What follows belongs to an exercise in optimizing a design on an open flow for small area, a short achievable clock period and few clock cycles; a production flow would make more cautious choices.
RTL that was checked went through simulation tests only; none was proved equivalent to the original.
The series may have gaps, and a smaller design here may also do less where the tests do not look.
Function not checked in runs 2 to 4 and 8 to 11: the RTL went through the layout flow alone.

[run.sh]
#!/bin/bash
# synth_recipe.tcl (not shown) runs the flow's synth.tcl, then flattens the netlist and writes it again
# the make line also repeats each setting of config.mk as NAME=value (left out here)
make -C /OpenROAD-flow-scripts/flow DESIGN_CONFIG=/design/flow/config.mk WORK_HOME=/design/flow/orfs CLKGATE_MAP_FILE= SYNTH_SCRIPT=/design/flow/synth_recipe.tcl finish
[config.mk]
export PLATFORM = sky130hd
export DESIGN_NAME = BAS
export DESIGN_NICKNAME = BAS
export VERILOG_FILES = /design/flow/design.v
export SDC_FILE = /design/flow/constraint.sdc
export NUM_CORES = 8
export LEC_CHECK = 0
export CAP_MARGIN = 20
export CORE_MARGIN = 2
export CORE_UTILIZATION = 45
export SLEW_MARGIN = 20
[constraint.sdc]
create_clock -name core_clock -period 72.0 [get_ports {clk}]
set_input_delay 14.4000 -clock core_clock [delete_from_list [all_inputs] [get_ports {clk}]]
set_output_delay 14.4000 -clock core_clock [all_outputs]
set_load 0.01 [all_outputs]
[design.v]
module Bfloat16_add(
    input [15:0]c,
    input [15:0]d,
    output reg [15:0]sum);
    wire [7:0]e1, e2;
    wire s1, s2;
    reg C, sign;
    reg [2:0]position;
    reg [7:0]n1, n2;    
    reg [7:0]exponent, S;
    reg [6:0]mantissa;
    assign e1 = c[14:7];
    assign e2 = d[14:7];
    assign s1 = c[15];
    assign s2 = d[15];
    always@(*)
    begin
        if(e1>e2)
        begin
            n1 = {1'b1, c[6:0]}; 
            n2 = {1'b1, d[6:0]}>>(e1-e2);
            sign = s1;
            if(~(s1^s2))
            begin
                {C, S} = n1+n2;
                if(C)
                begin
                    mantissa = S[7:1];
                    exponent = e1+1;
                end
                else
                begin
                    mantissa = S[6:0];
                    exponent = e1;
                end
            end
            else
            begin
                S = n1-n2;
                position = S[7]?0:(S[6]?1:(S[5]?2:(S[4]?3:(S[3]?4:(S[2]?5:S[1]?6:7)))));
                exponent = e1-position;
                case(position)
                    3'd0: mantissa = S[6:0];
                    3'd1: mantissa = {S[5:0], 1'd0};
                    3'd2: mantissa = {S[4:0], 2'd0};
                    3'd3: mantissa = {S[3:0], 3'd0};
                    3'd4: mantissa = {S[2:0], 4'd0};
                    3'd5: mantissa = {S[1:0], 5'd0};
                    3'd6: mantissa = {S[0], 6'd0};
                    3'd7: mantissa = 0;
                    default: mantissa = 0;               
                endcase
            end            
        end       
        else if(e2>e1)
        begin
            n1 = {1'b1, c[6:0]}>>(e2-e1); 
            n2 = {1'b1, d[6:0]};
            sign = s2;
            if(~(s1^s2))
            begin
                {C, S} = n1+n2;
                if(C)
                begin
                    mantissa = S[7:1];
                    exponent = e2+1;
                end
                else
                begin
                    mantissa = S[6:0];
                    exponent = e2;
                end
            end
            else
            begin
                S = n2-n1;
                position = S[7]?0:(S[6]?1:(S[5]?2:(S[4]?3:(S[3]?4:(S[2]?5:S[1]?6:7)))));
                exponent = e2-position;
                case(position)
                    3'd0: mantissa = S[6:0];
                    3'd1: mantissa = {S[5:0], 1'd0};
                    3'd2: mantissa = {S[4:0], 2'd0};
                    3'd3: mantissa = {S[3:0], 3'd0};
                    3'd4: mantissa = {S[2:0], 4'd0};
                    3'd5: mantissa = {S[1:0], 5'd0};
                    3'd6: mantissa = {S[0], 6'd0};
                    3'd7: mantissa = 0;
                    default: mantissa = 0;               
                endcase
            end            
        end
    else
    begin
         n1 = {1'b1, c[6:0]}; 
         n2 = {1'b1, d[6:0]};
         if(~(s1^s2))
         begin
            sign = s1;
            {C, S} = n1+n2;
            if(C)
            begin
                 mantissa = S[7:1];
                 exponent = e1+1;
            end
            else
            begin
                 mantissa = S[6:0];
                 exponent = e1;
            end
         end
         else
         begin
            if(n1>n2)
            begin
                S = n1-n2;
                position = S[6]?1:(S[5]?2:(S[4]?3:(S[3]?4:(S[2]?5:S[1]?6:7))));
                case(position)
                    3'd0: mantissa = S[6:0];
                    3'd1: mantissa = {S[5:0], 1'd0};
                    3'd2: mantissa = {S[4:0], 2'd0};
                    3'd3: mantissa = {S[3:0], 3'd0};
                    3'd4: mantissa = {S[2:0], 4'd0};
                    3'd5: mantissa = {S[1:0], 5'd0};
                    3'd6: mantissa = {S[0], 6'd0};
                    3'd7: mantissa = 7'd0;              
                endcase
                exponent = e1 - position;
                sign = s1;
            end
            else if(n2>n1)
            begin
                S = n2-n1;
                position = S[6]?1:(S[5]?2:(S[4]?3:(S[3]?4:(S[2]?5:S[1]?6:7))));
                case(position)
                    3'd0: mantissa = S[6:0];
                    3'd1: mantissa = {S[5:0], 1'd0};
                    3'd2: mantissa = {S[4:0], 2'd0};
                    3'd3: mantissa = {S[3:0], 3'd0};
                    3'd4: mantissa = {S[2:0], 4'd0};
                    3'd5: mantissa = {S[1:0], 5'd0};
                    3'd6: mantissa = {S[0], 6'd0};
                    3'd7: mantissa = 0;               
                endcase
                exponent = e2 - position;
                sign = s2;
            end
            else
            begin
                {sign, exponent, mantissa} = 0;
            end
         end
      end
      sum = {sign, exponent, mantissa};           
    end   
endmodule
module Bfloat16_mul(
    input [15:0]a, 
    input [15:0]b, 
    output reg [15:0]product);
    reg sign, carry;
    reg [15:0] mul, inter;
    reg [1:0]temp, position;
    reg [7:0]exponent, n1, n2;
    reg [6:0]mantissa;
    reg [7:0]roundoff;
    wire [4:0] point;
    wire [2:0]count1, count2;
    assign count1 = a[0]?3'd7:(a[1]?3'd6:(a[2]?3'd5:(a[3]?3'd4:(a[4]?3'd3:(a[5]?3'd2:(a[6]?3'd1:3'd0))))));
    assign count2 = b[0]?3'd7:(b[1]?3'd6:(b[2]?3'd5:(b[3]?3'd4:(b[4]?3'd3:(b[5]?3'd2:(b[6]?3'd1:3'd0))))));
    assign point = count1+count2;
    always@(*)
    begin
        if(count1 == 3'd7)
            n1 = {1'b1, a[6:0]};
        else if(count1 == 3'd6)
            n1 = {1'b0, 1'b1, a[6:1]};
        else if(count1 == 3'd5)
            n1 = {2'b0, 1'b1, a[6:2]};
        else if(count1 == 3'd4)
            n1 = {3'b0, 1'b1, a[6:3]};
        else if(count1 == 3'd3)
            n1 = {4'b0, 1'b1, a[6:4]};
        else if(count1 == 3'd2)
            n1 = {5'b0, 1'b1, a[6:5]};
        else if(count1 == 3'd1)
            n1 = {6'b0, 1'b1, a[6]};
        else
            n1 = {7'b0, 1'b1};
        if(count2 == 3'd7)
            n2 = {1'b1, b[6:0]};
        else if(count2 == 3'd6)
            n2 = {1'b0, 1'b1, b[6:1]};
        else if(count2 == 3'd5)
            n2 = {2'b0, 1'b1, b[6:2]};
        else if(count2 == 3'd4)
            n2 = {3'b0, 1'b1, b[6:3]};
        else if(count2 == 3'd3)
            n2 = {4'b0, 1'b1, b[6:4]};
        else if(count2 == 3'd2)
            n2 = {5'b0, 1'b1, b[6:5]};
        else if(count2 == 3'd1)
            n2 = {6'b0, 1'b1, b[6]};
        else
            n2 = {7'b0, 1'b1};
    end
    always@(*)
    begin
        if(a[14:0] == 0 | b[14:0] ==0)
        begin
            product = 0;
        end
        else if(a[14:7] == 255 | b[14:7] == 255)
        begin
            sign = a[15]^b[15];
            product = {sign, 8'd255, 7'b0};
        end
        else
        begin
            sign = a[15]^b[15];
            mul = n1*n2;
            temp = mul >> point;
            position = temp[1]?2'd2:(temp[0]?2'd1:2'd0);
            inter = mul[15]?mul:(mul[14]?(mul<<1):(mul[13]?(mul<<2):(mul[12]?(mul<<3):(mul[11]?(mul<<4):(mul[10]?(mul<<5):(mul[9]?(mul<<6):(mul[8]?(mul<<7):(mul[7]?(mul<<8):(mul[6]?(mul<<9):(mul[5]?(mul<<10):(mul[4]?(mul<<11):(mul[3]?(mul<<12):(mul[2]?(mul<<13):(mul[1]?(mul<<14):(mul<<15)))))))))))))));
            if(inter[7])
            begin
                {carry, roundoff} = inter[15:8]+1;
                if(carry)
                begin
                    mantissa = roundoff[7:1];
                    exponent = a[14:7] + b[14:7] - 127 + position;
                end
                else
                begin
                    mantissa = roundoff[6:0];
                    exponent = a[14:7] + b[14:7] - 127 + position - 1;
                end
            end
            else
            begin
                mantissa = inter[14:8]; 
                exponent = a[14:7] + b[14:7] - 127 + position - 1;
            end
            product = {sign, exponent, mantissa};
        end 
    end          
endmodule
module fitness_func(input [15:0]x, input [15:0]y, output [15:0]out);
    wire [15:0]num2 = 16'h4000;
    wire [15:0]num5 = 16'hC0A0;
    wire [15:0]num7 = 16'hC0E0;
    wire [15:0]w1, w2, w3, w4, w5, w6, w7, w8;
    Bfloat16_mul m1(num2, y, w1);
    Bfloat16_mul m2(num2, x, w2);
    Bfloat16_add a3(x, w1, w3);
    Bfloat16_add a4(w2, y, w4);
    Bfloat16_add a5(w3, num7, w5);
    Bfloat16_add a6(w4, num5, w6);
    Bfloat16_mul m7(w5, w5, w7);
    Bfloat16_mul m8(w6, w6, w8);
    Bfloat16_add a9(w7, w8, out);
endmodule
module twin_lfsr(input clk, input reset, input [8:0]seed1, input [8:0]seed2, output [15:0]n1, output [15:0]n2);
    reg [8:0]N1, N2;
    always @(posedge clk)
    begin
        if(reset)
        begin
            N1 <= seed1;
            N2 <= seed2;
        end
        else 
        begin
            N1[8] <= N1[7];             N2[8] <= N2[7];
            N1[7] <= N1[6];             N2[7] <= N2[6];
            N1[6] <= N1[5]^N1[8];       N2[6] <= N2[5]^N2[8];
            N1[5] <= N1[8];             N2[5] <= N2[8];
            N1[4] <= N1[0];             N2[4] <= N2[0];
            N1[3] <= N1[4];             N2[3] <= N2[4];
            N1[2] <= N1[3]^N1[0];       N2[2] <= N2[3]^N2[0];
            N1[1] <= N1[2];             N2[1] <= N2[2];
            N1[0] <= N1[1];             N2[0] <= N2[1];
        end
    end
    assign n1 = {N1[8], 5'b01111, N1[7], 1'b1, 1'b0, N1[6:0]};
    assign n2 = {N2[8], 5'b01111, N2[7], 1'b1, 1'b0, N2[6:0]};
endmodule
`timescale 1ns / 1ps
module BAS(input clk, input reset, input [8:0]count, input [8:0]seed1, input [8:0]seed2, input [15:0]xi, input [15:0]yi, input [15:0]P, input [15:0]E, output [15:0]xo, output [15:0]yo, output [15:0]fo, output reg [31:0]clk_cnt, output reg done);
    reg [8:0]counter;
    reg [15:0]x, y, f, x_temp, y_temp, r1, x1, y1;
    wire [15:0]dx, dy, xr, yr, xl, yl, dfx, dfy;
    wire [15:0]w1, w2, w3, w4, w5, w6, w7, w8, w9, w10, w11, fr, fl, f_temp, p_t, e_t;
    reg sign;
    reg [15:0]p, e, tt;
    twin_lfsr i1(clk, reset, seed1, seed2, dx, dy);
    assign w1 = {~dx[15], dx[14:0]};
    assign w2 = {~dy[15], dy[14:0]};
    Bfloat16_mul i2(p, dx, w3);
    Bfloat16_mul i3(p, dy, w4);
    Bfloat16_add i4(w3, x, xr);
    Bfloat16_add i5(w4, y, yr);
    Bfloat16_mul i6(p, w1, w5);
    Bfloat16_mul i7(p, w2, w6);
    Bfloat16_add i8(w5, x, xl);
    Bfloat16_add i9(w6, y, yl);
    fitness_func i10(xr, yr, fr);
    fitness_func i11(xl, yl, fl);
    fitness_func i12(x_temp, y_temp, f_temp);
    Bfloat16_mul i13(dfx, e, w7);
    Bfloat16_mul i14(dfy, e, w8);
    Bfloat16_add i15(x, w7, w9);
    Bfloat16_add i16(y, w8, w10);
    assign dfx = {sign, dx[14:0]};
    assign dfy = {sign, dy[14:0]};
    always@(posedge clk)
    begin
        if(reset) begin
            counter <= count;
            clk_cnt <= 0;
            done <= 0;
            x <= xi;
            y <= yi;
            p <= P;
            e <= E;
            f <= f_temp;
        end
        else begin
            counter <= (counter != 0)?(counter-1'b1):(counter);
            if(counter == 0)
            begin
                clk_cnt <= clk_cnt;
                done <= 1'b1;
                x <= x;
                y <= y;
                f <= f;
            end
            else
            begin
                clk_cnt <= clk_cnt + 1;
                done <= 0;
                x <= x1;
                y <= y1;
                f <= r1;
            end
        end
    end
    always@(*)
    begin
        if(fr[15] == 1'b1 & fl[15] == 1'b0)         sign = 1'b1;
        else if(fr[15] == 1'b0 & fl[15] == 1'b1)    sign = 1'b0;
        else
        begin
            if(fr[14:10] > fl[14:10])               sign = fr[15]?1'b1:1'b0;
            else if(fr[14:10] < fl[14:10])          sign = fr[15]?1'b0:1'b1;
            else
            begin
                if(fr[9:0] > fl[9:0])               sign = fr[15]?1'b1:1'b0;
                else                                sign = fr[15]?1'b0:1'b1;
            end
        end 
    end
    always@(*)
    begin
        if(reset) begin
            x_temp = xi;
            y_temp = yi;
        end
        else begin
            x_temp = w9;
            y_temp = w10;
        end            
    end
    always@(*)
    begin
        if(f_temp[15] == 1'b1 & f[15] == 1'b0) begin
            r1 = f_temp;
            x1 = x_temp;
            y1 = y_temp;
        end
        else if(f_temp[15] == 1'b0 & f[15] == 1'b1) begin   
            r1 = f;
            x1 = x;
            y1 = y;
        end
        else
        begin
            if(f_temp[14:10] > f[14:10]) begin
                r1 = f[15]?f_temp:f;
                x1 = f[15]?x_temp:x;
                y1 = f[15]?y_temp:y;
            end
            else if(f_temp[14:10] < f[14:10]) begin          
                r1 = f[15]?f:f_temp;
                x1 = f[15]?x:x_temp;
                y1 = f[15]?y:y_temp;
            end
            else
            begin
                if(f_temp[9:0] > f[9:0]) begin
                    r1 = f[15]?f_temp:f;
                    x1 = f[15]?x_temp:x;
                    y1 = f[15]?y_temp:y;
                 end
                else begin                                 
                    r1 = f[15]?f:f_temp;
                    x1 = f[15]?x:x_temp;
                    y1 = f[15]?y:y_temp;
                end
            end
        end           
    end
    assign xo = x;
    assign yo = y;
    assign fo = f;
endmodule
Run 1, metal 1:
(1 px per µm)
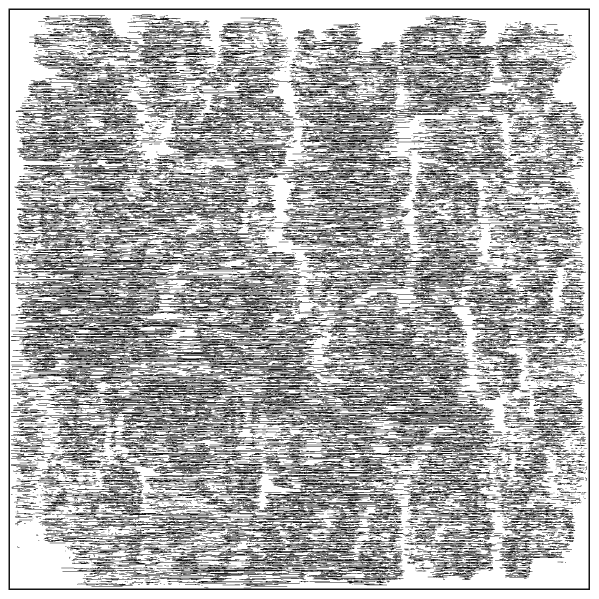
- wire length on this layer: 260 mm
- share of all routed wire: 42%
- main direction: horizontal
DR vias: 171381
final wirelength: 616000 µm
met1 Use GR: 45.9%

Run 1, met3 routing:
(1 px per µm)
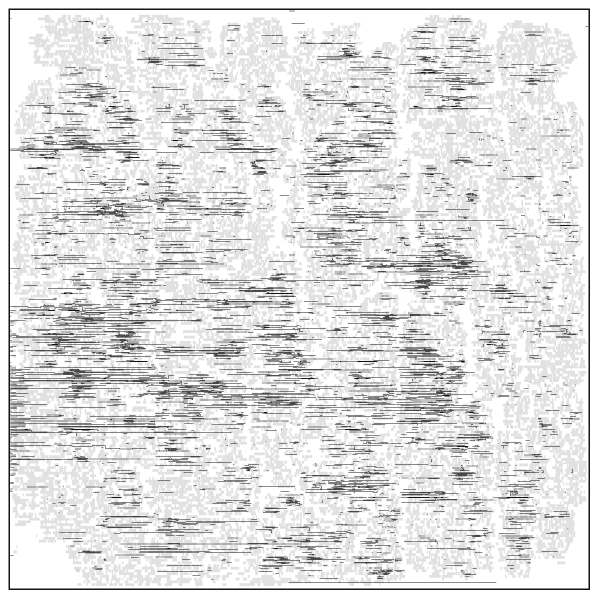
- wire length on this layer: 47.1 mm
- longest straight run: 208 µm
- nets with wire on the layer: 2816
met3 usage: 3.89%

==> impl_metrics.csv, run 1 <==
group,metric,value,unit
timing,period_minus_slack,68.47,ns
floorplanning,initial_core_util,45.3,%
final_layout,largest_register_ffs,32,
synth,yosysMostFrequentCell,"nor2_1",
final_layout,inv_count,1715,
global_route,grt_pass1_wl,936000,µm
clock_tree,cts_hold_buf,0,
worst_hold_path,hp-class,"register to register",
final_layout,syn2layout_area_growth,12.9,%
synth,ys.flop_type,"edfxtp_1",
critical_path,crit_path_top_delay_cell,"or4b_4",
placement,placedInstanceArea,0.160,mm²
worst_hold_path,whs_endpoint,"clk_cnt[16]",
floorplanning,fp.dieW,579,µm
timing,setup_viol,0,
timing,worstMarginPinSlew,1.26,ns
final_layout,sh_seq_area,2.19,%
route,via_per_inst,6.37,
route,wl_met2,275000,µm
final_layout,layout_common_cells,"2619 x nor2_1, 1964 x nand2_1, 1600 x a21oi_1",
timing,hold_viol,0,
route,wl_met1,260000,µm
synth,synth.area.top_cells,"ha_1 13%, nor2_1 6.8%, fa_1 6.5%",
critical_path,r2r_cells,341,
synth,ys_ff_latch,139,
final_layout,dominant_cells,"multi-input combinational cells",
critical_path,startpoint,"p[6]",
synth,synthCells,22150,
clock_tree,postCtsSetupRepairBufs,12,
final_layout,largest-register,"clk_cnt",
global_route,grt_overflow,0,
synth,synth_xor_area_share,8.60,%
global_route,antenna_found_initial,14,
synth,ys_seq_area_share,2.47,%
run,drv_cap,0,
synth,yosysTopAreaCell,"ha_1",
critical_path,cp.depth,341,
route,drtPass1Iterations,12,
final_layout,final_cell_area,0.168,mm²
route,wl_met3,47100,µm
critical_path,critPathKind,"register to register",
final_layout,multiInputGateArea,0.139,mm²
placement,numPortBuffers,172,
critical_path,arrival,68.70,ns
route,drc,0,
critical_path,critPathBufInv,54,
critical_path,crit_fanout,12,
worst_hold_path,hold_start,"clk_cnt[16]",
clock_tree,h-tree-depth,4,
synth,yosys.area_share.simple,24.4,%
synth,synth_top_family_by_area,"compound AO/OA/AOI/OAI gates",
timing,fin_hold_ws,0.507,ns
global_route,grt_usage,34.7,%
final_layout,fin_util,51.2,%
final_layout,buffers,1556,
clock_tree,clk_pin_slew,0.08,ns
clock_tree,clockBufferDepth,3,
synth,postSynthAreaPerCell,6.71,µm²
timing,slew_viol_final,0,
final_layout,nMultiInputCombCells,19114,
route,routed.top_layer,"met5",
synth,synthMuxAreaShare,4.20,%
floorplanning,die_h,579,µm
critical_path,critPathTopFamily,"compound AO/OA/AOI/OAI gates",
final_layout,diodes,4,
clock_tree,clk_latency,0.56,ns
clock_tree,cts_resized,143,
outcome,status,"finished clean",
final_layout,regArea,0.00367,mm²
critical_path,regToRegStartpoint,"p[6]",
final_layout,multi_input_area_share,82.9,%
timing,layout_setup_ws,3.53,ns
global_route,grt-busiest-layer,"met2",
route,drtIter0Drc,17834,
synth,synth-adder-area-share,19.7,%
synth,synth_cell_type_count,160,
global_route,grt_max_degree,69,
floorplanning,die-area,0.335,mm²
synth,yosysWarnings,4,
synth,synth_edf_count,88,
synth,netlist.area_leader.share,13.2,%
placement,dp_slack,-3.13,ns
floorplanning,core,0.328,mm²
synth,synth_compound_area_share,33.0,%
global_route,grt_pass1_vias,157322,
timing,slew_headroom,15.7,%
timing,tns,0,ns
critical_path,startpoint_type,"register",
floorplanning,fp-row-count,210,
final_layout,clk_share,0.409,%
worst_hold_path,min_path_cells,2,
floorplanning,nWellTaps,4346,
clock_tree,cts_tree,"done",
critical_path,endpoint,"y[12]",
final_layout,final_nets,24697,
final_layout,buf_share,7.40,%
clock_tree,numCtsBuffers,25,
synth,syn_area,0.149,mm²
route,ant_nets,0,
final_layout,layout_commonest_cell,"nor2_1",
floorplanning,io_pins,174,
placement,dpl.hpwl,493000,µm
critical_path,cp_common_cell,"a21oi_1",
synth,synth-async-reset-ratio,0,%
placement,gp_congestion,1.04,
placement,dp_cells,26586,
global_route,grt_util_met2,56.1,%
critical_path,reg2reg_to,"y[12]",
final_layout,clkbuf_count,26,
critical_path,required,72.23,ns
critical_path,worst-r2r-setup-slack,3.53,ns
final_layout,layoutNonFillerInstCount,26907,
timing,fmax,14.6,MHz
final_layout,nFillCells,33534,
timing,skew,0.0459,ns
synth,synth.top_cells.by_count,"2710 x nor2_1, 2006 x nand2_1, 1733 x a21oi_1",
critical_path,endpoint_kind,"register",
critical_path,critical-path-max-stage-delay,0.61,ns
timing,fin_crit_sh,95.1,%
route,avgRoutedWirePerCell,22.9,µm
final_layout,drive_gt1_share,13.5,%
Testbench counts for the RTL of run 1, summed over its fixed seeds: cycles 48,332.
Run 1, met4 routing:
(1 px per µm)
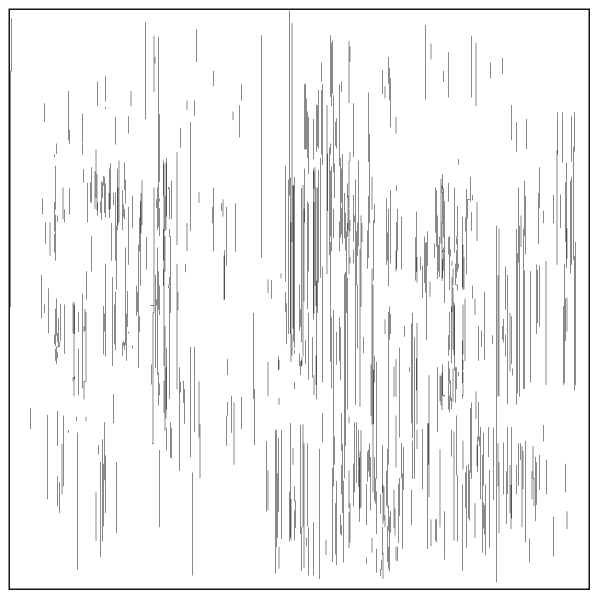
- share of all routed wire: 5.4%
- longest straight run: 356 µm

Run 1, clock tree after CTS:
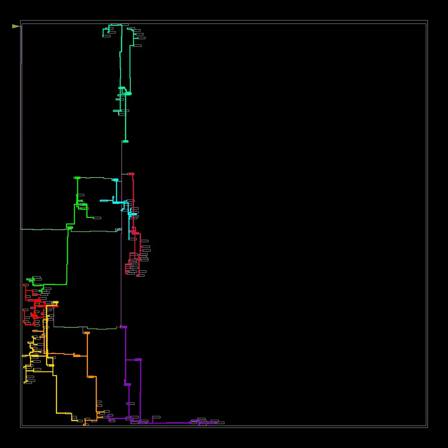
CTS Sinks: 139
layout sequential cell count: 139
clock root cell: clkbuf_16

## Run 2: files that changed since run 1, shown whole
==> design.v <==
module Bfloat16_add(input [15:0] c, input [15:0] d, output [15:0] sum);
    wire cbig = c[14:0] >= d[14:0];
    wire [15:0] b = cbig ? c : d;
    wire [15:0] s = cbig ? d : c;
    wire [7:0] ed = b[14:7] - s[14:7];
    wire [7:0] ns = (ed[7:3] != 5'd0) ? 8'd0 : ({1'b1, s[6:0]} >> ed[2:0]);
    wire [7:0] nb = {1'b1, b[6:0]};
    wire sub = c[15] ^ d[15];
    wire [8:0] r = sub ? {1'b0, nb} - {1'b0, ns} : {1'b0, nb} + {1'b0, ns};
    reg [2:0] pos;
    always @(*) begin
        casez (r[7:1])
            7'b1??????: pos = 3'd0;
            7'b01?????: pos = 3'd1;
            7'b001????: pos = 3'd2;
            7'b0001???: pos = 3'd3;
            7'b00001??: pos = 3'd4;
            7'b000001?: pos = 3'd5;
            7'b0000001: pos = 3'd6;
            default:    pos = 3'd7;
        endcase
    end
    wire [7:0] sh = r[7:0] << pos;
    wire [15:0] addres = r[8] ? {b[15], b[14:7] + 8'd1, r[7:1]} : {b[15], b[14:7], r[6:0]};
    wire [15:0] subres = (r[7:0] == 8'd0) ? 16'd0 :
                         {b[15], b[14:7] - {5'd0, pos}, (pos == 3'd7) ? 7'd0 : sh[6:0]};
    assign sum = sub ? subres : addres;
endmodule
module bf_addpos(input [14:0] c, input [14:0] d, output [14:0] sum);
    wire cbig = c >= d;
    wire [14:0] b = cbig ? c : d;
    wire [14:0] s = cbig ? d : c;
    wire [7:0] ed = b[14:7] - s[14:7];
    wire [7:0] ns = (ed[7:3] != 5'd0) ? 8'd0 : ({1'b1, s[6:0]} >> ed[2:0]);
    wire [8:0] r = {2'b01, b[6:0]} + {1'b0, ns};
    assign sum = r[8] ? {b[14:7] + 8'd1, r[7:1]} : {b[14:7], r[6:0]};
endmodule
module Bfloat16_mul(input [15:0] a, input [15:0] b, output [15:0] product);
    wire [15:0] fp = {1'b1, a[6:0]} * {1'b1, b[6:0]};
    wire [7:0] m8 = fp[15] ? fp[15:8] : fp[14:7];
    wire rb = fp[15] ? fp[7] : fp[6];
    wire [8:0] rm = {1'b0, m8} + {8'd0, rb};
    wire [7:0] ex = a[14:7] + b[14:7] + 8'd129 + {7'd0, fp[15]} + {7'd0, rm[8]};
    wire sg = a[15] ^ b[15];
    assign product = (a[14:0] == 15'd0 || b[14:0] == 15'd0) ? 16'd0 :
                     (a[14:7] == 8'd255 || b[14:7] == 8'd255) ? {sg, 8'd255, 7'd0} :
                     {sg, ex, rm[8] ? 7'd0 : rm[6:0]};
endmodule
module bf_sq(input [14:0] a, output [14:0] product);
    wire [15:0] fp = {1'b1, a[6:0]} * {1'b1, a[6:0]};
    wire [7:0] m8 = fp[15] ? fp[15:8] : fp[14:7];
    wire rb = fp[15] ? fp[7] : fp[6];
    wire [8:0] rm = {1'b0, m8} + {8'd0, rb};
    wire [7:0] ex = {a[13:7], 1'b0} + 8'd129 + {7'd0, fp[15]} + {7'd0, rm[8]};
    assign product = (a == 15'd0) ? 15'd0 :
                     (a[14:7] == 8'd255) ? {8'd255, 7'd0} :
                     {ex, rm[8] ? 7'd0 : rm[6:0]};
endmodule
module bf_dbl(input [15:0] a, output [15:0] y);
    assign y = (a[14:0] == 15'd0) ? 16'd0 :
               (a[14:7] == 8'd255) ? {a[15], 8'd255, 7'd0} :
               {a[15], a[14:7] + 8'd1, a[6:0]};
endmodule
module fitness_lin(input [15:0] x, input [15:0] y, output [15:0] u, output [15:0] v);
    wire [15:0] x2, y2, s1, s2;
    bf_dbl d1(y, y2);
    bf_dbl d2(x, x2);
    Bfloat16_add a1(x, y2, s1);
    Bfloat16_add a2(x2, y, s2);
    Bfloat16_add a3(s1, 16'hC0E0, u);
    Bfloat16_add a4(s2, 16'hC0A0, v);
endmodule
module fitness_sq(input [15:0] u, input [15:0] v, output [14:0] f);
    wire [14:0] u2, v2;
    bf_sq q1(u[14:0], u2);
    bf_sq q2(v[14:0], v2);
    bf_addpos a1(u2, v2, f);
endmodule
module twin_lfsr(input clk, input reset, input step, input [8:0] seed1, input [8:0] seed2,
                 output [15:0] n1, output [15:0] n2);
    reg [8:0] N1, N2;
    always @(posedge clk) begin
        if (reset) begin
            N1 <= seed1;
            N2 <= seed2;
        end else if (step) begin
            N1 <= {N1[7], N1[6], N1[5] ^ N1[8], N1[8], N1[0], N1[4], N1[3] ^ N1[0], N1[2], N1[1]};
            N2 <= {N2[7], N2[6], N2[5] ^ N2[8], N2[8], N2[0], N2[4], N2[3] ^ N2[0], N2[2], N2[1]};
        end
    end
    assign n1 = {N1[8], 5'b01111, N1[7], 1'b1, 1'b0, N1[6:0]};
    assign n2 = {N2[8], 5'b01111, N2[7], 1'b1, 1'b0, N2[6:0]};
endmodule
module BAS(input clk, input reset, input [8:0]count, input [8:0]seed1, input [8:0]seed2, input [15:0]xi, input [15:0]yi, input [15:0]P, input [15:0]E, output [15:0]xo, output [15:0]yo, output [15:0]fo, output [31:0]clk_cnt, output reg done);
    localparam K_NONE = 3'd0, K_INIT = 3'd1, K_R = 3'd2, K_L = 3'd3, K_T0 = 3'd4, K_T1 = 3'd5;
    reg [15:0] x, y, p, e;
    reg [14:0] f;
    reg [8:0] cnt, itc;
    reg [2:0] ph;
    reg ini, run;
    wire [15:0] dx, dy;
    twin_lfsr lfsr(clk, reset, run && ph == 3'd2, seed1, seed2, dx, dy);
    wire s0_e = run && (ph == 3'd1 || ph == 3'd2);
    wire s0_sx = (run && ph == 3'd0) ? ~dx[15] : (run && ph == 3'd1) ? 1'b0 : (run && ph == 3'd2) ? 1'b1 : dx[15];
    wire s0_sy = (run && ph == 3'd0) ? ~dy[15] : (run && ph == 3'd1) ? 1'b0 : (run && ph == 3'd2) ? 1'b1 : dy[15];
    wire [15:0] s0_a = s0_e ? e : p;
    wire [15:0] mx, my;
    Bfloat16_mul m1(s0_a, {s0_sx, dx[14:0]}, mx);
    Bfloat16_mul m2(s0_a, {s0_sy, dy[14:0]}, my);
    reg [15:0] opx, opy;
    wire [2:0] k0 = ini ? K_INIT : !run ? K_NONE :
                    (ph == 3'd0) ? K_R : (ph == 3'd1) ? K_L : (ph == 3'd2) ? K_T0 : (ph == 3'd3) ? K_T1 : K_NONE;
    wire [15:0] ax, ay;
    Bfloat16_add a1(x, opx, ax);
    Bfloat16_add a2(y, opy, ay);
    reg [15:0] x1, y1;
    reg [2:0] k1;
    wire [15:0] u, v;
    fitness_lin lin(x1, y1, u, v);
    reg [15:0] u2, v2;
    reg [2:0] k2;
    reg [15:0] xt0, yt0;
    wire [14:0] fs;
    fitness_sq sq(u2, v2, fs);
    reg [14:0] fr, ft0;
    reg sg;
    wire [14:0] fc = sg ? fs : ft0;
    wire acc = fc <= f;
    wire last = (itc + 9'd1 == cnt);
    always @(posedge clk) begin
        opx <= mx;
        opy <= my;
        if (k0 != K_NONE) begin
            x1 <= ini ? x : ax;
            y1 <= ini ? y : ay;
        end
        u2 <= u;
        v2 <= v;
        if (k1 == K_T0) begin
            xt0 <= x1;
            yt0 <= y1;
        end
        if (k2 == K_R) fr <= fs;
        if (k2 == K_L) sg <= !(fr > fs);
        if (k2 == K_T0) ft0 <= fs;
        if (reset) begin
            x <= xi;
            y <= yi;
            p <= P;
            e <= E;
            cnt <= count;
            itc <= 9'd0;
            ph <= 3'd0;
            ini <= 1'b1;
            run <= 1'b0;
            done <= 1'b0;
            k1 <= K_NONE;
            k2 <= K_NONE;
        end else begin
            ini <= 1'b0;
            k1 <= k0;
            k2 <= k1;
            if (ini) run <= (cnt != 9'd0);
            if (run) ph <= (ph == 3'd5) ? 3'd0 : ph + 3'd1;
            if (k2 == K_INIT) begin
                f <= fs;
                if (cnt == 9'd0) done <= 1'b1;
            end
            if (k2 == K_T1) begin
                if (acc) begin
                    x <= sg ? x1 : xt0;
                    y <= sg ? y1 : yt0;
                    f <= fc;
                end
                itc <= itc + 9'd1;
                if (last) begin
                    done <= 1'b1;
                    run <= 1'b0;
                end
            end
        end
    end
    assign xo = x;
    assign yo = y;
    assign fo = {1'b0, f};
    assign clk_cnt = {23'd0, itc};
endmodule
Run 2, clock tree after CTS:
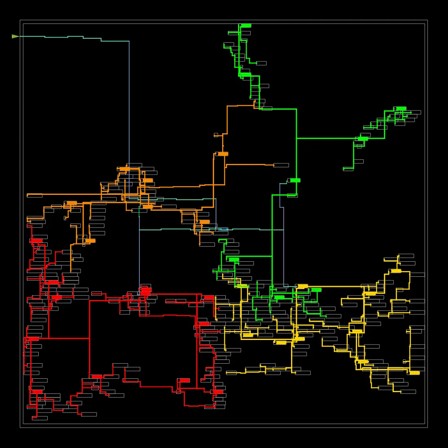
layout sequential cell count: 284
clock buffer count from CTS: 38
H-tree Lvls: 2

==> run 2 against run 1 <==
Still clean on timing, DRC and antenna. Core utilization down 1.6 points. Register-to-register slack better by 51 ns. Wire length is 82% lower. First-iteration DRC count down 84%. Setup slack improved by 51 ns. Hold slack got worse by 0.053 ns. Critical path depth decreased by 259. Non-clock buffer count is 1357 lower. Fmax grew to 3.8 times the previous value. Global-route usage down 8.9 points. Count of clock-buffer cells in the layout up 27. Cell area shrank 75%.
==> impl_metrics.csv, run 2 <==
group,metric,value,unit
route,drc,0,
final_layout,multiInputGateArea,0.0276,mm²
synth,yosys.area_share.simple,20.0,%
critical_path,regToRegStartpoint,"u2[4]",
final_layout,inv_count,427,
timing,period_minus_slack,17.86,ns
synth,synthCells,4640,
final_layout,sh_seq_area,18.6,%
route,via_per_inst,5.91,
placement,dp_slack,54.31,ns
critical_path,critPathKind,"register to register",
placement,dpl.hpwl,88300,µm
synth,ys.flop_type,"edfxtp_1",
timing,fin_hold_ws,0.454,ns
floorplanning,core,0.0834,mm²
critical_path,critPathBufInv,11,
placement,placedInstanceArea,0.0401,mm²
run,drv_cap,0,
route,route.vias.total,34259,
final_layout,buffers,199,
synth,synth_cell_type_count,125,
global_route,antenna_found_initial,1,
synth,synth_edf_count,201,
critical_path,cp.depth,82,
critical_path,endpoint_kind,"register",
synth,synth_xor_area_share,6.12,%
route,wl_met2,48800,µm
route,ant_nets,0,
global_route,grt_max_degree,86,
synth,netlist.area_leader.share,16.0,%
floorplanning,die_h,294,µm
synth,synth.top_cells.by_count,"484 x nand2_1, 420 x inv_1, 369 x nor2_1",
final_layout,buf_share,4.51,%
clock_tree,clockBufferDepth,3,
floorplanning,initial_core_util,45.3,%
critical_path,worst-r2r-setup-slack,54.14,ns
worst_hold_path,hold_start,"k1[2]",
route,routed.top_layer,"met4",
synth,ys_seq_area_share,20.4,%
final_layout,nMultiInputCombCells,3733,
route,wl_met1,53100,µm
critical_path,reg2reg_to,"x[9]",
timing,fin_crit_sh,24.8,%
clock_tree,cts_hold_buf,0,
final_layout,clk_share,3.02,%
final_layout,final_nets,5260,
timing,slew_viol_final,0,
final_layout,diodes,0,
final_layout,regArea,0.00770,mm²
placement,dp_cells,5723,
final_layout,layoutNonFillerInstCount,5793,
clock_tree,cts_resized,0,
synth,synth.area.top_cells,"edfxtp_1 16%, ha_1 12%, fa_1 7.2%",
route,drtPass1Iterations,6,
timing,layout_setup_ws,54.14,ns
final_layout,clkbuf_count,53,
critical_path,endpoint,"x[9]",
outcome,status,"finished clean",
floorplanning,io_pins,174,
worst_hold_path,hp-class,"register to register",
floorplanning,fp-row-count,106,
global_route,grt_overflow,0,
final_layout,layout_commonest_cell,"nand2_1",
critical_path,r2r_cells,82,
worst_hold_path,whs_endpoint,"k2[2]",
synth,syn_area,0.0378,mm²
synth,yosysTopAreaCell,"edfxtp_1",
placement,numPortBuffers,149,
global_route,grt_util_met2,40.1,%
timing,skew,0.0383,ns
final_layout,syn2layout_area_growth,9.57,%
clock_tree,cts_num_sinks,284,
synth,yosysMostFrequentCell,"nand2_1",
global_route,grt_pass1_vias,32662,
synth,postSynthAreaPerCell,8.14,µm²
final_layout,layout_common_cells,"483 x nand2_1, 420 x inv_1, 368 x nor2_1",
global_route,grt_pass1_wl,181000,µm
synth,synth-adder-area-share,18.7,%
floorplanning,nWellTaps,1080,
final_layout,final_cell_area,0.0414,mm²
floorplanning,fp.dieW,294,µm
synth,ys_ff_latch,284,
critical_path,required,72.17,ns
critical_path,startpoint_type,"register",
global_route,grt_usage,25.8,%
critical_path,cp_common_cell,"ha_1",
critical_path,critPathTopFamily,"compound AO/OA/AOI/OAI gates",
clock_tree,cts_tree,"done",
global_route,gr-usage-met1,37.1,%
timing,setup_viol,0,
Run 2, met3 routing:
(1.5 px per µm)
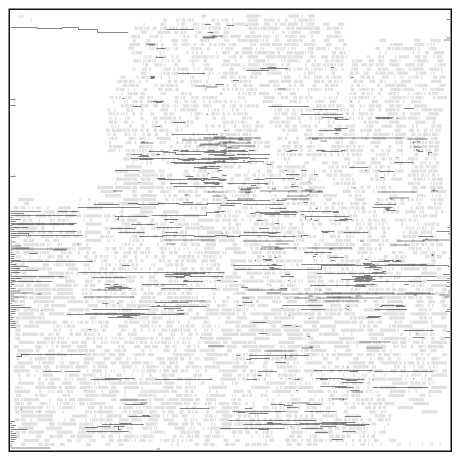
- main direction: horizontal
- wire length on this layer: 6520 µm
- longest straight run: 102 µm
- share of all routed wire: 5.8%
- nets with wire on the layer: 430
final wirelength: 112000 µm
met3 usage: 3.39%

## Run 3: what changed since run 2
--- a/design.v
+++ b/design.v
@@ -98,51 +98,51 @@
     reg [8:0] cnt, itc;
     reg [2:0] ph;
     reg ini, run;
+    wire ph0 = ph == 3'd0, ph1 = ph == 3'd1, ph2 = ph == 3'd2;
+    wire ph3 = ph == 3'd3, ph4 = ph == 3'd4, ph5 = ph == 3'd5;
     wire [15:0] dx, dy;
-    twin_lfsr lfsr(clk, reset, run && ph == 3'd2, seed1, seed2, dx, dy);
-    wire s0_e = run && (ph == 3'd1 || ph == 3'd2);
-    wire s0_sx = (run && ph == 3'd0) ? ~dx[15] : (run && ph == 3'd1) ? 1'b0 : (run && ph == 3'd2) ? 1'b1 : dx[15];
-    wire s0_sy = (run && ph == 3'd0) ? ~dy[15] : (run && ph == 3'd1) ? 1'b0 : (run && ph == 3'd2) ? 1'b1 : dy[15];
-    wire [15:0] s0_a = s0_e ? e : p;
-    wire [15:0] mx, my;
-    Bfloat16_mul m1(s0_a, {s0_sx, dx[14:0]}, mx);
-    Bfloat16_mul m2(s0_a, {s0_sy, dy[14:0]}, my);
-    reg [15:0] opx, opy;
+    twin_lfsr lfsr(clk, reset, ph1, seed1, seed2, dx, dy);
+    wire useE = ph0 | ph1;
+    wire useY = ph5 | ph1;
+    wire [15:0] ma = useE ? e : p;
+    wire [15:0] d = useY ? dy : dx;
+    wire [15:0] mp;
+    Bfloat16_mul m1(ma, {d[15] & !useE, d[14:0]}, mp);
+    reg [15:0] opx, opy, opt;
+    wire flip = (ph1 & (p[14:0] != 15'd0)) | ((ph3 | (ph4 & sg)) & (e[14:0] != 15'd0));
+    wire [15:0] sx = {opx[15] ^ flip, opx[14:0]};
+    wire [15:0] sy = {opy[15] ^ flip, opy[14:0]};
+    wire [15:0] ax, ay;
+    Bfloat16_add a1(x, sx, ax);
+    Bfloat16_add a2(y, sy, ay);
     wire [2:0] k0 = ini ? K_INIT : !run ? K_NONE :
-                    (ph == 3'd0) ? K_R : (ph == 3'd1) ? K_L : (ph == 3'd2) ? K_T0 : (ph == 3'd3) ? K_T1 : K_NONE;
-    wire [15:0] ax, ay;
-    Bfloat16_add a1(x, opx, ax);
-    Bfloat16_add a2(y, opy, ay);
+                    ph0 ? K_R : ph1 ? K_L : ph2 ? K_T0 : ph3 ? K_T1 : K_NONE;
     reg [15:0] x1, y1;
     reg [2:0] k1;
     wire [15:0] u, v;
     fitness_lin lin(x1, y1, u, v);
     reg [15:0] u2, v2;
     reg [2:0] k2;
-    reg [15:0] xt0, yt0;
     wire [14:0] fs;
     fitness_sq sq(u2, v2, fs);
-    reg [14:0] fr, ft0;
-    reg sg;
-    wire [14:0] fc = sg ? fs : ft0;
-    wire acc = fc <= f;
+    reg [14:0] fr;
+    reg sg, acc0;
+    wire acc = fs <= f;
     wire last = (itc + 9'd1 == cnt);
     always @(posedge clk) begin
-        opx <= mx;
-        opy <= my;
-        if (k0 != K_NONE) begin
+        if (ph4) opx <= mp;
+        if (ph1) opx <= opt;
+        if (ph0) opt <= mp;
+        if (ph5 | ph1) opy <= mp;
+        if (ini | (k0 != K_NONE) | ph4) begin
             x1 <= ini ? x : ax;
             y1 <= ini ? y : ay;
         end
         u2 <= u;
         v2 <= v;
-        if (k1 == K_T0) begin
-            xt0 <= x1;
-            yt0 <= y1;
-        end
         if (k2 == K_R) fr <= fs;
         if (k2 == K_L) sg <= !(fr > fs);
-        if (k2 == K_T0) ft0 <= fs;
+        if (k2 == K_T0) acc0 <= acc;
         if (reset) begin
             x <= xi;
             y <= yi;
@@ -150,9 +150,9 @@
             e <= E;
             cnt <= count;
             itc <= 9'd0;
-            ph <= 3'd0;
+            ph <= 3'd4;
             ini <= 1'b1;
-            run <= 1'b0;
+            run <= count != 9'd0;
             done <= 1'b0;
             k1 <= K_NONE;
             k2 <= K_NONE;
@@ -160,18 +160,18 @@
             ini <= 1'b0;
             k1 <= k0;
             k2 <= k1;
-            if (ini) run <= (cnt != 9'd0);
-            if (run) ph <= (ph == 3'd5) ? 3'd0 : ph + 3'd1;
+            ph <= ph5 ? 3'd0 : ph + 3'd1;
             if (k2 == K_INIT) begin
                 f <= fs;
-                if (cnt == 9'd0) done <= 1'b1;
+                if (!run) done <= 1'b1;
             end
+            if (k2 == K_T0 && !sg && acc) f <= fs;
             if (k2 == K_T1) begin
-                if (acc) begin
-                    x <= sg ? x1 : xt0;
-                    y <= sg ? y1 : yt0;
-                    f <= fc;
+                if (sg ? acc : acc0) begin
+                    x <= x1;
+                    y <= y1;
                 end
+                if (sg && acc) f <= fs;
                 itc <= itc + 9'd1;
                 if (last) begin
                     done <= 1'b1;
Run 3, metal 1:
(1.5 px per µm)
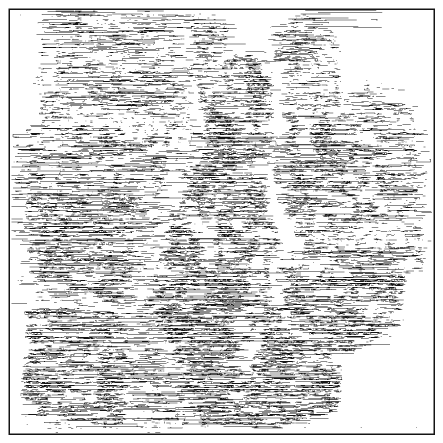
- main direction: horizontal
- wire length on this layer: 46.2 mm
- longest straight run: 72.7 µm
- nets with wire on the layer: 4668
final wirelength: 101000 µm
met1 Use GR: 34.4%
DR vias: 32039

Run 3, clock tree after CTS:
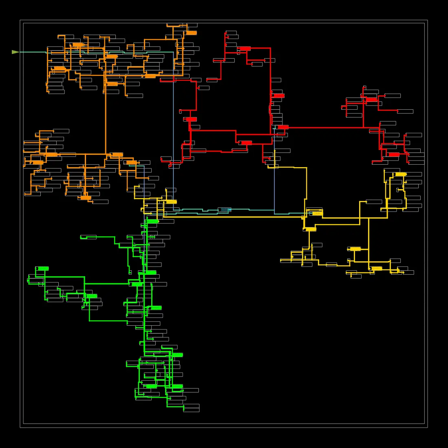
CTS Sinks: 254
clock buffer count from CTS: 34
layout sequential cell count: 254

==> run 3 against run 2 <==
Cell count down 5.9%. Synthesized cell count down 6.6%. Via count down 6.5%. Global-route usage down 0.93 points. Setup slack better by 0.25 ns. First-iteration DRC count down 9.4%.
==> impl_metrics.csv, run 3 <==
group,metric,value,unit
floorplanning,initial_core_util,45.2,%
critical_path,critPathTopFamily,"compound AO/OA/AOI/OAI gates",
global_route,grt_usage,24.9,%
route,wl_met1,46200,µm
critical_path,critical-path-max-stage-delay,0.70,ns
critical_path,critPathBufInv,9,
global_route,grt-busiest-layer,"met2",
final_layout,diodes,0,
global_route,grt_max_degree,65,
critical_path,critPathKind,"register to register",
worst_hold_path,hold_start,"k1[1]",
timing,fmax,56.8,MHz
synth,synth_edf_count,204,
final_layout,clkbuf_count,43,
critical_path,reg2reg_to,"f[1]",
final_layout,layout_common_cells,"439 x nand2_1, 366 x inv_1, 341 x nor2_1",
final_layout,fin_util,49.9,%
final_layout,layout_commonest_cell,"nand2_1",
placement,dp_cells,5389,
critical_path,r2r_cells,79,
critical_path,crit_path_top_delay_cell,"or4b_2",
clock_tree,postCtsSetupRepairBufs,0,
route,drtIter0Drc,2538,
final_layout,nMultiInputCombCells,3524,
final_layout,final_cell_area,0.0384,mm²
synth,synth_top_family_by_area,"compound AO/OA/AOI/OAI gates",
timing,skew,0.0230,ns
route,routed.top_layer,"met4",
route,wl_met2,47000,µm
synth,postSynthAreaPerCell,8.05,µm²
synth,ys.flop_type,"edfxtp_1",
synth,synth-adder-area-share,17.2,%
placement,placedInstanceArea,0.0373,mm²
timing,tns,0,ns
clock_tree,cts_tree,"done",
worst_hold_path,min_path_cells,1,
synth,syn_area,0.0349,mm²
route,drc,0,
final_layout,dominant_cells,"multi-input combinational cells",
floorplanning,die_h,282,µm
timing,rsz0062_at_grt,"no",
synth,synth_xor_area_share,6.68,%
final_layout,nFillCells,7695,
floorplanning,die-area,0.0797,mm²
final_layout,buf_share,4.94,%
route,avgRoutedWirePerCell,18.6,µm
global_route,grt_overflow,0,
route,ant_nets,0,
critical_path,endpoint,"f[1]",
route,wl_met3,5200,µm
global_route,grt_util_met2,41.1,%
synth,yosysTopAreaCell,"edfxtp_1",
critical_path,worst-r2r-setup-slack,54.39,ns
global_route,grt_use_met3,2.40,%
final_layout,syn2layout_area_growth,10.3,%
clock_tree,cts_resized,0,
synth,synthMuxAreaShare,7.07,%
synth,ys_ff_latch,254,
synth,synth.area.top_cells,"edfxtp_1 18%, ha_1 12%, fa_1 5.7%",
timing,setup_viol,0,
critical_path,crit_fanout,25,
final_layout,inv_count,371,
final_layout,clk_share,2.89,%
clock_tree,clockBufferDepth,3,
final_layout,layoutNonFillerInstCount,5451,
placement,gp_congestion,0.950,
critical_path,required,72.30,ns
outcome,status,"finished clean",
placement,dpl.hpwl,79300,µm
critical_path,startpoint,"v2[0]",
synth,synth_cell_type_count,111,
timing,fin_hold_ws,0.449,ns
synth,yosys.area_share.simple,19.2,%
timing,worstMarginPinSlew,1.12,ns
critical_path,regToRegStartpoint,"v2[0]",
run,drv_cap,0,
global_route,antenna_found_initial,0,
global_route,grt_pass1_vias,30109,
critical_path,cp.depth,79,
synth,netlist.area_leader.share,17.6,%
final_layout,regArea,0.00713,mm²
timing,slew_viol_final,0,
floorplanning,fp.dieW,282,µm
timing,slew_headroom,25.1,%
timing,period_minus_slack,17.61,ns
critical_path,cp_common_cell,"a21oi_1",
floorplanning,core,0.0771,mm²
route,via_per_inst,5.88,
timing,layout_setup_ws,54.39,ns
final_layout,multiInputGateArea,0.0256,mm²
final_layout,multi_input_area_share,66.6,%
synth,ys_seq_area_share,20.4,%
clock_tree,clk_pin_slew,0.06,ns
synth,synth.top_cells.by_count,"439 x nand2_1, 366 x inv_1, 341 x nor2_1",
timing,fin_crit_sh,24.5,%
floorplanning,nWellTaps,1040,
critical_path,endpoint_kind,"register",
synth,yosysWarnings,3,
clock_tree,cts_hold_buf,0,
placement,numPortBuffers,149,
synth,yosysMostFrequentCell,"nand2_1",
route,drtPass1Iterations,6,
placement,dp_slack,54.08,ns
final_layout,drive_gt1_share,6.60,%
final_layout,sh_seq_area,18.5,%
critical_path,startpoint_type,"register",
final_layout,final_nets,4899,
clock_tree,h-tree-depth,2,
global_route,grt_pass1_wl,161000,µm
timing,hold_viol,0,
synth,synth-async-reset-ratio,0,%
clock_tree,clk_latency,0.56,ns
synth,synth_compound_area_share,22.8,%
synth,synthCells,4332,
worst_hold_path,whs_endpoint,"k2[1]",
final_layout,buffers,201,
floorplanning,io_pins,174,
worst_hold_path,hp-class,"register to register",
floorplanning,fp-row-count,102,
clock_tree,clockRootBuffer,"clkbuf_16",
## Run 4: what changed since run 3
--- a/config.mk
+++ b/config.mk
@@ -5,6 +5,7 @@
 export SDC_FILE = /design/flow/constraint.sdc
 export NUM_CORES = 8
 export LEC_CHECK = 0
+export ABC_AREA = 1
 export CAP_MARGIN = 20
 export CORE_MARGIN = 2
 export CORE_UTILIZATION = 45
==> run 4 against run 3 <==
Count of clock-buffer cells in the layout stayed put. Still clean. Synthesized cell count is 12% higher. Largest cell class unchanged. Highest routed layer unchanged.
==> impl_metrics.csv, run 4 <==
group,metric,value,unit
clock_tree,postCtsSetupRepairBufs,0,
final_layout,buf_share,4.31,%
critical_path,crit_fanout,30,
final_layout,layoutNonFillerInstCount,5949,
route,routed.top_layer,"met4",
synth,synth-adder-area-share,17.9,%
final_layout,multiInputGateArea,0.0227,mm²
floorplanning,fp.dieW,277,µm
clock_tree,cts_resized,0,
placement,placedInstanceArea,0.0357,mm²
synth,synth_top_family_by_area,"simple AND/OR/NAND/NOR gates",
synth,ys.flop_type,"edfxtp_1",
timing,fin_crit_sh,23.5,%
final_layout,seq_cells,254,
clock_tree,clk_pin_slew,0.06,ns
timing,fmax,59.0,MHz
floorplanning,core,0.0741,mm²
route,wl_met3,3690,µm
synth,synth.area.top_cells,"edfxtp_1 18%, nand2_1 13%, ha_1 12%",
final_layout,nFillCells,7583,
synth,synthCells,4862,
synth,netlist.area_leader.share,18.3,%
route,drc,0,
timing,layout_setup_ws,55.06,ns
critical_path,startpoint,"v2[3]",
critical_path,critPathTopFamily,"simple AND/OR/NAND/NOR gates",
synth,synth_cell_type_count,83,
floorplanning,initial_core_util,45.3,%
synth,synth_edf_count,204,
global_route,grt_use_met3,2.43,%
worst_hold_path,hp-class,"register to register",
final_layout,final_nets,5468,
synth,synth_xor_area_share,5.04,%
worst_hold_path,min_path_cells,2,
route,via_per_inst,5.19,
global_route,antenna_found_initial,0,
worst_hold_path,whs_endpoint,"k2[0]",
floorplanning,die-area,0.0767,mm²
final_layout,syn2layout_area_growth,9.81,%
route,wl_met1,42000,µm
clock_tree,cts_tree,"done",
critical_path,worst-r2r-setup-slack,55.06,ns
timing,tns,0,ns
critical_path,regToRegStartpoint,"v2[3]",
clock_tree,cts_hold_buf,0,
timing,fin_hold_ws,0.403,ns
floorplanning,nWellTaps,969,
final_layout,sh_seq_area,19.4,%
global_route,grt_util_met2,39.0,%
final_layout,multi_input_area_share,61.8,%
floorplanning,fp-row-count,100,
critical_path,required,72.31,ns
worst_hold_path,hold_start,"k1[0]",
global_route,grt_pass1_wl,146000,µm
timing,worstMarginPinSlew,1.15,ns
critical_path,reg2reg_to,"f[8]",
route,drtIter0Drc,2132,
critical_path,critPathKind,"register to register",
floorplanning,io_pins,174,
timing,slew_headroom,22.6,%
synth,yosys.area_share.simple,29.8,%
placement,dp_slack,55.09,ns
placement,gp_congestion,0.935,
critical_path,cp.depth,85,
synth,synth-async-reset-ratio,0,%
final_layout,clkbuf_count,43,
outcome,status,"finished clean",
run,drv_cap,0,
clock_tree,h-tree-depth,2,
synth,synthMuxAreaShare,0.448,%
route,avgRoutedWirePerCell,15.1,µm
global_route,grt_usage,23.1,%
final_layout,final_cell_area,0.0368,mm²
route,drtPass1Iterations,5,
global_route,grt_overflow,0,
placement,numPortBuffers,149,
global_route,grt_pass1_vias,28720,
final_layout,clk_share,3.12,%
global_route,grt-busiest-layer,"met2",
placement,dp_cells,5888,
critical_path,critPathBufInv,16,
final_layout,fin_util,49.7,%
synth,yosysTopAreaCell,"edfxtp_1",
global_route,grt_max_degree,92,
timing,period_minus_slack,16.94,ns
final_layout,buffers,162,
synth,syn_area,0.0335,mm²
route,ant_nets,0,
Run 4, metal 1:
(1.5 px per µm)
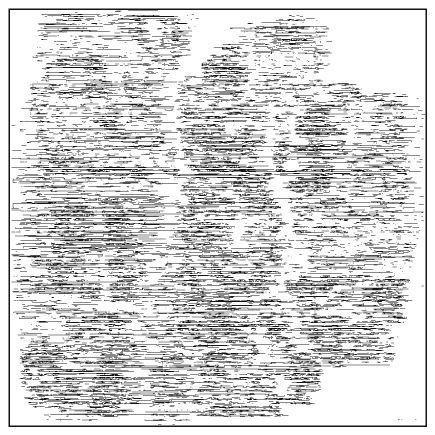
- longest straight run: 75.7 µm
- main direction: horizontal
met1 Use GR: 31.1%
DR vias: 30879
final wirelength: 89900 µm

Run 4, clock network drawn from the DEF:
(2 px per µm)
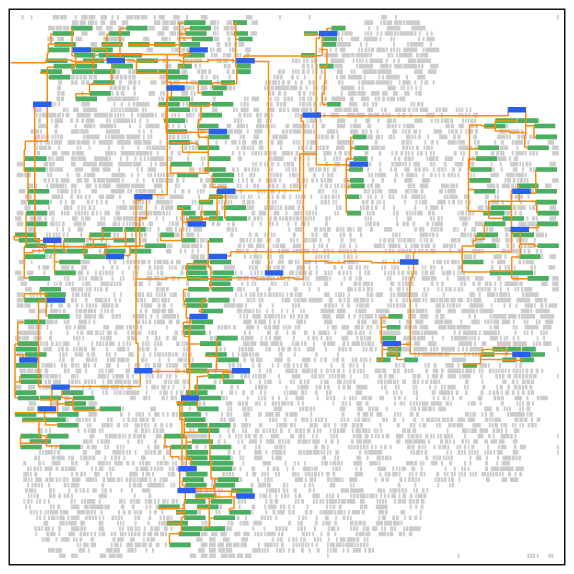
- blue: clock drivers (count 34)
- orange: clock wires (length 4080 µm)
- green: flip-flops (count 254)
- flops lie: widely spread
- routed clock nets: 35
Setup Skew: 0.0130 ns
clk latency of the worst-skew pair: 0.57 ns

## Run 5: what changed since run 4
--- a/design.v
+++ b/design.v
@@ -109,26 +109,29 @@
     wire [15:0] mp;
     Bfloat16_mul m1(ma, {d[15] & !useE, d[14:0]}, mp);
     reg [15:0] opx, opy, opt;
-    wire flip = (ph1 & (p[14:0] != 15'd0)) | ((ph3 | (ph4 & sg)) & (e[14:0] != 15'd0));
+    reg [14:0] f3, fr;
+    reg [15:0] x1, y1;
+    reg [2:0] k1, k2, k3;
+    reg sg, acc0;
+    wire sgc = !(fr > f3);                           
+    wire le = f3 <= f;
+    wire upd = (k3 == K_T1) && (sg ? le : acc0);      
+    wire last = (itc + 9'd1 == cnt);
+    wire [15:0] xs = upd ? x1 : x;
+    wire [15:0] ys = upd ? y1 : y;
+    wire flip = (ph1 & (p[14:0] != 15'd0)) | ((ph3 | (ph4 & sgc)) & (e[14:0] != 15'd0));
     wire [15:0] sx = {opx[15] ^ flip, opx[14:0]};
     wire [15:0] sy = {opy[15] ^ flip, opy[14:0]};
     wire [15:0] ax, ay;
-    Bfloat16_add a1(x, sx, ax);
-    Bfloat16_add a2(y, sy, ay);
+    Bfloat16_add a1(xs, sx, ax);
+    Bfloat16_add a2(ys, sy, ay);
     wire [2:0] k0 = ini ? K_INIT : !run ? K_NONE :
                     ph0 ? K_R : ph1 ? K_L : ph2 ? K_T0 : ph3 ? K_T1 : K_NONE;
-    reg [15:0] x1, y1;
-    reg [2:0] k1;
     wire [15:0] u, v;
     fitness_lin lin(x1, y1, u, v);
     reg [15:0] u2, v2;
-    reg [2:0] k2;
     wire [14:0] fs;
     fitness_sq sq(u2, v2, fs);
-    reg [14:0] fr;
-    reg sg, acc0;
-    wire acc = fs <= f;
-    wire last = (itc + 9'd1 == cnt);
     always @(posedge clk) begin
         if (ph4) opx <= mp;
         if (ph1) opx <= opt;
@@ -140,9 +143,10 @@
         end
         u2 <= u;
         v2 <= v;
-        if (k2 == K_R) fr <= fs;
-        if (k2 == K_L) sg <= !(fr > fs);
-        if (k2 == K_T0) acc0 <= acc;
+        f3 <= fs;
+        if (k3 == K_R) fr <= f3;
+        if (k3 == K_L) sg <= sgc;
+        if (k3 == K_T0) acc0 <= le;
         if (reset) begin
             x <= xi;
             y <= yi;
@@ -156,22 +160,22 @@
             done <= 1'b0;
             k1 <= K_NONE;
             k2 <= K_NONE;
+            k3 <= K_NONE;
         end else begin
             ini <= 1'b0;
             k1 <= k0;
             k2 <= k1;
+            k3 <= k2;
             ph <= ph5 ? 3'd0 : ph + 3'd1;
-            if (k2 == K_INIT) begin
-                f <= fs;
+            if (k3 == K_INIT) begin
+                f <= f3;
                 if (!run) done <= 1'b1;
             end
-            if (k2 == K_T0 && !sg && acc) f <= fs;
-            if (k2 == K_T1) begin
-                if (sg ? acc : acc0) begin
-                    x <= x1;
-                    y <= y1;
-                end
-                if (sg && acc) f <= fs;
+            if (k3 == K_T0 && !sg && le) f <= f3;
+            if (k3 == K_T1) begin
+                if (sg && le) f <= f3;
+                x <= xs;
+                y <= ys;
                 itc <= itc + 9'd1;
                 if (last) begin
                     done <= 1'b1;
==> flow/run.sh (new file) <==
#!/bin/bash
# The standard layout, with plain buf_1 cells as the port buffers
set -euo pipefail
bash standard.sh "BUFFER_PORTS_ARGS=-buffer_cell sky130_fd_sc_hd__buf_1" finish > standard.log 2>&1
==> standard.sh (new file) <==
#!/bin/bash
# synth_recipe.tcl (not shown) runs the flow's synth.tcl, then flattens the netlist and writes it again
# the make line also repeats each setting of config.mk as NAME=value (left out here)
make -C /OpenROAD-flow-scripts/flow DESIGN_CONFIG=/design/flow/config.mk WORK_HOME=/design/flow/orfs CLKGATE_MAP_FILE= SYNTH_SCRIPT=/design/flow/synth_recipe.tcl "${@:-finish}"
removed: run.sh
Run 5, met3 routing:
(1.5 px per µm)
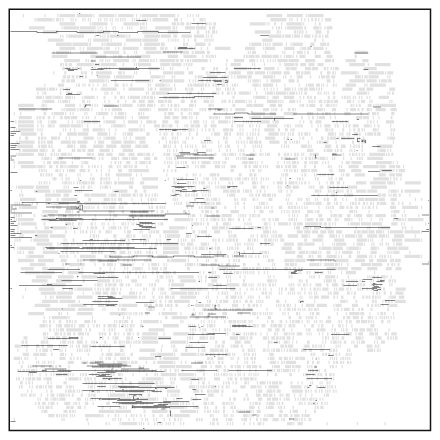
- nets with wire on the layer: 300
- main direction: horizontal
DR vias: 31661
final wirelength: 92600 µm
met3 usage: 2.84%

==> run 5 against run 4 <==
Hold slack about the same. Via count up 2.5%. Synthesized area up 2.1%. Sequential cell count up 18. Cell count up 2.1%. Non-clock buffer count up 10. Critical path depth down 82. Fmax up 5.2%. Wire length up 2.9%. Critical path type is now primary input to register. Largest cell class unchanged.
==> impl_metrics.csv, run 5 <==
group,metric,value,unit
timing,slew_headroom,30.6,%
global_route,grt-busiest-layer,"met2",
global_route,grt_usage,23.4,%
route,routed.top_layer,"met4",
route,ant_nets,0,
outcome,status,"finished clean",
final_layout,clk_share,3.23,%
floorplanning,io_pins,174,
global_route,grt_util_met2,39.2,%
floorplanning,die-area,0.0783,mm²
route,drtIter0Drc,2093,
route,avgRoutedWirePerCell,15.2,µm
global_route,grt_max_degree,67,
critical_path,worst-r2r-setup-slack,57.21,ns
critical_path,required,72.08,ns
synth,netlist.area_leader.share,17.9,%
final_layout,sh_seq_area,20.4,%
synth,synth.area.top_cells,"edfxtp_1 18%, nand2_1 13%, ha_1 12%",
final_layout,fin_util,48.6,%
global_route,grt_pass1_vias,29295,
synth,synthMuxAreaShare,0.501,%
timing,skew,0.0213,ns
synth,synth_xor_area_share,4.88,%
critical_path,crit_fanout,34,
timing,fin_hold_ws,0.403,ns
global_route,antenna_found_initial,1,
route,drtPass1Iterations,6,
clock_tree,cts_tree,"done",
synth,synth-async-reset-ratio,0,%
critical_path,regToRegStartpoint,"y1[8]",
final_layout,final_nets,5584,
placement,dp_cells,6008,
synth,synth_cell_type_count,84,
final_layout,syn2layout_area_growth,7.39,%
final_layout,buf_share,2.00,%
synth,synth_top_family_by_area,"simple AND/OR/NAND/NOR gates",
route,wl_met3,4200,µm
floorplanning,nWellTaps,978,
global_route,grt_overflow,0,
floorplanning,fp.dieW,280,µm
critical_path,startpoint,"reset",
worst_hold_path,hp-class,"register to register",
clock_tree,cts_hold_buf,0,
clock_tree,cts_resized,0,
final_layout,buffers,172,
clock_tree,postCtsSetupRepairBufs,0,
route,wl_met1,43200,µm
final_layout,clkbuf_count,43,
critical_path,reg2reg_to,"u2[13]",
synth,ys.flop_type,"edfxtp_1",
global_route,gr-usage-met1,31.9,%
worst_hold_path,hold_start,"k2[0]",
final_layout,layoutNonFillerInstCount,6075,
critical_path,cp.depth,3,
synth,yosysTopAreaCell,"edfxtp_1",
final_layout,final_cell_area,0.0368,mm²
global_route,grt_pass1_wl,150000,µm
synth,synthCells,4957,
critical_path,critPathBufInv,2,
clock_tree,h-tree-depth,2,
final_layout,multiInputGateArea,0.0231,mm²
worst_hold_path,whs_endpoint,"k3[0]",
placement,gp_congestion,0.937,
clock_tree,clk_latency,0.56,ns
floorplanning,core,0.0757,mm²
worst_hold_path,min_path_cells,2,
Testbench counts for the RTL of run 5, summed over its fixed seeds: cycles 288,456.
Run 5, clock tree after CTS:
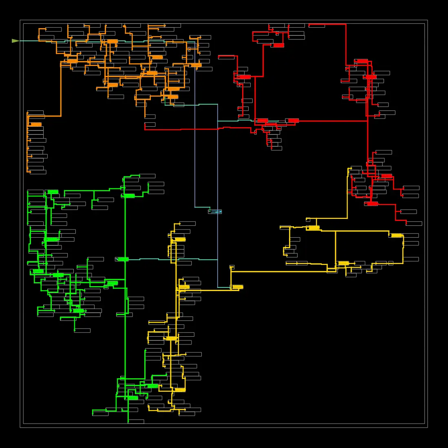
layout sequential cell count: 272
clock buffer count from CTS: 36
CTS Sinks: 272

Run 5, met4 routing:
(1.5 px per µm)
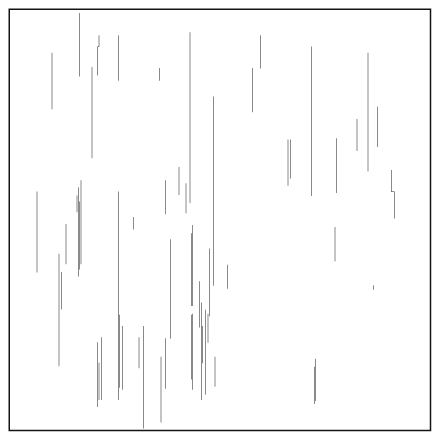

## Run 6: what changed since run 5
==> run.sh (new file) <==
#!/bin/bash
# synth_recipe.tcl (not shown) runs the flow's synth.tcl, then flattens the netlist and writes it again
# the make line also repeats each setting of config.mk as NAME=value (left out here)
make -C /OpenROAD-flow-scripts/flow DESIGN_CONFIG=/design/flow/config.mk WORK_HOME=/design/flow/orfs CLKGATE_MAP_FILE= SYNTH_SCRIPT=/design/flow/synth_recipe.tcl finish
removed: flow/run.sh
removed: standard.sh
Run 6, met4 routing:
(1.5 px per µm)
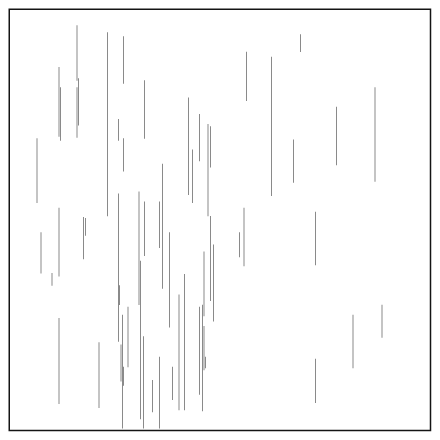
- share of all routed wire: 2.8%
- wire length on this layer: 2630 µm
- main direction: vertical
final wirelength: 93500 µm
DR vias: 31672

Run 6, metal 1:
(1.5 px per µm)
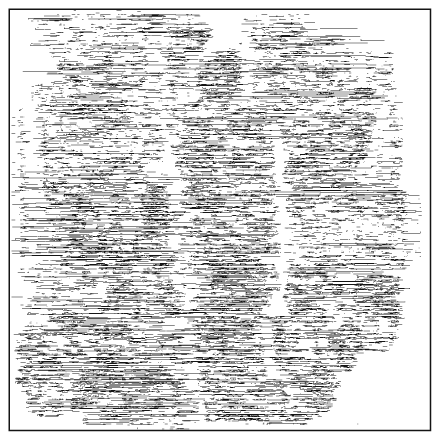
- share of all routed wire: 47%
- main direction: horizontal
- nets with wire on the layer: 5290
- longest straight run: 70.8 µm
- wire length on this layer: 43.6 mm
met1 Use GR: 32.6%

==> run 6 against run 5 <==
Sequential cell count is the same. Die area unchanged. Largest cell class unchanged. Fmax is 0.97% lower. Global-route usage up 0.27 points.
==> impl_metrics.csv, run 6 <==
group,metric,value,unit
synth,yosysMostFrequentCell,"nand2_1",
critical_path,startpoint,"reset",
route,wl_met2,43100,µm
synth,synth_top_family_by_area,"simple AND/OR/NAND/NOR gates",
critical_path,worst-r2r-setup-slack,57.43,ns
floorplanning,core,0.0757,mm²
global_route,grt_pass1_wl,152000,µm
floorplanning,die-area,0.0783,mm²
synth,ys_seq_area_share,21.9,%
clock_tree,h-tree-depth,2,
synth,synth_cell_type_count,84,
global_route,grt_usage,23.7,%
synth,synth_xor_area_share,4.88,%
final_layout,final_nets,5580,
final_layout,dominant_cells,"multi-input combinational cells",
route,routed.top_layer,"met4",
global_route,antenna_found_initial,0,
critical_path,regToRegStartpoint,"y1[8]",
clock_tree,clockBufferDepth,3,
route,via_per_inst,5.22,
synth,yosys.area_share.simple,30.1,%
global_route,grt_max_degree,81,
final_layout,multiInputGateArea,0.0231,mm²
worst_hold_path,hold_start,"k2[1]",
global_route,grt_util_met2,39.4,%
route,wl_met3,4130,µm
floorplanning,fp.dieW,280,µm
final_layout,syn2layout_area_growth,9.65,%
floorplanning,nWellTaps,978,
final_layout,layout_common_cells,"1195 x nand2_1, 763 x inv_1, 419 x o21ai_0",
synth,synth-adder-area-share,17.6,%
final_layout,drive_gt1_share,7.05,%
route,wl_met1,43600,µm
clock_tree,postCtsSetupRepairBufs,0,
clock_tree,cts_tree,"done",
final_layout,clk_share,2.80,%
synth,ys.flop_type,"edfxtp_1",
final_layout,fin_util,49.6,%
clock_tree,clk_pin_slew,0.06,ns
outcome,status,"finished clean",
floorplanning,die_h,280,µm
route,drtIter0Drc,2353,
clock_tree,cts_num_sinks,272,
global_route,grt_overflow,0,
critical_path,critPathBufInv,3,
critical_path,startpoint_type,"primary input",
final_layout,seq_cells,272,
clock_tree,clockRootBuffer,"clkbuf_16",
timing,slew_viol_final,0,
synth,synth_compound_area_share,13.9,%
synth,yosysTopAreaCell,"edfxtp_1",
placement,dp_slack,55.15,ns
global_route,grt-busiest-layer,"met2",
worst_hold_path,hp-class,"register to register",
final_layout,clkbuf_count,44,
synth,synth-async-reset-ratio,0,%
timing,fmax,61.5,MHz
synth,synthCells,4957,
placement,dp_cells,6006,
floorplanning,initial_core_util,45.2,%
placement,dpl.hpwl,76200,µm
route,ant_nets,0,
route,avgRoutedWirePerCell,15.4,µm
final_layout,buffers,170,
worst_hold_path,min_path_cells,2,
route,drtPass1Iterations,6,
critical_path,cp_common_cell,"buf_4",
timing,setup_viol,0,
critical_path,required,72.19,ns
final_layout,sh_seq_area,19.9,%
worst_hold_path,whs_endpoint,"k3[1]",
synth,netlist.area_leader.share,17.9,%
clock_tree,cts_hold_buf,0,
final_layout,nFillCells,7752,
placement,gp_congestion,0.929,
final_layout,regArea,0.00749,mm²
placement,numPortBuffers,149,
timing,slew_headroom,29.1,%
timing,tns,0,ns
final_layout,final_cell_area,0.0376,mm²
critical_path,arrival,16.45,ns
final_layout,layoutNonFillerInstCount,6068,
timing,rsz0062_at_grt,"no",
critical_path,endpoint,"y[12]",
final_layout,nMultiInputCombCells,3777,
floorplanning,fp-row-count,101,
timing,hold_viol,0,
timing,fin_crit_sh,22.6,%
timing,period_minus_slack,16.26,ns
final_layout,multi_input_area_share,61.5,%
final_layout,buf_share,4.38,%
clock_tree,numCtsBuffers,34,
synth,synth.area.top_cells,"edfxtp_1 18%, nand2_1 13%, ha_1 12%",
clock_tree,clk_latency,0.56,ns
timing,skew,0.0286,ns
floorplanning,io_pins,174,
critical_path,crit_fanout,64,
clock_tree,cts_resized,0,
synth,synthMuxAreaShare,0.501,%
global_route,grt_pass1_vias,29559,
timing,layout_setup_ws,55.74,ns
critical_path,reg2reg_to,"u2[13]",
critical_path,r2r_cells,84,
timing,fin_hold_ws,0.392,ns
critical_path,cp.depth,4,
critical_path,critPathTopFamily,"buffers and inverters",
global_route,grt_use_met3,2.37,%
critical_path,critPathKind,"primary input to register",
Run 6, full-chip view from the flow's report step:
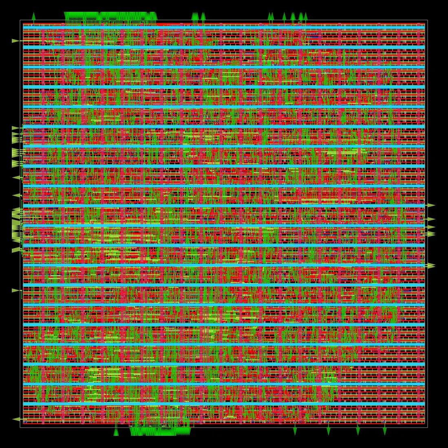

## Run 7: what changed since run 6
==> flow/run.sh (new file) <==
#!/bin/bash
# The standard layout, with plain buf_1 cells as the port buffers and
# timing repair aiming at 57 ns of setup slack (a 15 ns path)
set -euo pipefail
bash standard.sh "BUFFER_PORTS_ARGS=-buffer_cell sky130_fd_sc_hd__buf_1" SETUP_SLACK_MARGIN=57 finish > standard.log 2>&1
==> standard.sh (new file) <==
#!/bin/bash
# synth_recipe.tcl (not shown) runs the flow's synth.tcl, then flattens the netlist and writes it again
# the make line also repeats each setting of config.mk as NAME=value (left out here)
make -C /OpenROAD-flow-scripts/flow DESIGN_CONFIG=/design/flow/config.mk WORK_HOME=/design/flow/orfs CLKGATE_MAP_FILE= SYNTH_SCRIPT=/design/flow/synth_recipe.tcl "${@:-finish}"
removed: run.sh
Run 7, full-chip view from the flow's report step:
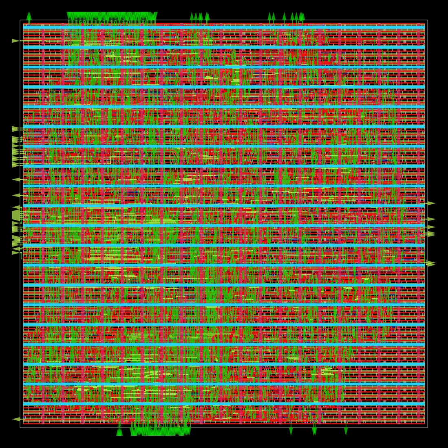
# rows: 101
Finished Cell Area: 0.0380 mm²
# IOs: 174

Run 7, met4 routing:
(1.5 px per µm)
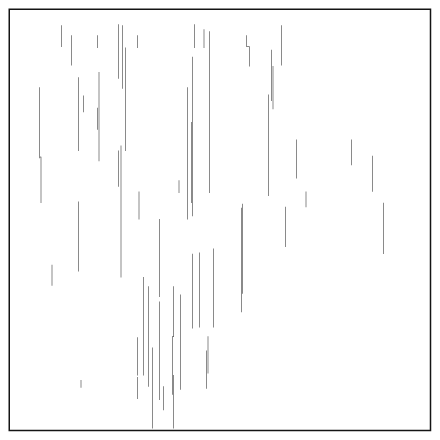
- share of all routed wire: 2.3%
- nets with wire on the layer: 40
- wire length on this layer: 2170 µm
- main direction: vertical
final wirelength: 96300 µm
DR vias: 32353

==> run 7 against run 6 <==
Critical endpoint is now xo[2]. Setup slack better by 0.73 ns. Global-route usage is 0.31 points higher. Sequential share of layout area is 0.20 points lower. Cell area is 1.2% higher. Synthesized area stayed put. Critical path depth is 3 lower. Critical path type is now register to output port. Largest cell class unchanged. Count of clock-buffer cells in the layout is 8 lower. Cell count is 1.5% higher.
==> impl_metrics.csv, run 7 <==
group,metric,value,unit
outcome,status,"finished clean",
synth,synthMuxAreaShare,0.501,%
timing,tns,0,ns
global_route,grt_use_met3,2.32,%
route,drtPass1Iterations,8,
synth,synth-adder-area-share,17.6,%
floorplanning,initial_core_util,45.2,%
route,ant_nets,0,
final_layout,buffers,250,
timing,period_minus_slack,15.53,ns
final_layout,clk_share,3.28,%
worst_hold_path,min_path_cells,2,
route,routed.top_layer,"met4",
final_layout,fin_util,50.2,%
timing,layout_setup_ws,56.47,ns
placement,placedInstanceArea,0.0356,mm²
final_layout,multiInputGateArea,0.0233,mm²
synth,synth_top_family_by_area,"simple AND/OR/NAND/NOR gates",
critical_path,critPathBufInv,1,
clock_tree,clockRootBuffer,"clkbuf_16",
final_layout,final_nets,5668,
global_route,grt_util_met2,41.4,%
worst_hold_path,hp-class,"register to register",
final_layout,nFillCells,7589,
critical_path,crit_fanout,2,
synth,yosysMostFrequentCell,"nand2_1",
worst_hold_path,hold_start,"k2[0]",
clock_tree,clockBufferDepth,3,
final_layout,dominant_cells,"multi-input combinational cells",
placement,gp_congestion,0.893,
critical_path,required,57.60,ns
final_layout,sh_seq_area,19.7,%
clock_tree,numCtsBuffers,34,
global_route,gr-usage-met1,32.3,%
global_route,grt_pass1_vias,30097,
final_layout,nMultiInputCombCells,3784,
route,drtIter0Drc,2355,
floorplanning,nWellTaps,978,
synth,netlist.area_leader.share,17.9,%
clock_tree,cts_tree,"done",
placement,numPortBuffers,149,
critical_path,reg2reg_to,"u2[13]",
timing,fin_hold_ws,0.402,ns
route,wl_met1,44500,µm
clock_tree,clk_pin_slew,0.06,ns
synth,ys.flop_type,"edfxtp_1",
timing,slew_viol_final,0,
synth,yosys.area_share.simple,30.1,%
placement,dp_slack,55.61,ns
global_route,grt_overflow,0,
route,via_per_inst,5.26,
clock_tree,h-tree-depth,2,
timing,setup_viol,0,
critical_path,critPathTopFamily,"flip-flops",
route,wl_met2,45500,µm
timing,hold_viol,0,
final_layout,multi_input_area_share,61.4,%
synth,synth_xor_area_share,4.88,%
critical_path,critPathKind,"register to output port",
final_layout,drive_gt1_share,10.5,%
timing,fmax,64.4,MHz
floorplanning,die-area,0.0783,mm²
floorplanning,fp.dieW,280,µm
route,avgRoutedWirePerCell,15.6,µm
final_layout,layoutNonFillerInstCount,6156,
worst_hold_path,whs_endpoint,"k3[0]",
clock_tree,cts_resized,64,
clock_tree,cts_hold_buf,0,
timing,worstMarginPinSlew,1.15,ns
synth,synth-async-reset-ratio,0,%
final_layout,seq_cells,272,
critical_path,startpoint_type,"register",
clock_tree,clk_latency,0.57,ns
synth,yosysTopAreaCell,"edfxtp_1",
floorplanning,die_h,280,µm
placement,dp_cells,6004,
final_layout,regArea,0.00750,mm²
critical_path,startpoint,"x[2]",
global_route,antenna_found_initial,1,
critical_path,regToRegStartpoint,"y1[8]",
final_layout,buf_share,4.19,%
global_route,grt_pass1_wl,154000,µm
floorplanning,core,0.0757,mm²
synth,synth_cell_type_count,84,
final_layout,clkbuf_count,36,
global_route,grt-busiest-layer,"met2",
final_layout,layout_common_cells,"1191 x nand2_1, 758 x inv_1, 414 x o21ai_0",
critical_path,cp.depth,1,
synth,synthCells,4957,
synth,synth_compound_area_share,13.9,%
timing,fin_crit_sh,21.6,%
synth,synth.area.top_cells,"edfxtp_1 18%, nand2_1 13%, ha_1 12%",
global_route,grt_max_degree,64,
timing,rsz0062_at_grt,"yes",
critical_path,worst-r2r-setup-slack,58.16,ns
synth,ys_seq_area_share,21.9,%
timing,slew_headroom,23.0,%
route,wl_met3,4130,µm
critical_path,r2r_cells,86,
critical_path,arrival,1.13,ns
## Run 8: files that changed since run 7, shown whole
==> design.v <==
module Bfloat16_add(input [15:0] c, input [15:0] d, output [15:0] sum);
    wire cbig = c[14:0] >= d[14:0];
    wire [15:0] b = cbig ? c : d;
    wire [15:0] s = cbig ? d : c;
    wire [7:0] ed = b[14:7] - s[14:7];
    wire [7:0] ns = (ed[7:3] != 5'd0) ? 8'd0 : ({1'b1, s[6:0]} >> ed[2:0]);
    wire [7:0] nb = {1'b1, b[6:0]};
    wire sub = c[15] ^ d[15];
    wire [8:0] r = sub ? {1'b0, nb} - {1'b0, ns} : {1'b0, nb} + {1'b0, ns};
    reg [2:0] pos;
    always @(*) begin
        casez (r[7:1])
            7'b1??????: pos = 3'd0;
            7'b01?????: pos = 3'd1;
            7'b001????: pos = 3'd2;
            7'b0001???: pos = 3'd3;
            7'b00001??: pos = 3'd4;
            7'b000001?: pos = 3'd5;
            7'b0000001: pos = 3'd6;
            default:    pos = 3'd7;
        endcase
    end
    wire [7:0] sh = r[7:0] << pos;
    wire [15:0] addres = r[8] ? {b[15], b[14:7] + 8'd1, r[7:1]} : {b[15], b[14:7], r[6:0]};
    wire [15:0] subres = (r[7:0] == 8'd0) ? 16'd0 :
                         {b[15], b[14:7] - {5'd0, pos}, (pos == 3'd7) ? 7'd0 : sh[6:0]};
    assign sum = sub ? subres : addres;
endmodule
module bf_addpos(input [14:0] c, input [14:0] d, output [14:0] sum);
    wire cbig = c >= d;
    wire [14:0] b = cbig ? c : d;
    wire [14:0] s = cbig ? d : c;
    wire [7:0] ed = b[14:7] - s[14:7];
    wire [7:0] ns = (ed[7:3] != 5'd0) ? 8'd0 : ({1'b1, s[6:0]} >> ed[2:0]);
    wire [8:0] r = {2'b01, b[6:0]} + {1'b0, ns};
    assign sum = r[8] ? {b[14:7] + 8'd1, r[7:1]} : {b[14:7], r[6:0]};
endmodule
module bf_add_slow(input [15:0] c, input [15:0] d, output [15:0] sum);
    wire [15:0] cmpc;
    assign cmpc[0] = 1'b1;
    genvar k;
    generate for (k = 0; k < 15; k = k + 1) begin : cm
        assign cmpc[k+1] = (c[k] & ~d[k]) | (c[k] & cmpc[k]) | (~d[k] & cmpc[k]);
    end endgenerate
    wire cbig = cmpc[15];
    wire [15:0] b = cbig ? c : d;
    wire [15:0] s = cbig ? d : c;
    wire [7:0] ed; wire edc;
    radd8 r1(b[14:7], ~s[14:7], 1'b1, ed, edc);
    wire [7:0] ns = (ed[7:3] != 5'd0) ? 8'd0 : ({1'b1, s[6:0]} >> ed[2:0]);
    wire [7:0] nb = {1'b1, b[6:0]};
    wire sub = c[15] ^ d[15];
    wire [7:0] rr; wire rco;
    radd8 r2(nb, sub ? ~ns : ns, sub, rr, rco);
    wire [8:0] r = {rco & !sub, rr};
    reg [2:0] pos;
    always @(*) begin
        casez (r[7:1])
            7'b1??????: pos = 3'd0;
            7'b01?????: pos = 3'd1;
            7'b001????: pos = 3'd2;
            7'b0001???: pos = 3'd3;
            7'b00001??: pos = 3'd4;
            7'b000001?: pos = 3'd5;
            7'b0000001: pos = 3'd6;
            default:    pos = 3'd7;
        endcase
    end
    wire [7:0] sh = r[7:0] << pos;
    wire [7:0] einc, edec; wire ic, dc;
    radd8 r3(b[14:7], 8'd0, 1'b1, einc, ic);
    radd8 r4(b[14:7], ~{5'd0, pos}, 1'b1, edec, dc);
    wire [15:0] addres = r[8] ? {b[15], einc, r[7:1]} : {b[15], b[14:7], r[6:0]};
    wire [15:0] subres = (r[7:0] == 8'd0) ? 16'd0 :
                         {b[15], edec, (pos == 3'd7) ? 7'd0 : sh[6:0]};
    assign sum = sub ? subres : addres;
endmodule
module radd8(input [7:0] a, input [7:0] b, input ci, output [7:0] s, output co);
    wire [8:0] c;
    assign c[0] = ci;
    genvar k;
    generate for (k = 0; k < 8; k = k + 1) begin : rc
        assign s[k] = a[k] ^ b[k] ^ c[k];
        assign c[k+1] = (a[k] & b[k]) | (a[k] & c[k]) | (b[k] & c[k]);
    end endgenerate
    assign co = c[8];
endmodule
module Bfloat16_mul(input [15:0] a, input [15:0] b, output [15:0] product);
    wire [15:0] fp;
    mant_mul m(a[6:0], b[6:0], fp);
    wire [7:0] m8 = fp[15] ? fp[15:8] : fp[14:7];
    wire rb = fp[15] ? fp[7] : fp[6];
    wire [7:0] rm; wire rc;
    radd8 r1(m8, 8'd0, rb, rm, rc);
    wire [7:0] e0, ex; wire c0, c1;
    radd8 r2(a[14:7], b[14:7], fp[15], e0, c0);
    radd8 r3(e0, 8'd129, rc, ex, c1);
    wire sg = a[15] ^ b[15];
    assign product = (a[14:0] == 15'd0 || b[14:0] == 15'd0) ? 16'd0 :
                     (a[14:7] == 8'd255 || b[14:7] == 8'd255) ? {sg, 8'd255, 7'd0} :
                     {sg, ex, rc ? 7'd0 : rm[6:0]};
endmodule
module bf_sq(input [14:0] a, output [14:0] product);
    wire [15:0] fp;
    mant_sq m(a[6:0], fp);
    wire [7:0] m8 = fp[15] ? fp[15:8] : fp[14:7];
    wire rb = fp[15] ? fp[7] : fp[6];
    wire [8:0] rm = {1'b0, m8} + {8'd0, rb};
    wire [7:0] ex = {a[13:7], fp[15]} + 8'd129 + {7'd0, rm[8]};
    assign product = (a == 15'd0) ? 15'd0 :
                     (a[14:7] == 8'd255) ? {8'd255, 7'd0} :
                     {ex, rm[8] ? 7'd0 : rm[6:0]};
endmodule
module bf_dbl(input [15:0] a, output [15:0] y);
    assign y = (a[14:0] == 15'd0) ? 16'd0 :
               (a[14:7] == 8'd255) ? {a[15], 8'd255, 7'd0} :
               {a[15], a[14:7] + 8'd1, a[6:0]};
endmodule
module mant_mul(input [6:0] a, input [6:0] b, output [15:0] p);
    wire t1 = (a[0] & b[6]) ^ (a[1] & b[5]);
    wire t2 = (a[0] & b[6]) & (a[1] & b[5]);
    wire t3 = a[0] ^ (a[1] & b[6]) ^ (a[2] & b[5]);
    wire t4 = (a[0] & (a[1] & b[6])) | (a[0] & (a[2] & b[5])) | ((a[1] & b[6]) & (a[2] & b[5]));
    wire t5 = (a[3] & b[4]) ^ (a[4] & b[3]);
    wire t6 = (a[3] & b[4]) & (a[4] & b[3]);
    wire t7 = a[1] ^ (a[2] & b[6]) ^ (a[3] & b[5]);
    wire t8 = (a[1] & (a[2] & b[6])) | (a[1] & (a[3] & b[5])) | ((a[2] & b[6]) & (a[3] & b[5]));
    wire t9 = (a[4] & b[4]) ^ (a[5] & b[3]);
    wire t10 = (a[4] & b[4]) & (a[5] & b[3]);
    wire t11 = a[2] ^ (a[3] & b[6]) ^ (a[4] & b[5]);
    wire t12 = (a[2] & (a[3] & b[6])) | (a[2] & (a[4] & b[5])) | ((a[3] & b[6]) & (a[4] & b[5]));
    wire t13 = (a[0] & b[4]) ^ (a[1] & b[3]);
    wire t14 = (a[0] & b[4]) & (a[1] & b[3]);
    wire t15 = (a[0] & b[5]) ^ (a[1] & b[4]) ^ (a[2] & b[3]);
    wire t16 = ((a[0] & b[5]) & (a[1] & b[4])) | ((a[0] & b[5]) & (a[2] & b[3])) | ((a[1] & b[4]) & (a[2] & b[3]));
    wire t17 = (a[3] & b[2]) ^ (a[4] & b[1]);
    wire t18 = (a[3] & b[2]) & (a[4] & b[1]);
    wire t19 = t1 ^ (a[2] & b[4]) ^ (a[3] & b[3]);
    wire t20 = (t1 & (a[2] & b[4])) | (t1 & (a[3] & b[3])) | ((a[2] & b[4]) & (a[3] & b[3]));
    wire t21 = (a[4] & b[2]) ^ (a[5] & b[1]) ^ (a[6] & b[0]);
    wire t22 = ((a[4] & b[2]) & (a[5] & b[1])) | ((a[4] & b[2]) & (a[6] & b[0])) | ((a[5] & b[1]) & (a[6] & b[0]));
    wire t23 = t2 ^ t3 ^ t5;
    wire t24 = (t2 & t3) | (t2 & t5) | (t3 & t5);
    wire t25 = (a[5] & b[2]) ^ (a[6] & b[1]) ^ b[0];
    wire t26 = ((a[5] & b[2]) & (a[6] & b[1])) | ((a[5] & b[2]) & b[0]) | ((a[6] & b[1]) & b[0]);
    wire t27 = t4 ^ t6 ^ t7;
    wire t28 = (t4 & t6) | (t4 & t7) | (t6 & t7);
    wire t29 = t9 ^ (a[6] & b[2]) ^ b[1];
    wire t30 = (t9 & (a[6] & b[2])) | (t9 & b[1]) | ((a[6] & b[2]) & b[1]);
    wire t31 = t8 ^ t10 ^ t11;
    wire t32 = (t8 & t10) | (t8 & t11) | (t10 & t11);
    wire t33 = (a[5] & b[4]) ^ (a[6] & b[3]) ^ b[2];
    wire t34 = ((a[5] & b[4]) & (a[6] & b[3])) | ((a[5] & b[4]) & b[2]) | ((a[6] & b[3]) & b[2]);
    wire t35 = t12 ^ a[3] ^ (a[4] & b[6]);
    wire t36 = (t12 & a[3]) | (t12 & (a[4] & b[6])) | (a[3] & (a[4] & b[6]));
    wire t37 = (a[5] & b[5]) ^ (a[6] & b[4]) ^ b[3];
    wire t38 = ((a[5] & b[5]) & (a[6] & b[4])) | ((a[5] & b[5]) & b[3]) | ((a[6] & b[4]) & b[3]);
    wire t39 = a[4] ^ (a[5] & b[6]) ^ (a[6] & b[5]);
    wire t40 = (a[4] & (a[5] & b[6])) | (a[4] & (a[6] & b[5])) | ((a[5] & b[6]) & (a[6] & b[5]));
    wire t41 = (a[0] & b[3]) ^ (a[1] & b[2]);
    wire t42 = (a[0] & b[3]) & (a[1] & b[2]);
    wire t43 = t13 ^ (a[2] & b[2]) ^ (a[3] & b[1]);
    wire t44 = (t13 & (a[2] & b[2])) | (t13 & (a[3] & b[1])) | ((a[2] & b[2]) & (a[3] & b[1]));
    wire t45 = t14 ^ t15 ^ t17;
    wire t46 = (t14 & t15) | (t14 & t17) | (t15 & t17);
    wire t47 = t16 ^ t18 ^ t19;
    wire t48 = (t16 & t18) | (t16 & t19) | (t18 & t19);
    wire t49 = t20 ^ t22 ^ t23;
    wire t50 = (t20 & t22) | (t20 & t23) | (t22 & t23);
    wire t51 = t24 ^ t26 ^ t27;
    wire t52 = (t24 & t26) | (t24 & t27) | (t26 & t27);
    wire t53 = t28 ^ t30 ^ t31;
    wire t54 = (t28 & t30) | (t28 & t31) | (t30 & t31);
    wire t55 = t32 ^ t34 ^ t35;
    wire t56 = (t32 & t34) | (t32 & t35) | (t34 & t35);
    wire t57 = t36 ^ t38 ^ t39;
    wire t58 = (t36 & t38) | (t36 & t39) | (t38 & t39);
    wire t59 = t40 ^ a[5] ^ (a[6] & b[6]);
    wire t60 = (t40 & a[5]) | (t40 & (a[6] & b[6])) | (a[5] & (a[6] & b[6]));
    wire t61 = (a[0] & b[2]) ^ (a[1] & b[1]);
    wire t62 = (a[0] & b[2]) & (a[1] & b[1]);
    wire t63 = t41 ^ (a[2] & b[1]) ^ (a[3] & b[0]);
    wire t64 = (t41 & (a[2] & b[1])) | (t41 & (a[3] & b[0])) | ((a[2] & b[1]) & (a[3] & b[0]));
    wire t65 = t42 ^ t43 ^ (a[4] & b[0]);
    wire t66 = (t42 & t43) | (t42 & (a[4] & b[0])) | (t43 & (a[4] & b[0]));
    wire t67 = t44 ^ t45 ^ (a[5] & b[0]);
    wire t68 = (t44 & t45) | (t44 & (a[5] & b[0])) | (t45 & (a[5] & b[0]));
    wire t69 = t46 ^ t47 ^ t21;
    wire t70 = (t46 & t47) | (t46 & t21) | (t47 & t21);
    wire t71 = t48 ^ t49 ^ t25;
    wire t72 = (t48 & t49) | (t48 & t25) | (t49 & t25);
    wire t73 = t50 ^ t51 ^ t29;
    wire t74 = (t50 & t51) | (t50 & t29) | (t51 & t29);
    wire t75 = t52 ^ t53 ^ t33;
    wire t76 = (t52 & t53) | (t52 & t33) | (t53 & t33);
    wire t77 = t54 ^ t55 ^ t37;
    wire t78 = (t54 & t55) | (t54 & t37) | (t55 & t37);
    wire t79 = t56 ^ t57 ^ b[4];
    wire t80 = (t56 & t57) | (t56 & b[4]) | (t57 & b[4]);
    wire t81 = t58 ^ t59 ^ b[5];
    wire t82 = (t58 & t59) | (t58 & b[5]) | (t59 & b[5]);
    wire t83 = t60 ^ a[6] ^ b[6];
    wire t84 = (t60 & a[6]) | (t60 & b[6]) | (a[6] & b[6]);
    wire [15:0] r0 = {1'b0, t84, t82, t80, t78, t76, t74, t72, t70, t68, t66, t64, t62, t61, (a[0] & b[1]), (a[0] & b[0])};
    wire [15:0] r1 = {1'b0, 1'b1, t83, t81, t79, t77, t75, t73, t71, t69, t67, t65, t63, (a[2] & b[0]), (a[1] & b[0]), 1'b0};
    wire [16:0] cy;
    assign cy[0] = 1'b0;
    genvar k;
    generate for (k = 0; k < 16; k = k + 1) begin : rc
        assign p[k] = r0[k] ^ r1[k] ^ cy[k];
        assign cy[k+1] = (r0[k] & r1[k]) | (r0[k] & cy[k]) | (r1[k] & cy[k]);
    end endgenerate
endmodule
module mant_sq(input [6:0] a, output [15:0] p);
    wire t1 = a[0] ^ (a[1] & a[6]);
    wire t2 = a[0] & (a[1] & a[6]);
    wire t3 = (a[0] & a[5]) ^ (a[1] & a[4]);
    wire t4 = (a[0] & a[5]) & (a[1] & a[4]);
    wire t5 = (a[0] & a[6]) ^ (a[1] & a[5]);
    wire t6 = (a[0] & a[6]) & (a[1] & a[5]);
    wire t7 = t1 ^ (a[2] & a[5]) ^ (a[3] & a[4]);
    wire t8 = (t1 & (a[2] & a[5])) | (t1 & (a[3] & a[4])) | ((a[2] & a[5]) & (a[3] & a[4]));
    wire t9 = t2 ^ a[1] ^ (a[2] & a[6]);
    wire t10 = (t2 & a[1]) | (t2 & (a[2] & a[6])) | (a[1] & (a[2] & a[6]));
    wire t11 = a[2] ^ (a[3] & a[6]) ^ (a[4] & a[5]);
    wire t12 = (a[2] & (a[3] & a[6])) | (a[2] & (a[4] & a[5])) | ((a[3] & a[6]) & (a[4] & a[5]));
    wire t13 = (a[0] & a[3]) ^ (a[1] & a[2]);
    wire t14 = (a[0] & a[3]) & (a[1] & a[2]);
    wire t15 = (a[0] & a[4]) ^ (a[1] & a[3]);
    wire t16 = (a[0] & a[4]) & (a[1] & a[3]);
    wire t17 = t3 ^ (a[2] & a[3]) ^ a[3];
    wire t18 = (t3 & (a[2] & a[3])) | (t3 & a[3]) | ((a[2] & a[3]) & a[3]);
    wire t19 = t4 ^ t5 ^ (a[2] & a[4]);
    wire t20 = (t4 & t5) | (t4 & (a[2] & a[4])) | (t5 & (a[2] & a[4]));
    wire t21 = t6 ^ t7 ^ a[4];
    wire t22 = (t6 & t7) | (t6 & a[4]) | (t7 & a[4]);
    wire t23 = t8 ^ t9 ^ (a[3] & a[5]);
    wire t24 = (t8 & t9) | (t8 & (a[3] & a[5])) | (t9 & (a[3] & a[5]));
    wire t25 = t10 ^ t11 ^ a[5];
    wire t26 = (t10 & t11) | (t10 & a[5]) | (t11 & a[5]);
    wire t27 = t12 ^ a[3] ^ (a[4] & a[6]);
    wire t28 = (t12 & a[3]) | (t12 & (a[4] & a[6])) | (a[3] & (a[4] & a[6]));
    wire t29 = a[4] ^ (a[5] & a[6]) ^ a[6];
    wire t30 = (a[4] & (a[5] & a[6])) | (a[4] & a[6]) | ((a[5] & a[6]) & a[6]);
    wire [15:0] r0 = {1'b0, a[6], t30, t28, t26, t24, t22, t20, t18, t16, t14, t13, (a[0] & a[2]), (a[0] & a[1]), 1'b0, a[0]};
    wire [15:0] r1 = {1'b0, 1'b1, a[5], t29, t27, t25, t23, t21, t19, t17, t15, a[2], 1'b0, a[1], 1'b0, 1'b0};
    wire [16:0] cy;
    assign cy[0] = 1'b0;
    genvar k;
    generate for (k = 0; k < 16; k = k + 1) begin : rc
        assign p[k] = r0[k] ^ r1[k] ^ cy[k];
        assign cy[k+1] = (r0[k] & r1[k]) | (r0[k] & cy[k]) | (r1[k] & cy[k]);
    end endgenerate
endmodule
module fitness_lin(input [15:0] x, input [15:0] y, output [15:0] u, output [15:0] v);
    wire [15:0] x2, y2, s1, s2;
    bf_dbl d1(y, y2);
    bf_dbl d2(x, x2);
    Bfloat16_add a1(x, y2, s1);
    Bfloat16_add a2(x2, y, s2);
    Bfloat16_add a3(s1, 16'hC0E0, u);
    Bfloat16_add a4(s2, 16'hC0A0, v);
endmodule
module fitness_sq(input [15:0] u, input [15:0] v, output [14:0] f);
    wire [14:0] u2, v2;
    bf_sq q1(u[14:0], u2);
    bf_sq q2(v[14:0], v2);
    bf_addpos a1(u2, v2, f);
endmodule
module twin_lfsr(input clk, input reset, input step, input [8:0] seed1, input [8:0] seed2,
                 output [15:0] n1, output [15:0] n2);
    reg [8:0] N1, N2;
    always @(posedge clk) begin
        if (reset) begin
            N1 <= seed1;
            N2 <= seed2;
        end else if (step) begin
            N1 <= {N1[7], N1[6], N1[5] ^ N1[8], N1[8], N1[0], N1[4], N1[3] ^ N1[0], N1[2], N1[1]};
            N2 <= {N2[7], N2[6], N2[5] ^ N2[8], N2[8], N2[0], N2[4], N2[3] ^ N2[0], N2[2], N2[1]};
        end
    end
    assign n1 = {N1[8], 5'b01111, N1[7], 1'b1, 1'b0, N1[6:0]};
    assign n2 = {N2[8], 5'b01111, N2[7], 1'b1, 1'b0, N2[6:0]};
endmodule
module BAS(input clk, input reset, input [8:0]count, input [8:0]seed1, input [8:0]seed2, input [15:0]xi, input [15:0]yi, input [15:0]P, input [15:0]E, output [15:0]xo, output [15:0]yo, output [15:0]fo, output [31:0]clk_cnt, output reg done);
    localparam K_NONE = 3'd0, K_INIT = 3'd1, K_R = 3'd2, K_L = 3'd3, K_T0 = 3'd4, K_T1 = 3'd5;
    reg [15:0] x, y, p, e;
    reg [14:0] f;
    reg [8:0] cnt, itc;
    reg [2:0] ph;
    reg ini, run;
    wire ph0 = ph == 3'd0, ph1 = ph == 3'd1, ph2 = ph == 3'd2;
    wire ph3 = ph == 3'd3, ph4 = ph == 3'd4, ph5 = ph == 3'd5;
    wire [15:0] dx, dy;
    twin_lfsr lfsr(clk, reset, ph1, seed1, seed2, dx, dy);
    wire useE = ph0 | ph1;
    wire useY = ph5 | ph1;
    wire [15:0] ma = useE ? e : p;
    wire [15:0] d = useY ? dy : dx;
    wire [15:0] mp;
    Bfloat16_mul m1(ma, {d[15] & !useE, d[14:0]}, mp);
    reg [15:0] opx, opy, opt;
    reg [14:0] f3, fr;
    reg [15:0] x1, y1;
    reg [2:0] k1, k2, k3;
    reg sg, acc0;
    wire sgc = !(fr > f3);                           
    wire le = f3 <= f;
    wire upd = (k3 == K_T1) && (sg ? le : acc0);      
    wire last = (itc + 9'd1 == cnt);
    wire [15:0] xs = upd ? x1 : x;
    wire [15:0] ys = upd ? y1 : y;
    wire flip = (ph1 & (p[14:0] != 15'd0)) | ((ph3 | (ph4 & sgc)) & (e[14:0] != 15'd0));
    wire [15:0] sx = {opx[15] ^ flip, opx[14:0]};
    wire [15:0] sy = {opy[15] ^ flip, opy[14:0]};
    wire [15:0] ax, ay;
    bf_add_slow a1(xs, sx, ax);
    bf_add_slow a2(ys, sy, ay);
    wire [2:0] k0 = ini ? K_INIT : !run ? K_NONE :
                    ph0 ? K_R : ph1 ? K_L : ph2 ? K_T0 : ph3 ? K_T1 : K_NONE;
    wire [15:0] u, v;
    fitness_lin lin(x1, y1, u, v);
    reg [15:0] u2, v2;
    wire [14:0] fs;
    fitness_sq sq(u2, v2, fs);
    always @(posedge clk) begin
        if (ph4) opx <= mp;
        if (ph1) opx <= opt;
        if (ph0) opt <= mp;
        if (ph5 | ph1) opy <= mp;
        if (ini | (k0 != K_NONE) | ph4) begin
            x1 <= ini ? x : ax;
            y1 <= ini ? y : ay;
        end
        u2 <= u;
        v2 <= v;
        f3 <= fs;
        if (k3 == K_R) fr <= f3;
        if (k3 == K_L) sg <= sgc;
        if (k3 == K_T0) acc0 <= le;
        if (reset) begin
            x <= xi;
            y <= yi;
            p <= P;
            e <= E;
            cnt <= count;
            itc <= 9'd0;
            ph <= 3'd4;
            ini <= 1'b1;
            run <= count != 9'd0;
            done <= 1'b0;
            k1 <= K_NONE;
            k2 <= K_NONE;
            k3 <= K_NONE;
        end else begin
            ini <= 1'b0;
            k1 <= k0;
            k2 <= k1;
            k3 <= k2;
            ph <= ph5 ? 3'd0 : ph + 3'd1;
            if (k3 == K_INIT) begin
                f <= f3;
                if (!run) done <= 1'b1;
            end
            if (k3 == K_T0 && !sg && le) f <= f3;
            if (k3 == K_T1) begin
                if (sg && le) f <= f3;
                x <= xs;
                y <= ys;
                itc <= itc + 9'd1;
                if (last) begin
                    done <= 1'b1;
                    run <= 1'b0;
                end
            end
        end
    end
    assign xo = x;
    assign yo = y;
    assign fo = {1'b0, f};
    assign clk_cnt = {23'd0, itc};
endmodule
==> flow/run.sh <==
#!/bin/bash
# The standard layout, with plain buf_1 cells as the port buffers
set -euo pipefail
bash standard.sh "BUFFER_PORTS_ARGS=-buffer_cell sky130_fd_sc_hd__buf_1" finish > standard.log 2>&1
==> run 8 against run 7 <==
Still clean on timing, DRC and antenna. Clock skew rose by 0.0037 ns. Hold slack got worse by 0.0025 ns. Register-to-register slack got worse by 1.3 ns. Sequential cell count did not move. Cell count fell by 8.5%. Synthesized cell count fell by 7.0%. Die area fell by 9.4%. Count of clock-buffer cells in the layout rose by 9. First-iteration DRC count fell by 20%. Via count fell by 10%. Critical path depth rose by 3. Cell area fell by 12%.
==> impl_metrics.csv, run 8 <==
group,metric,value,unit
floorplanning,die-area,0.0710,mm²
global_route,grt_util_met2,41.5,%
critical_path,endpoint_kind,"register",
clock_tree,cts_num_sinks,272,
synth,ys_ff_latch,272,
critical_path,worst-r2r-setup-slack,56.84,ns
global_route,antenna_found_initial,1,
worst_hold_path,hp-class,"register to register",
critical_path,r2r_cells,75,
floorplanning,core,0.0683,mm²
placement,dp_slack,55.18,ns
final_layout,multi_input_area_share,59.9,%
global_route,grt-busiest-layer,"met2",
timing,tns,0,ns
final_layout,final_cell_area,0.0335,mm²
timing,slew_viol_final,0,
route,ant_nets,0,
global_route,grt_usage,24.2,%
placement,placedInstanceArea,0.0323,mm²
route,avgRoutedWirePerCell,15.3,µm
clock_tree,cts_resized,0,
placement,dpl.hpwl,69300,µm
floorplanning,fp-row-count,96,
outcome,status,"finished clean",
route,wl_met1,39100,µm
critical_path,startpoint_type,"primary input",
global_route,grt_overflow,0,
route,drtIter0Drc,1887,
synth,synth_compound_area_share,13.7,%
clock_tree,clockRootBuffer,"clkbuf_16",
final_layout,nMultiInputCombCells,3479,
final_layout,seq_cells,272,
critical_path,critPathBufInv,3,
critical_path,arrival,16.14,ns
synth,syn_area,0.0310,mm²
synth,yosysMostFrequentCell,"nand2_1",
synth,synth-adder-area-share,16.0,%
worst_hold_path,hold_start,"k2[0]",
synth,synth_xor_area_share,3.87,%
synth,synth.area.top_cells,"edfxtp_1 20%, nand2_1 16%, ha_1 9.5%",
critical_path,reg2reg_to,"v2[12]",
route,wl_met3,3800,µm
timing,slew_headroom,23.5,%
clock_tree,h-tree-depth,2,
critical_path,cp.depth,4,
timing,fmax,62.8,MHz
synth,synth_top_family_by_area,"simple AND/OR/NAND/NOR gates",
synth,synth_cell_type_count,72,
final_layout,clkbuf_count,45,
final_layout,inv_count,761,
critical_path,crit_fanout,66,
final_layout,syn2layout_area_growth,8.26,%
timing,hold_viol,0,
synth,postSynthAreaPerCell,6.72,µm²
run,drv_cap,0,
placement,gp_congestion,0.903,
final_layout,layout_common_cells,"1313 x nand2_1, 713 x inv_1, 376 x o21ai_0",
final_layout,dominant_cells,"multi-input combinational cells",
critical_path,path_cells,"clkbuf_4 -> clkinv_1 -> buf_4 -> nand2_1",
floorplanning,initial_core_util,45.3,%
clock_tree,clockBufferDepth,3,
route,drc,0,
timing,skew,0.0310,ns
critical_path,critPathTopFamily,"buffers and inverters",
synth,synthMuxAreaShare,0.194,%
floorplanning,nWellTaps,882,
synth,yosys.area_share.simple,30.8,%
synth,yosysWarnings,4,
route,via_per_inst,5.15,
timing,fin_crit_sh,22.1,%
synth,ys.flop_type,"edfxtp_1",
final_layout,nFillCells,7105,
final_layout,buffers,175,
critical_path,regToRegStartpoint,"x1[8]",
clock_tree,clk_pin_slew,0.05,ns
timing,worstMarginPinSlew,1.14,ns
critical_path,critical-path-max-stage-delay,0.65,ns
global_route,grt_pass1_vias,26735,
floorplanning,die_h,266,µm
final_layout,layout_commonest_cell,"nand2_1",
placement,dp_cells,5569,
final_layout,diodes,1,
timing,layout_setup_ws,56.07,ns
clock_tree,clk_latency,0.57,ns
global_route,grt_pass1_wl,139000,µm
route,routed.top_layer,"met4",
synth,yosysTopAreaCell,"edfxtp_1",
floorplanning,fp.dieW,266,µm
route,wl_met2,41000,µm
critical_path,endpoint,"lfsr.N2[1]",
synth,synthCells,4609,
synth,synth.top_cells.by_count,"1315 x nand2_1, 713 x inv_1, 376 x o21ai_0",
clock_tree,cts_tree,"done",
final_layout,multiInputGateArea,0.0201,mm²
critical_path,required,72.20,ns
timing,period_minus_slack,15.93,ns
placement,numPortBuffers,149,
timing,rsz0062_at_grt,"no",
global_route,grt_max_degree,82,
global_route,grt_use_met3,2.62,%
final_layout,layoutNonFillerInstCount,5634,
critical_path,startpoint,"reset",
floorplanning,io_pins,174,
synth,synth_edf_count,204,
synth,netlist.area_leader.share,19.8,%
final_layout,sh_seq_area,22.3,%
clock_tree,cts_hold_buf,0,
worst_hold_path,whs_endpoint,"k3[0]",
critical_path,critPathKind,"primary input to register",
synth,synth-async-reset-ratio,0,%
final_layout,final_nets,5153,
final_layout,buf_share,2.26,%
timing,setup_viol,0,
final_layout,regArea,0.00749,mm²
final_layout,clk_share,3.67,%
final_layout,fin_util,49.1,%
critical_path,crit_path_top_delay_cell,"nand2_1",
route,drtPass1Iterations,6,
timing,fin_hold_ws,0.399,ns
synth,ys_seq_area_share,24.2,%
worst_hold_path,min_path_cells,2,
final_layout,drive_gt1_share,5.39,%
clock_tree,numCtsBuffers,36,
clock_tree,postCtsSetupRepairBufs,0,
Run 8, clock tree after CTS:
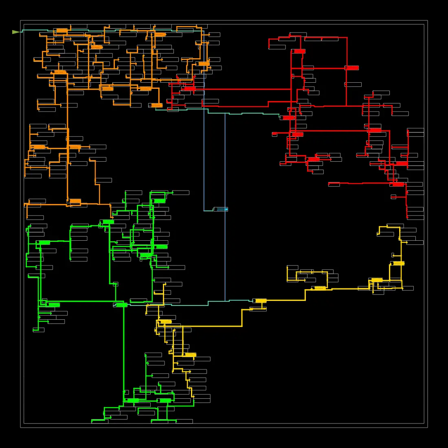

Run 8, metal 1:
(1.5 px per µm)
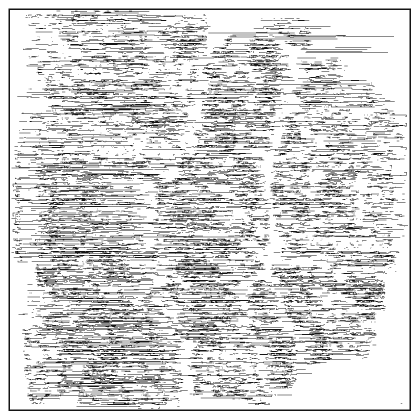
- main direction: horizontal
- longest straight run: 74.1 µm
- nets with wire on the layer: 4876
- wire length on this layer: 39.1 mm
final wirelength: 86200 µm
DR vias: 29031
met1 Use GR: 32.3%

## Run 9: what changed since run 8
==> flow/run.sh (replaced) <==
#!/bin/bash
# The standard layout, with plain buf_1 cells as the port buffers and
# timing repair aiming at 57 ns of setup slack (a 15 ns path)
set -euo pipefail
bash standard.sh "BUFFER_PORTS_ARGS=-buffer_cell sky130_fd_sc_hd__buf_1" SETUP_SLACK_MARGIN=57 finish > standard.log 2>&1
==> run 9 against run 8 <==
Largest cell class unchanged. Global-route usage up 0.079 points. Synthesized area did not move. Cell area increased by 2.7%. Still clean. Critical path type is now register to output port. Setup slack better by 0.39 ns.
==> impl_metrics.csv, run 9 <==
group,metric,value,unit
synth,synthMuxAreaShare,0.194,%
floorplanning,initial_core_util,45.3,%
final_layout,inv_count,761,
global_route,antenna_found_initial,0,
floorplanning,io_pins,174,
synth,synth-adder-area-share,16.0,%
worst_hold_path,min_path_cells,2,
placement,placedInstanceArea,0.0323,mm²
route,drtPass1Iterations,8,
final_layout,dominant_cells,"multi-input combinational cells",
clock_tree,numCtsBuffers,37,
floorplanning,nWellTaps,882,
clock_tree,cts_num_sinks,272,
synth,synthCells,4609,
global_route,grt_pass1_wl,139000,µm
synth,synth_top_family_by_area,"simple AND/OR/NAND/NOR gates",
timing,setup_viol,0,
worst_hold_path,hp-class,"register to register",
critical_path,critPathTopFamily,"flip-flops",
synth,synth_xor_area_share,3.87,%
placement,dp_cells,5563,
critical_path,startpoint_type,"register",
timing,fin_crit_sh,21.6,%
final_layout,syn2layout_area_growth,11.2,%
critical_path,required,57.60,ns
critical_path,endpoint,"xo[8]",
final_layout,nFillCells,6998,
timing,slew_viol_final,0,
outcome,status,"finished clean",
final_layout,layout_common_cells,"1311 x nand2_1, 712 x inv_1, 367 x nor2_1",
critical_path,critical-path-max-stage-delay,0.40,ns
clock_tree,cts_hold_buf,0,
synth,yosysTopAreaCell,"edfxtp_1",
floorplanning,die-area,0.0710,mm²
clock_tree,cts_tree,"done",
global_route,grt-busiest-layer,"met2",
synth,synth.top_cells.by_count,"1315 x nand2_1, 713 x inv_1, 376 x o21ai_0",
worst_hold_path,whs_endpoint,"k2[1]",
floorplanning,fp.dieW,266,µm
route,wl_met3,4130,µm
run,drv_cap,0,
critical_path,r2r_cells,87,
final_layout,clkbuf_count,41,
route,avgRoutedWirePerCell,15.4,µm
timing,period_minus_slack,15.55,ns
route,drtIter0Drc,1898,
global_route,grt_max_degree,65,
synth,postSynthAreaPerCell,6.72,µm²
timing,layout_setup_ws,56.45,ns
clock_tree,postCtsSetupRepairBufs,42,
timing,hold_viol,0,
route,via_per_inst,5.18,
critical_path,cp.depth,1,
critical_path,crit_path_top_delay_cell,"edfxtp_1",
timing,tns,0,ns
route,drc,0,
timing,fin_hold_ws,0.401,ns
final_layout,diodes,0,
critical_path,crit_fanout,2,
global_route,gr-usage-met1,32.4,%
Run 9, met4 routing:
(2 px per µm)
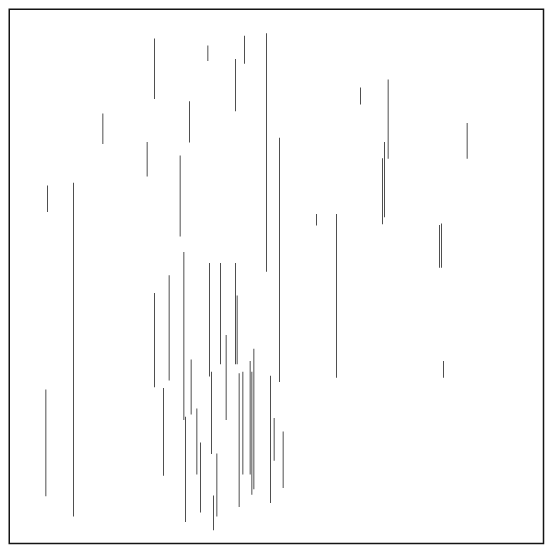
- wire length on this layer: 2030 µm
- nets with wire on the layer: 39
final wirelength: 87900 µm
DR vias: 29513

Run 9, clock network drawn from the DEF:
(2 px per µm)
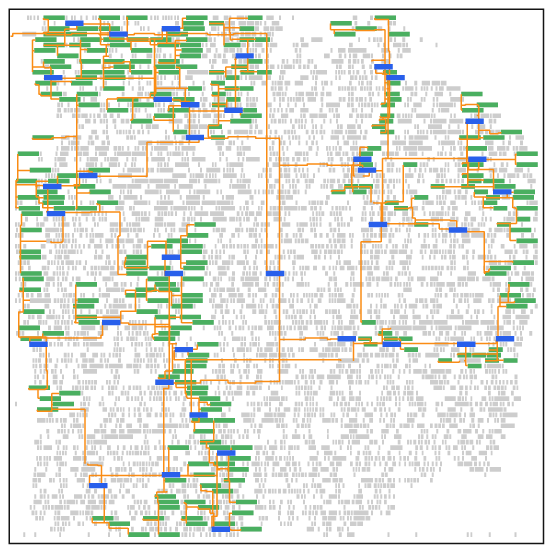
- orange: clock wires (length 4380 µm)
- blue: clock drivers (count 37)
- green: flip-flops (count 272)
- flops lie: widely spread
clk latency of the worst-skew pair: 0.59 ns
Setup Skew: 0.0477 ns

## Run 10: what changed since run 9
--- a/design.v
+++ b/design.v
@@ -300,17 +300,15 @@
     wire [15:0] mp;
     Bfloat16_mul m1(ma, {d[15] & !useE, d[14:0]}, mp);
     reg [15:0] opx, opy, opt;
-    reg [14:0] f3, fr;
+    reg [14:0] fr;                       
     reg [15:0] x1, y1;
-    reg [2:0] k1, k2, k3;
-    reg sg, acc0;
-    wire sgc = !(fr > f3);                           
-    wire le = f3 <= f;
-    wire upd = (k3 == K_T1) && (sg ? le : acc0);      
+    reg [2:0] k1, k2;
+    reg sg, acc0, fin, updr;
+    wire upd = fin & updr;               
     wire last = (itc + 9'd1 == cnt);
     wire [15:0] xs = upd ? x1 : x;
     wire [15:0] ys = upd ? y1 : y;
-    wire flip = (ph1 & (p[14:0] != 15'd0)) | ((ph3 | (ph4 & sgc)) & (e[14:0] != 15'd0));
+    wire flip = (ph1 & (p[14:0] != 15'd0)) | ((ph3 | (ph4 & sg)) & (e[14:0] != 15'd0));
     wire [15:0] sx = {opx[15] ^ flip, opx[14:0]};
     wire [15:0] sy = {opy[15] ^ flip, opy[14:0]};
     wire [15:0] ax, ay;
@@ -323,6 +321,7 @@
     reg [15:0] u2, v2;
     wire [14:0] fs;
     fitness_sq sq(u2, v2, fs);
+    wire le = fs <= f;
     always @(posedge clk) begin
         if (ph4) opx <= mp;
         if (ph1) opx <= opt;
@@ -334,10 +333,10 @@
         end
         u2 <= u;
         v2 <= v;
-        f3 <= fs;
-        if (k3 == K_R) fr <= f3;
-        if (k3 == K_L) sg <= sgc;
-        if (k3 == K_T0) acc0 <= le;
+        if (k2 == K_R) fr <= fs;
+        if (k2 == K_L) sg <= !(fr > fs);
+        if (k2 == K_T0) acc0 <= le;
+        if (k2 == K_T1) updr <= sg ? le : acc0;
         if (reset) begin
             x <= xi;
             y <= yi;
@@ -349,22 +348,21 @@
             ini <= 1'b1;
             run <= count != 9'd0;
             done <= 1'b0;
+            fin <= 1'b0;
             k1 <= K_NONE;
             k2 <= K_NONE;
-            k3 <= K_NONE;
         end else begin
             ini <= 1'b0;
             k1 <= k0;
             k2 <= k1;
-            k3 <= k2;
             ph <= ph5 ? 3'd0 : ph + 3'd1;
-            if (k3 == K_INIT) begin
-                f <= f3;
+            fin <= (k2 == K_T1);
+            if (k2 == K_INIT) begin
+                f <= fs;
                 if (!run) done <= 1'b1;
             end
-            if (k3 == K_T0 && !sg && le) f <= f3;
-            if (k3 == K_T1) begin
-                if (sg && le) f <= f3;
+            if (((k2 == K_T0) && !sg || (k2 == K_T1) && sg) && le) f <= fs;
+            if (fin) begin
                 x <= xs;
                 y <= ys;
                 itc <= itc + 9'd1;
==> flow/run.sh (replaced) <==
#!/bin/bash
# The standard layout, with plain buf_1 cells as the port buffers
set -euo pipefail
bash standard.sh "BUFFER_PORTS_ARGS=-buffer_cell sky130_fd_sc_hd__buf_1" finish > standard.log 2>&1
==> run 10 against run 9 <==
Still clean on timing, DRC and antenna. Synthesized cell count fell by 1.8%. Clock skew fell by 0.011 ns. Critical path depth rose by 3. Die area fell by 1.8%. First-iteration DRC count rose by 11%. Register-to-register slack got worse by 2.2 ns. Highest routed layer is now met5.
==> impl_metrics.csv, run 10 <==
group,metric,value,unit
route,via_per_inst,5.22,
floorplanning,die-area,0.0697,mm²
route,wl_met3,3290,µm
critical_path,worst-r2r-setup-slack,56.21,ns
clock_tree,numCtsBuffers,30,
clock_tree,postCtsSetupRepairBufs,0,
synth,yosysTopAreaCell,"edfxtp_1",
route,drtPass1Iterations,5,
critical_path,endpoint,"lfsr.N1[5]",
critical_path,critical-path-max-stage-delay,0.71,ns
timing,setup_viol,0,
critical_path,critPathTopFamily,"buffers and inverters",
synth,synth_xor_area_share,4.14,%
synth,synth.top_cells.by_count,"1236 x nand2_1, 745 x inv_1, 377 x nor2_1",
clock_tree,clockRootBuffer,"clkbuf_16",
route,wl_met1,39100,µm
clock_tree,cts_num_sinks,256,
global_route,antenna_found_initial,2,
synth,synthMuxAreaShare,0.230,%
clock_tree,clk_latency,0.62,ns
critical_path,crit_path_top_delay_cell,"nand2_1",
final_layout,diodes,0,
timing,hold_viol,0,
final_layout,nFillCells,7031,
floorplanning,die_h,264,µm
floorplanning,io_pins,174,
final_layout,buffers,169,
worst_hold_path,min_path_cells,2,
synth,synthCells,4528,
worst_hold_path,whs_endpoint,"k2[0]",
route,drtIter0Drc,2098,
global_route,gr-usage-met1,32.3,%
timing,period_minus_slack,16.10,ns
route,drc,0,
timing,fin_crit_sh,22.4,%
floorplanning,fp.dieW,264,µm
floorplanning,nWellTaps,873,
worst_hold_path,hp-class,"register to register",
synth,postSynthAreaPerCell,6.72,µm²
route,wl_met2,39200,µm
clock_tree,cts_hold_buf,0,
synth,synth-adder-area-share,16.3,%
synth,synth_top_family_by_area,"simple AND/OR/NAND/NOR gates",
placement,placedInstanceArea,0.0317,mm²
placement,dp_cells,5474,
route,avgRoutedWirePerCell,15.1,µm
final_layout,layout_common_cells,"1235 x nand2_1, 745 x inv_1, 376 x nor2_1, 376 x o21ai_0, 249 x nand3_1",
timing,slew_viol_final,0,
global_route,grt_max_degree,76,
critical_path,startpoint_type,"primary input",
critical_path,cp.depth,4,
critical_path,required,72.24,ns
critical_path,crit_fanout,75,
final_layout,dominant_cells,"multi-input combinational cells",
placement,dp_slack,55.27,ns
floorplanning,initial_core_util,45.4,%
final_layout,clkbuf_count,31,
clock_tree,cts_tree,"done",
final_layout,syn2layout_area_growth,7.69,%
timing,layout_setup_ws,55.90,ns
timing,fin_hold_ws,0.401,ns
floorplanning,core,0.0670,mm²
outcome,status,"finished clean",
Run 10, met4 routing:
(2 px per µm)
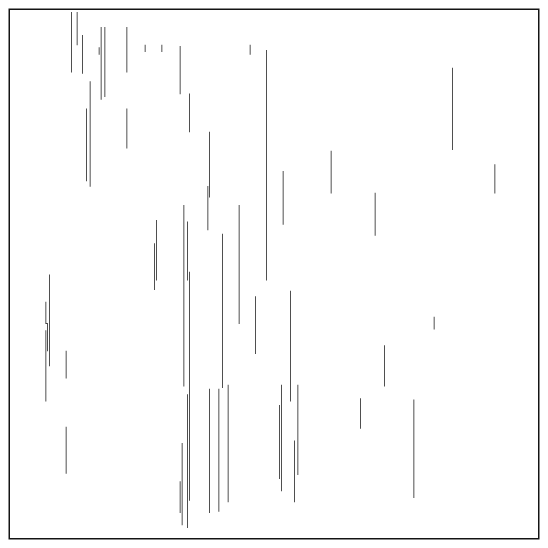
- wire length on this layer: 1830 µm
- longest straight run: 115 µm
- nets with wire on the layer: 38
- main direction: vertical
DR vias: 28845
final wirelength: 83400 µm

Run 10, clock network drawn from the DEF:
(2 px per µm)
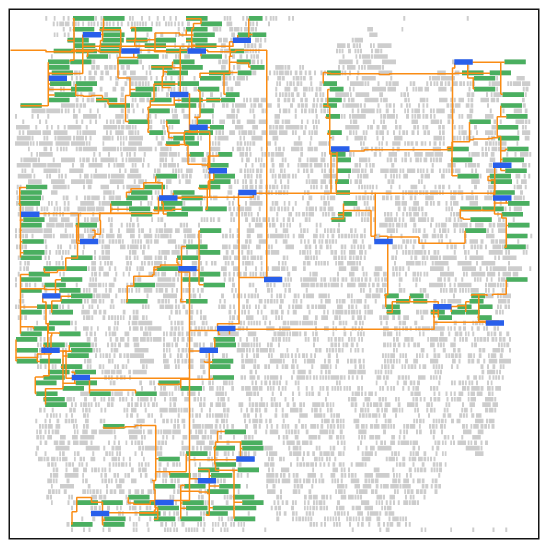
- orange: clock wires (length 3900 µm)
- blue: clock drivers (count 30)
- green: flip-flops (count 256)
- flops lie: widely spread
- routed clock nets: 31
Setup Skew: 0.0364 ns

## Run 11: what changed since run 10
==> flow/run.sh (replaced) <==
#!/bin/bash
# The standard layout, with plain buf_1 cells as the port buffers and
# timing repair aiming at 56.5 ns of setup slack
set -euo pipefail
bash standard.sh "BUFFER_PORTS_ARGS=-buffer_cell sky130_fd_sc_hd__buf_1" SETUP_SLACK_MARGIN=56.5 finish > standard.log 2>&1
==> run 11 against run 10 <==
Highest routed layer is now met4. Largest cell class unchanged. Core utilization increased by 1.5 points. Fmax increased by 2.8%. Still clean on timing, DRC and antenna. Cell count increased by 1.4%.
==> impl_metrics.csv, run 11 <==
group,metric,value,unit
critical_path,cp.depth,1,
synth,ys.flop_type,"edfxtp_1",
route,ant_nets,0,
floorplanning,nWellTaps,873,
worst_hold_path,hp-class,"register to register",
floorplanning,initial_core_util,45.4,%
route,wl_met2,39800,µm
route,via_per_inst,5.23,
critical_path,critPathTopFamily,"flip-flops",
timing,layout_setup_ws,56.34,ns
final_layout,multi_input_area_share,59.6,%
placement,dp_cells,5475,
floorplanning,core,0.0670,mm²
clock_tree,postCtsSetupRepairBufs,41,
critical_path,startpoint_type,"register",
timing,setup_viol,0,
clock_tree,cts_num_sinks,256,
synth,synth-adder-area-share,16.3,%
critical_path,required,57.60,ns
global_route,gr-usage-met1,32.5,%
global_route,grt_pass1_vias,27070,
worst_hold_path,hold_start,"k1[1]",
synth,synth_xor_area_share,4.14,%
global_route,grt_pass1_wl,137000,µm
final_layout,buffers,243,
placement,dp_slack,55.58,ns
clock_tree,clockRootBuffer,"clkbuf_16",
synth,yosysTopAreaCell,"edfxtp_1",
route,avgRoutedWirePerCell,15.2,µm
final_layout,nFillCells,6902,
final_layout,dominant_cells,"multi-input combinational cells",
critical_path,crit_path_top_delay_cell,"edfxtp_1",
synth,postSynthAreaPerCell,6.72,µm²
critical_path,regToRegStartpoint,"v2[4]",
timing,period_minus_slack,15.66,ns
final_layout,multiInputGateArea,0.0201,mm²
critical_path,worst-r2r-setup-slack,57.71,ns
clock_tree,cts_hold_buf,0,
synth,ys_ff_latch,256,
route,wl_met3,3860,µm
floorplanning,io_pins,174,
final_layout,clkbuf_count,32,
timing,skew,0.0382,ns
final_layout,diodes,0,
clock_tree,h-tree-depth,1,
outcome,status,"finished clean",
synth,synth_top_family_by_area,"simple AND/OR/NAND/NOR gates",
worst_hold_path,min_path_cells,2,
critical_path,critical-path-max-stage-delay,0.47,ns
route,drtIter0Drc,2352,
route,drtPass1Iterations,6,
clock_tree,numCtsBuffers,31,
final_layout,final_nets,5139,
timing,slew_viol_final,0,
final_layout,syn2layout_area_growth,10.9,%
final_layout,layout_common_cells,"1231 x nand2_1, 744 x inv_1, 373 x nor2_1",
route,wl_met1,39600,µm
synth,synthMuxAreaShare,0.230,%
global_route,antenna_found_initial,0,
critical_path,crit_fanout,3,
timing,hold_viol,0,
synth,synthCells,4528,
critical_path,endpoint,"yo[1]",
timing,fin_crit_sh,21.7,%
clock_tree,clk_latency,0.63,ns
route,drc,0,
worst_hold_path,whs_endpoint,"k2[1]",
clock_tree,cts_tree,"done",
global_route,grt_max_degree,75,
critical_path,path_cells,"buf_1",
final_layout,inv_count,773,
placement,placedInstanceArea,0.0318,mm²
timing,fin_hold_ws,0.409,ns
synth,synth.top_cells.by_count,"1236 x nand2_1, 745 x inv_1, 377 x nor2_1",
synth,yosysWarnings,4,
Run 11, met4 routing:
(2 px per µm)
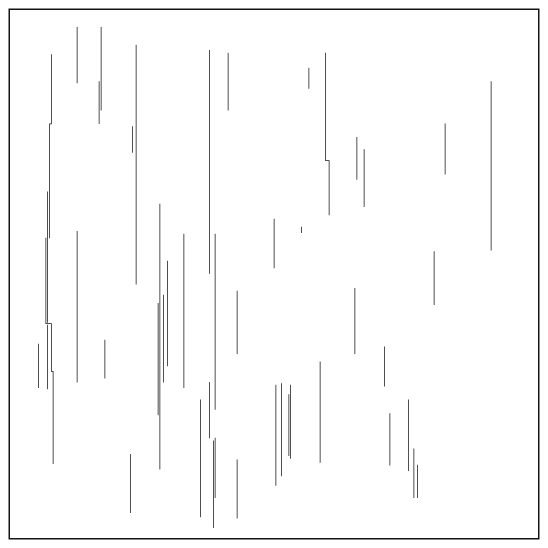
- share of all routed wire: 2.5%
- wire length on this layer: 2160 µm
- main direction: vertical
- longest straight run: 133 µm
DR vias: 29342
final wirelength: 85500 µm

Run 11, full-chip view from the flow's report step:
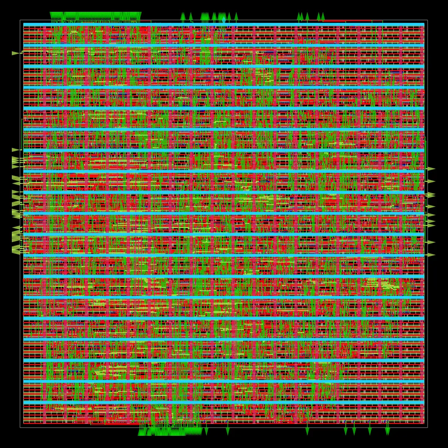
Finished Cell Area: 0.0337 mm²
Die Height: 264 µm
Die X-Extent: 264 µm
DIE AREA: 0.0697 mm²
# rows: 95

## afterwards: timing with drivers on the ports
Ports are ideal in the flow. The routed layouts listed here were re-timed in OpenROAD.
Step 1 (the two cells are an assumption about what drives the block):
set clk [get_ports {clk}]
set_driving_cell -lib_cell sky130_fd_sc_hd__clkbuf_16 $clk
set_driving_cell -lib_cell sky130_fd_sc_hd__buf_2 [delete_from_list [all_inputs] $clk]
Step 2 adds t to the input delays and takes it off the output delays; t is the mean of the earliest and latest rising clock arrival at the registers after step 1. Input paths then give back, and output paths get back, about the clock's delay inside the block.
Slacks: no drivers / after step 1 / after step 2; pairs: no drivers / after step 1.
| run | t, ns | setup slack, ns | pins driven straight from the clock port |
|---|---|---|---|
| run 1 | 0.617 | 3.529 / 3.529 / 3.529 | 1 |
| run 2 | 0.633 | 54.138 / 54.138 / 54.138 | 1 |
| run 3 | 0.615 | 54.389 / 54.389 / 54.389 | 1 |
| run 4 | 0.625 | 55.063 / 55.063 / 55.063 | 1 |
| run 5 | 0.612 | 55.897 / 55.937 / 55.325 | 1 |
| run 6 | 0.613 | 55.740 / 55.781 / 55.168 | 1 |
| run 7 | 0.621 | 56.467 / 56.402 / 56.439 | 1 |
| run 8 | 0.623 | 56.066 / 56.107 / 55.484 | 1 |
| run 9 | 0.629 | 56.455 / 56.388 / 56.509 | 1 |
| run 10 | 0.665 | 55.903 / 55.942 / 55.278 | 1 |
| run 11 | 0.669 | 56.340 / 56.278 / 56.012 | 1 |
After both steps setup and hold are still met in every run listed. For run 10, which loses most, drivers alone change the setup slack by +0.039 ns; drivers and shift together by -0.625 ns.
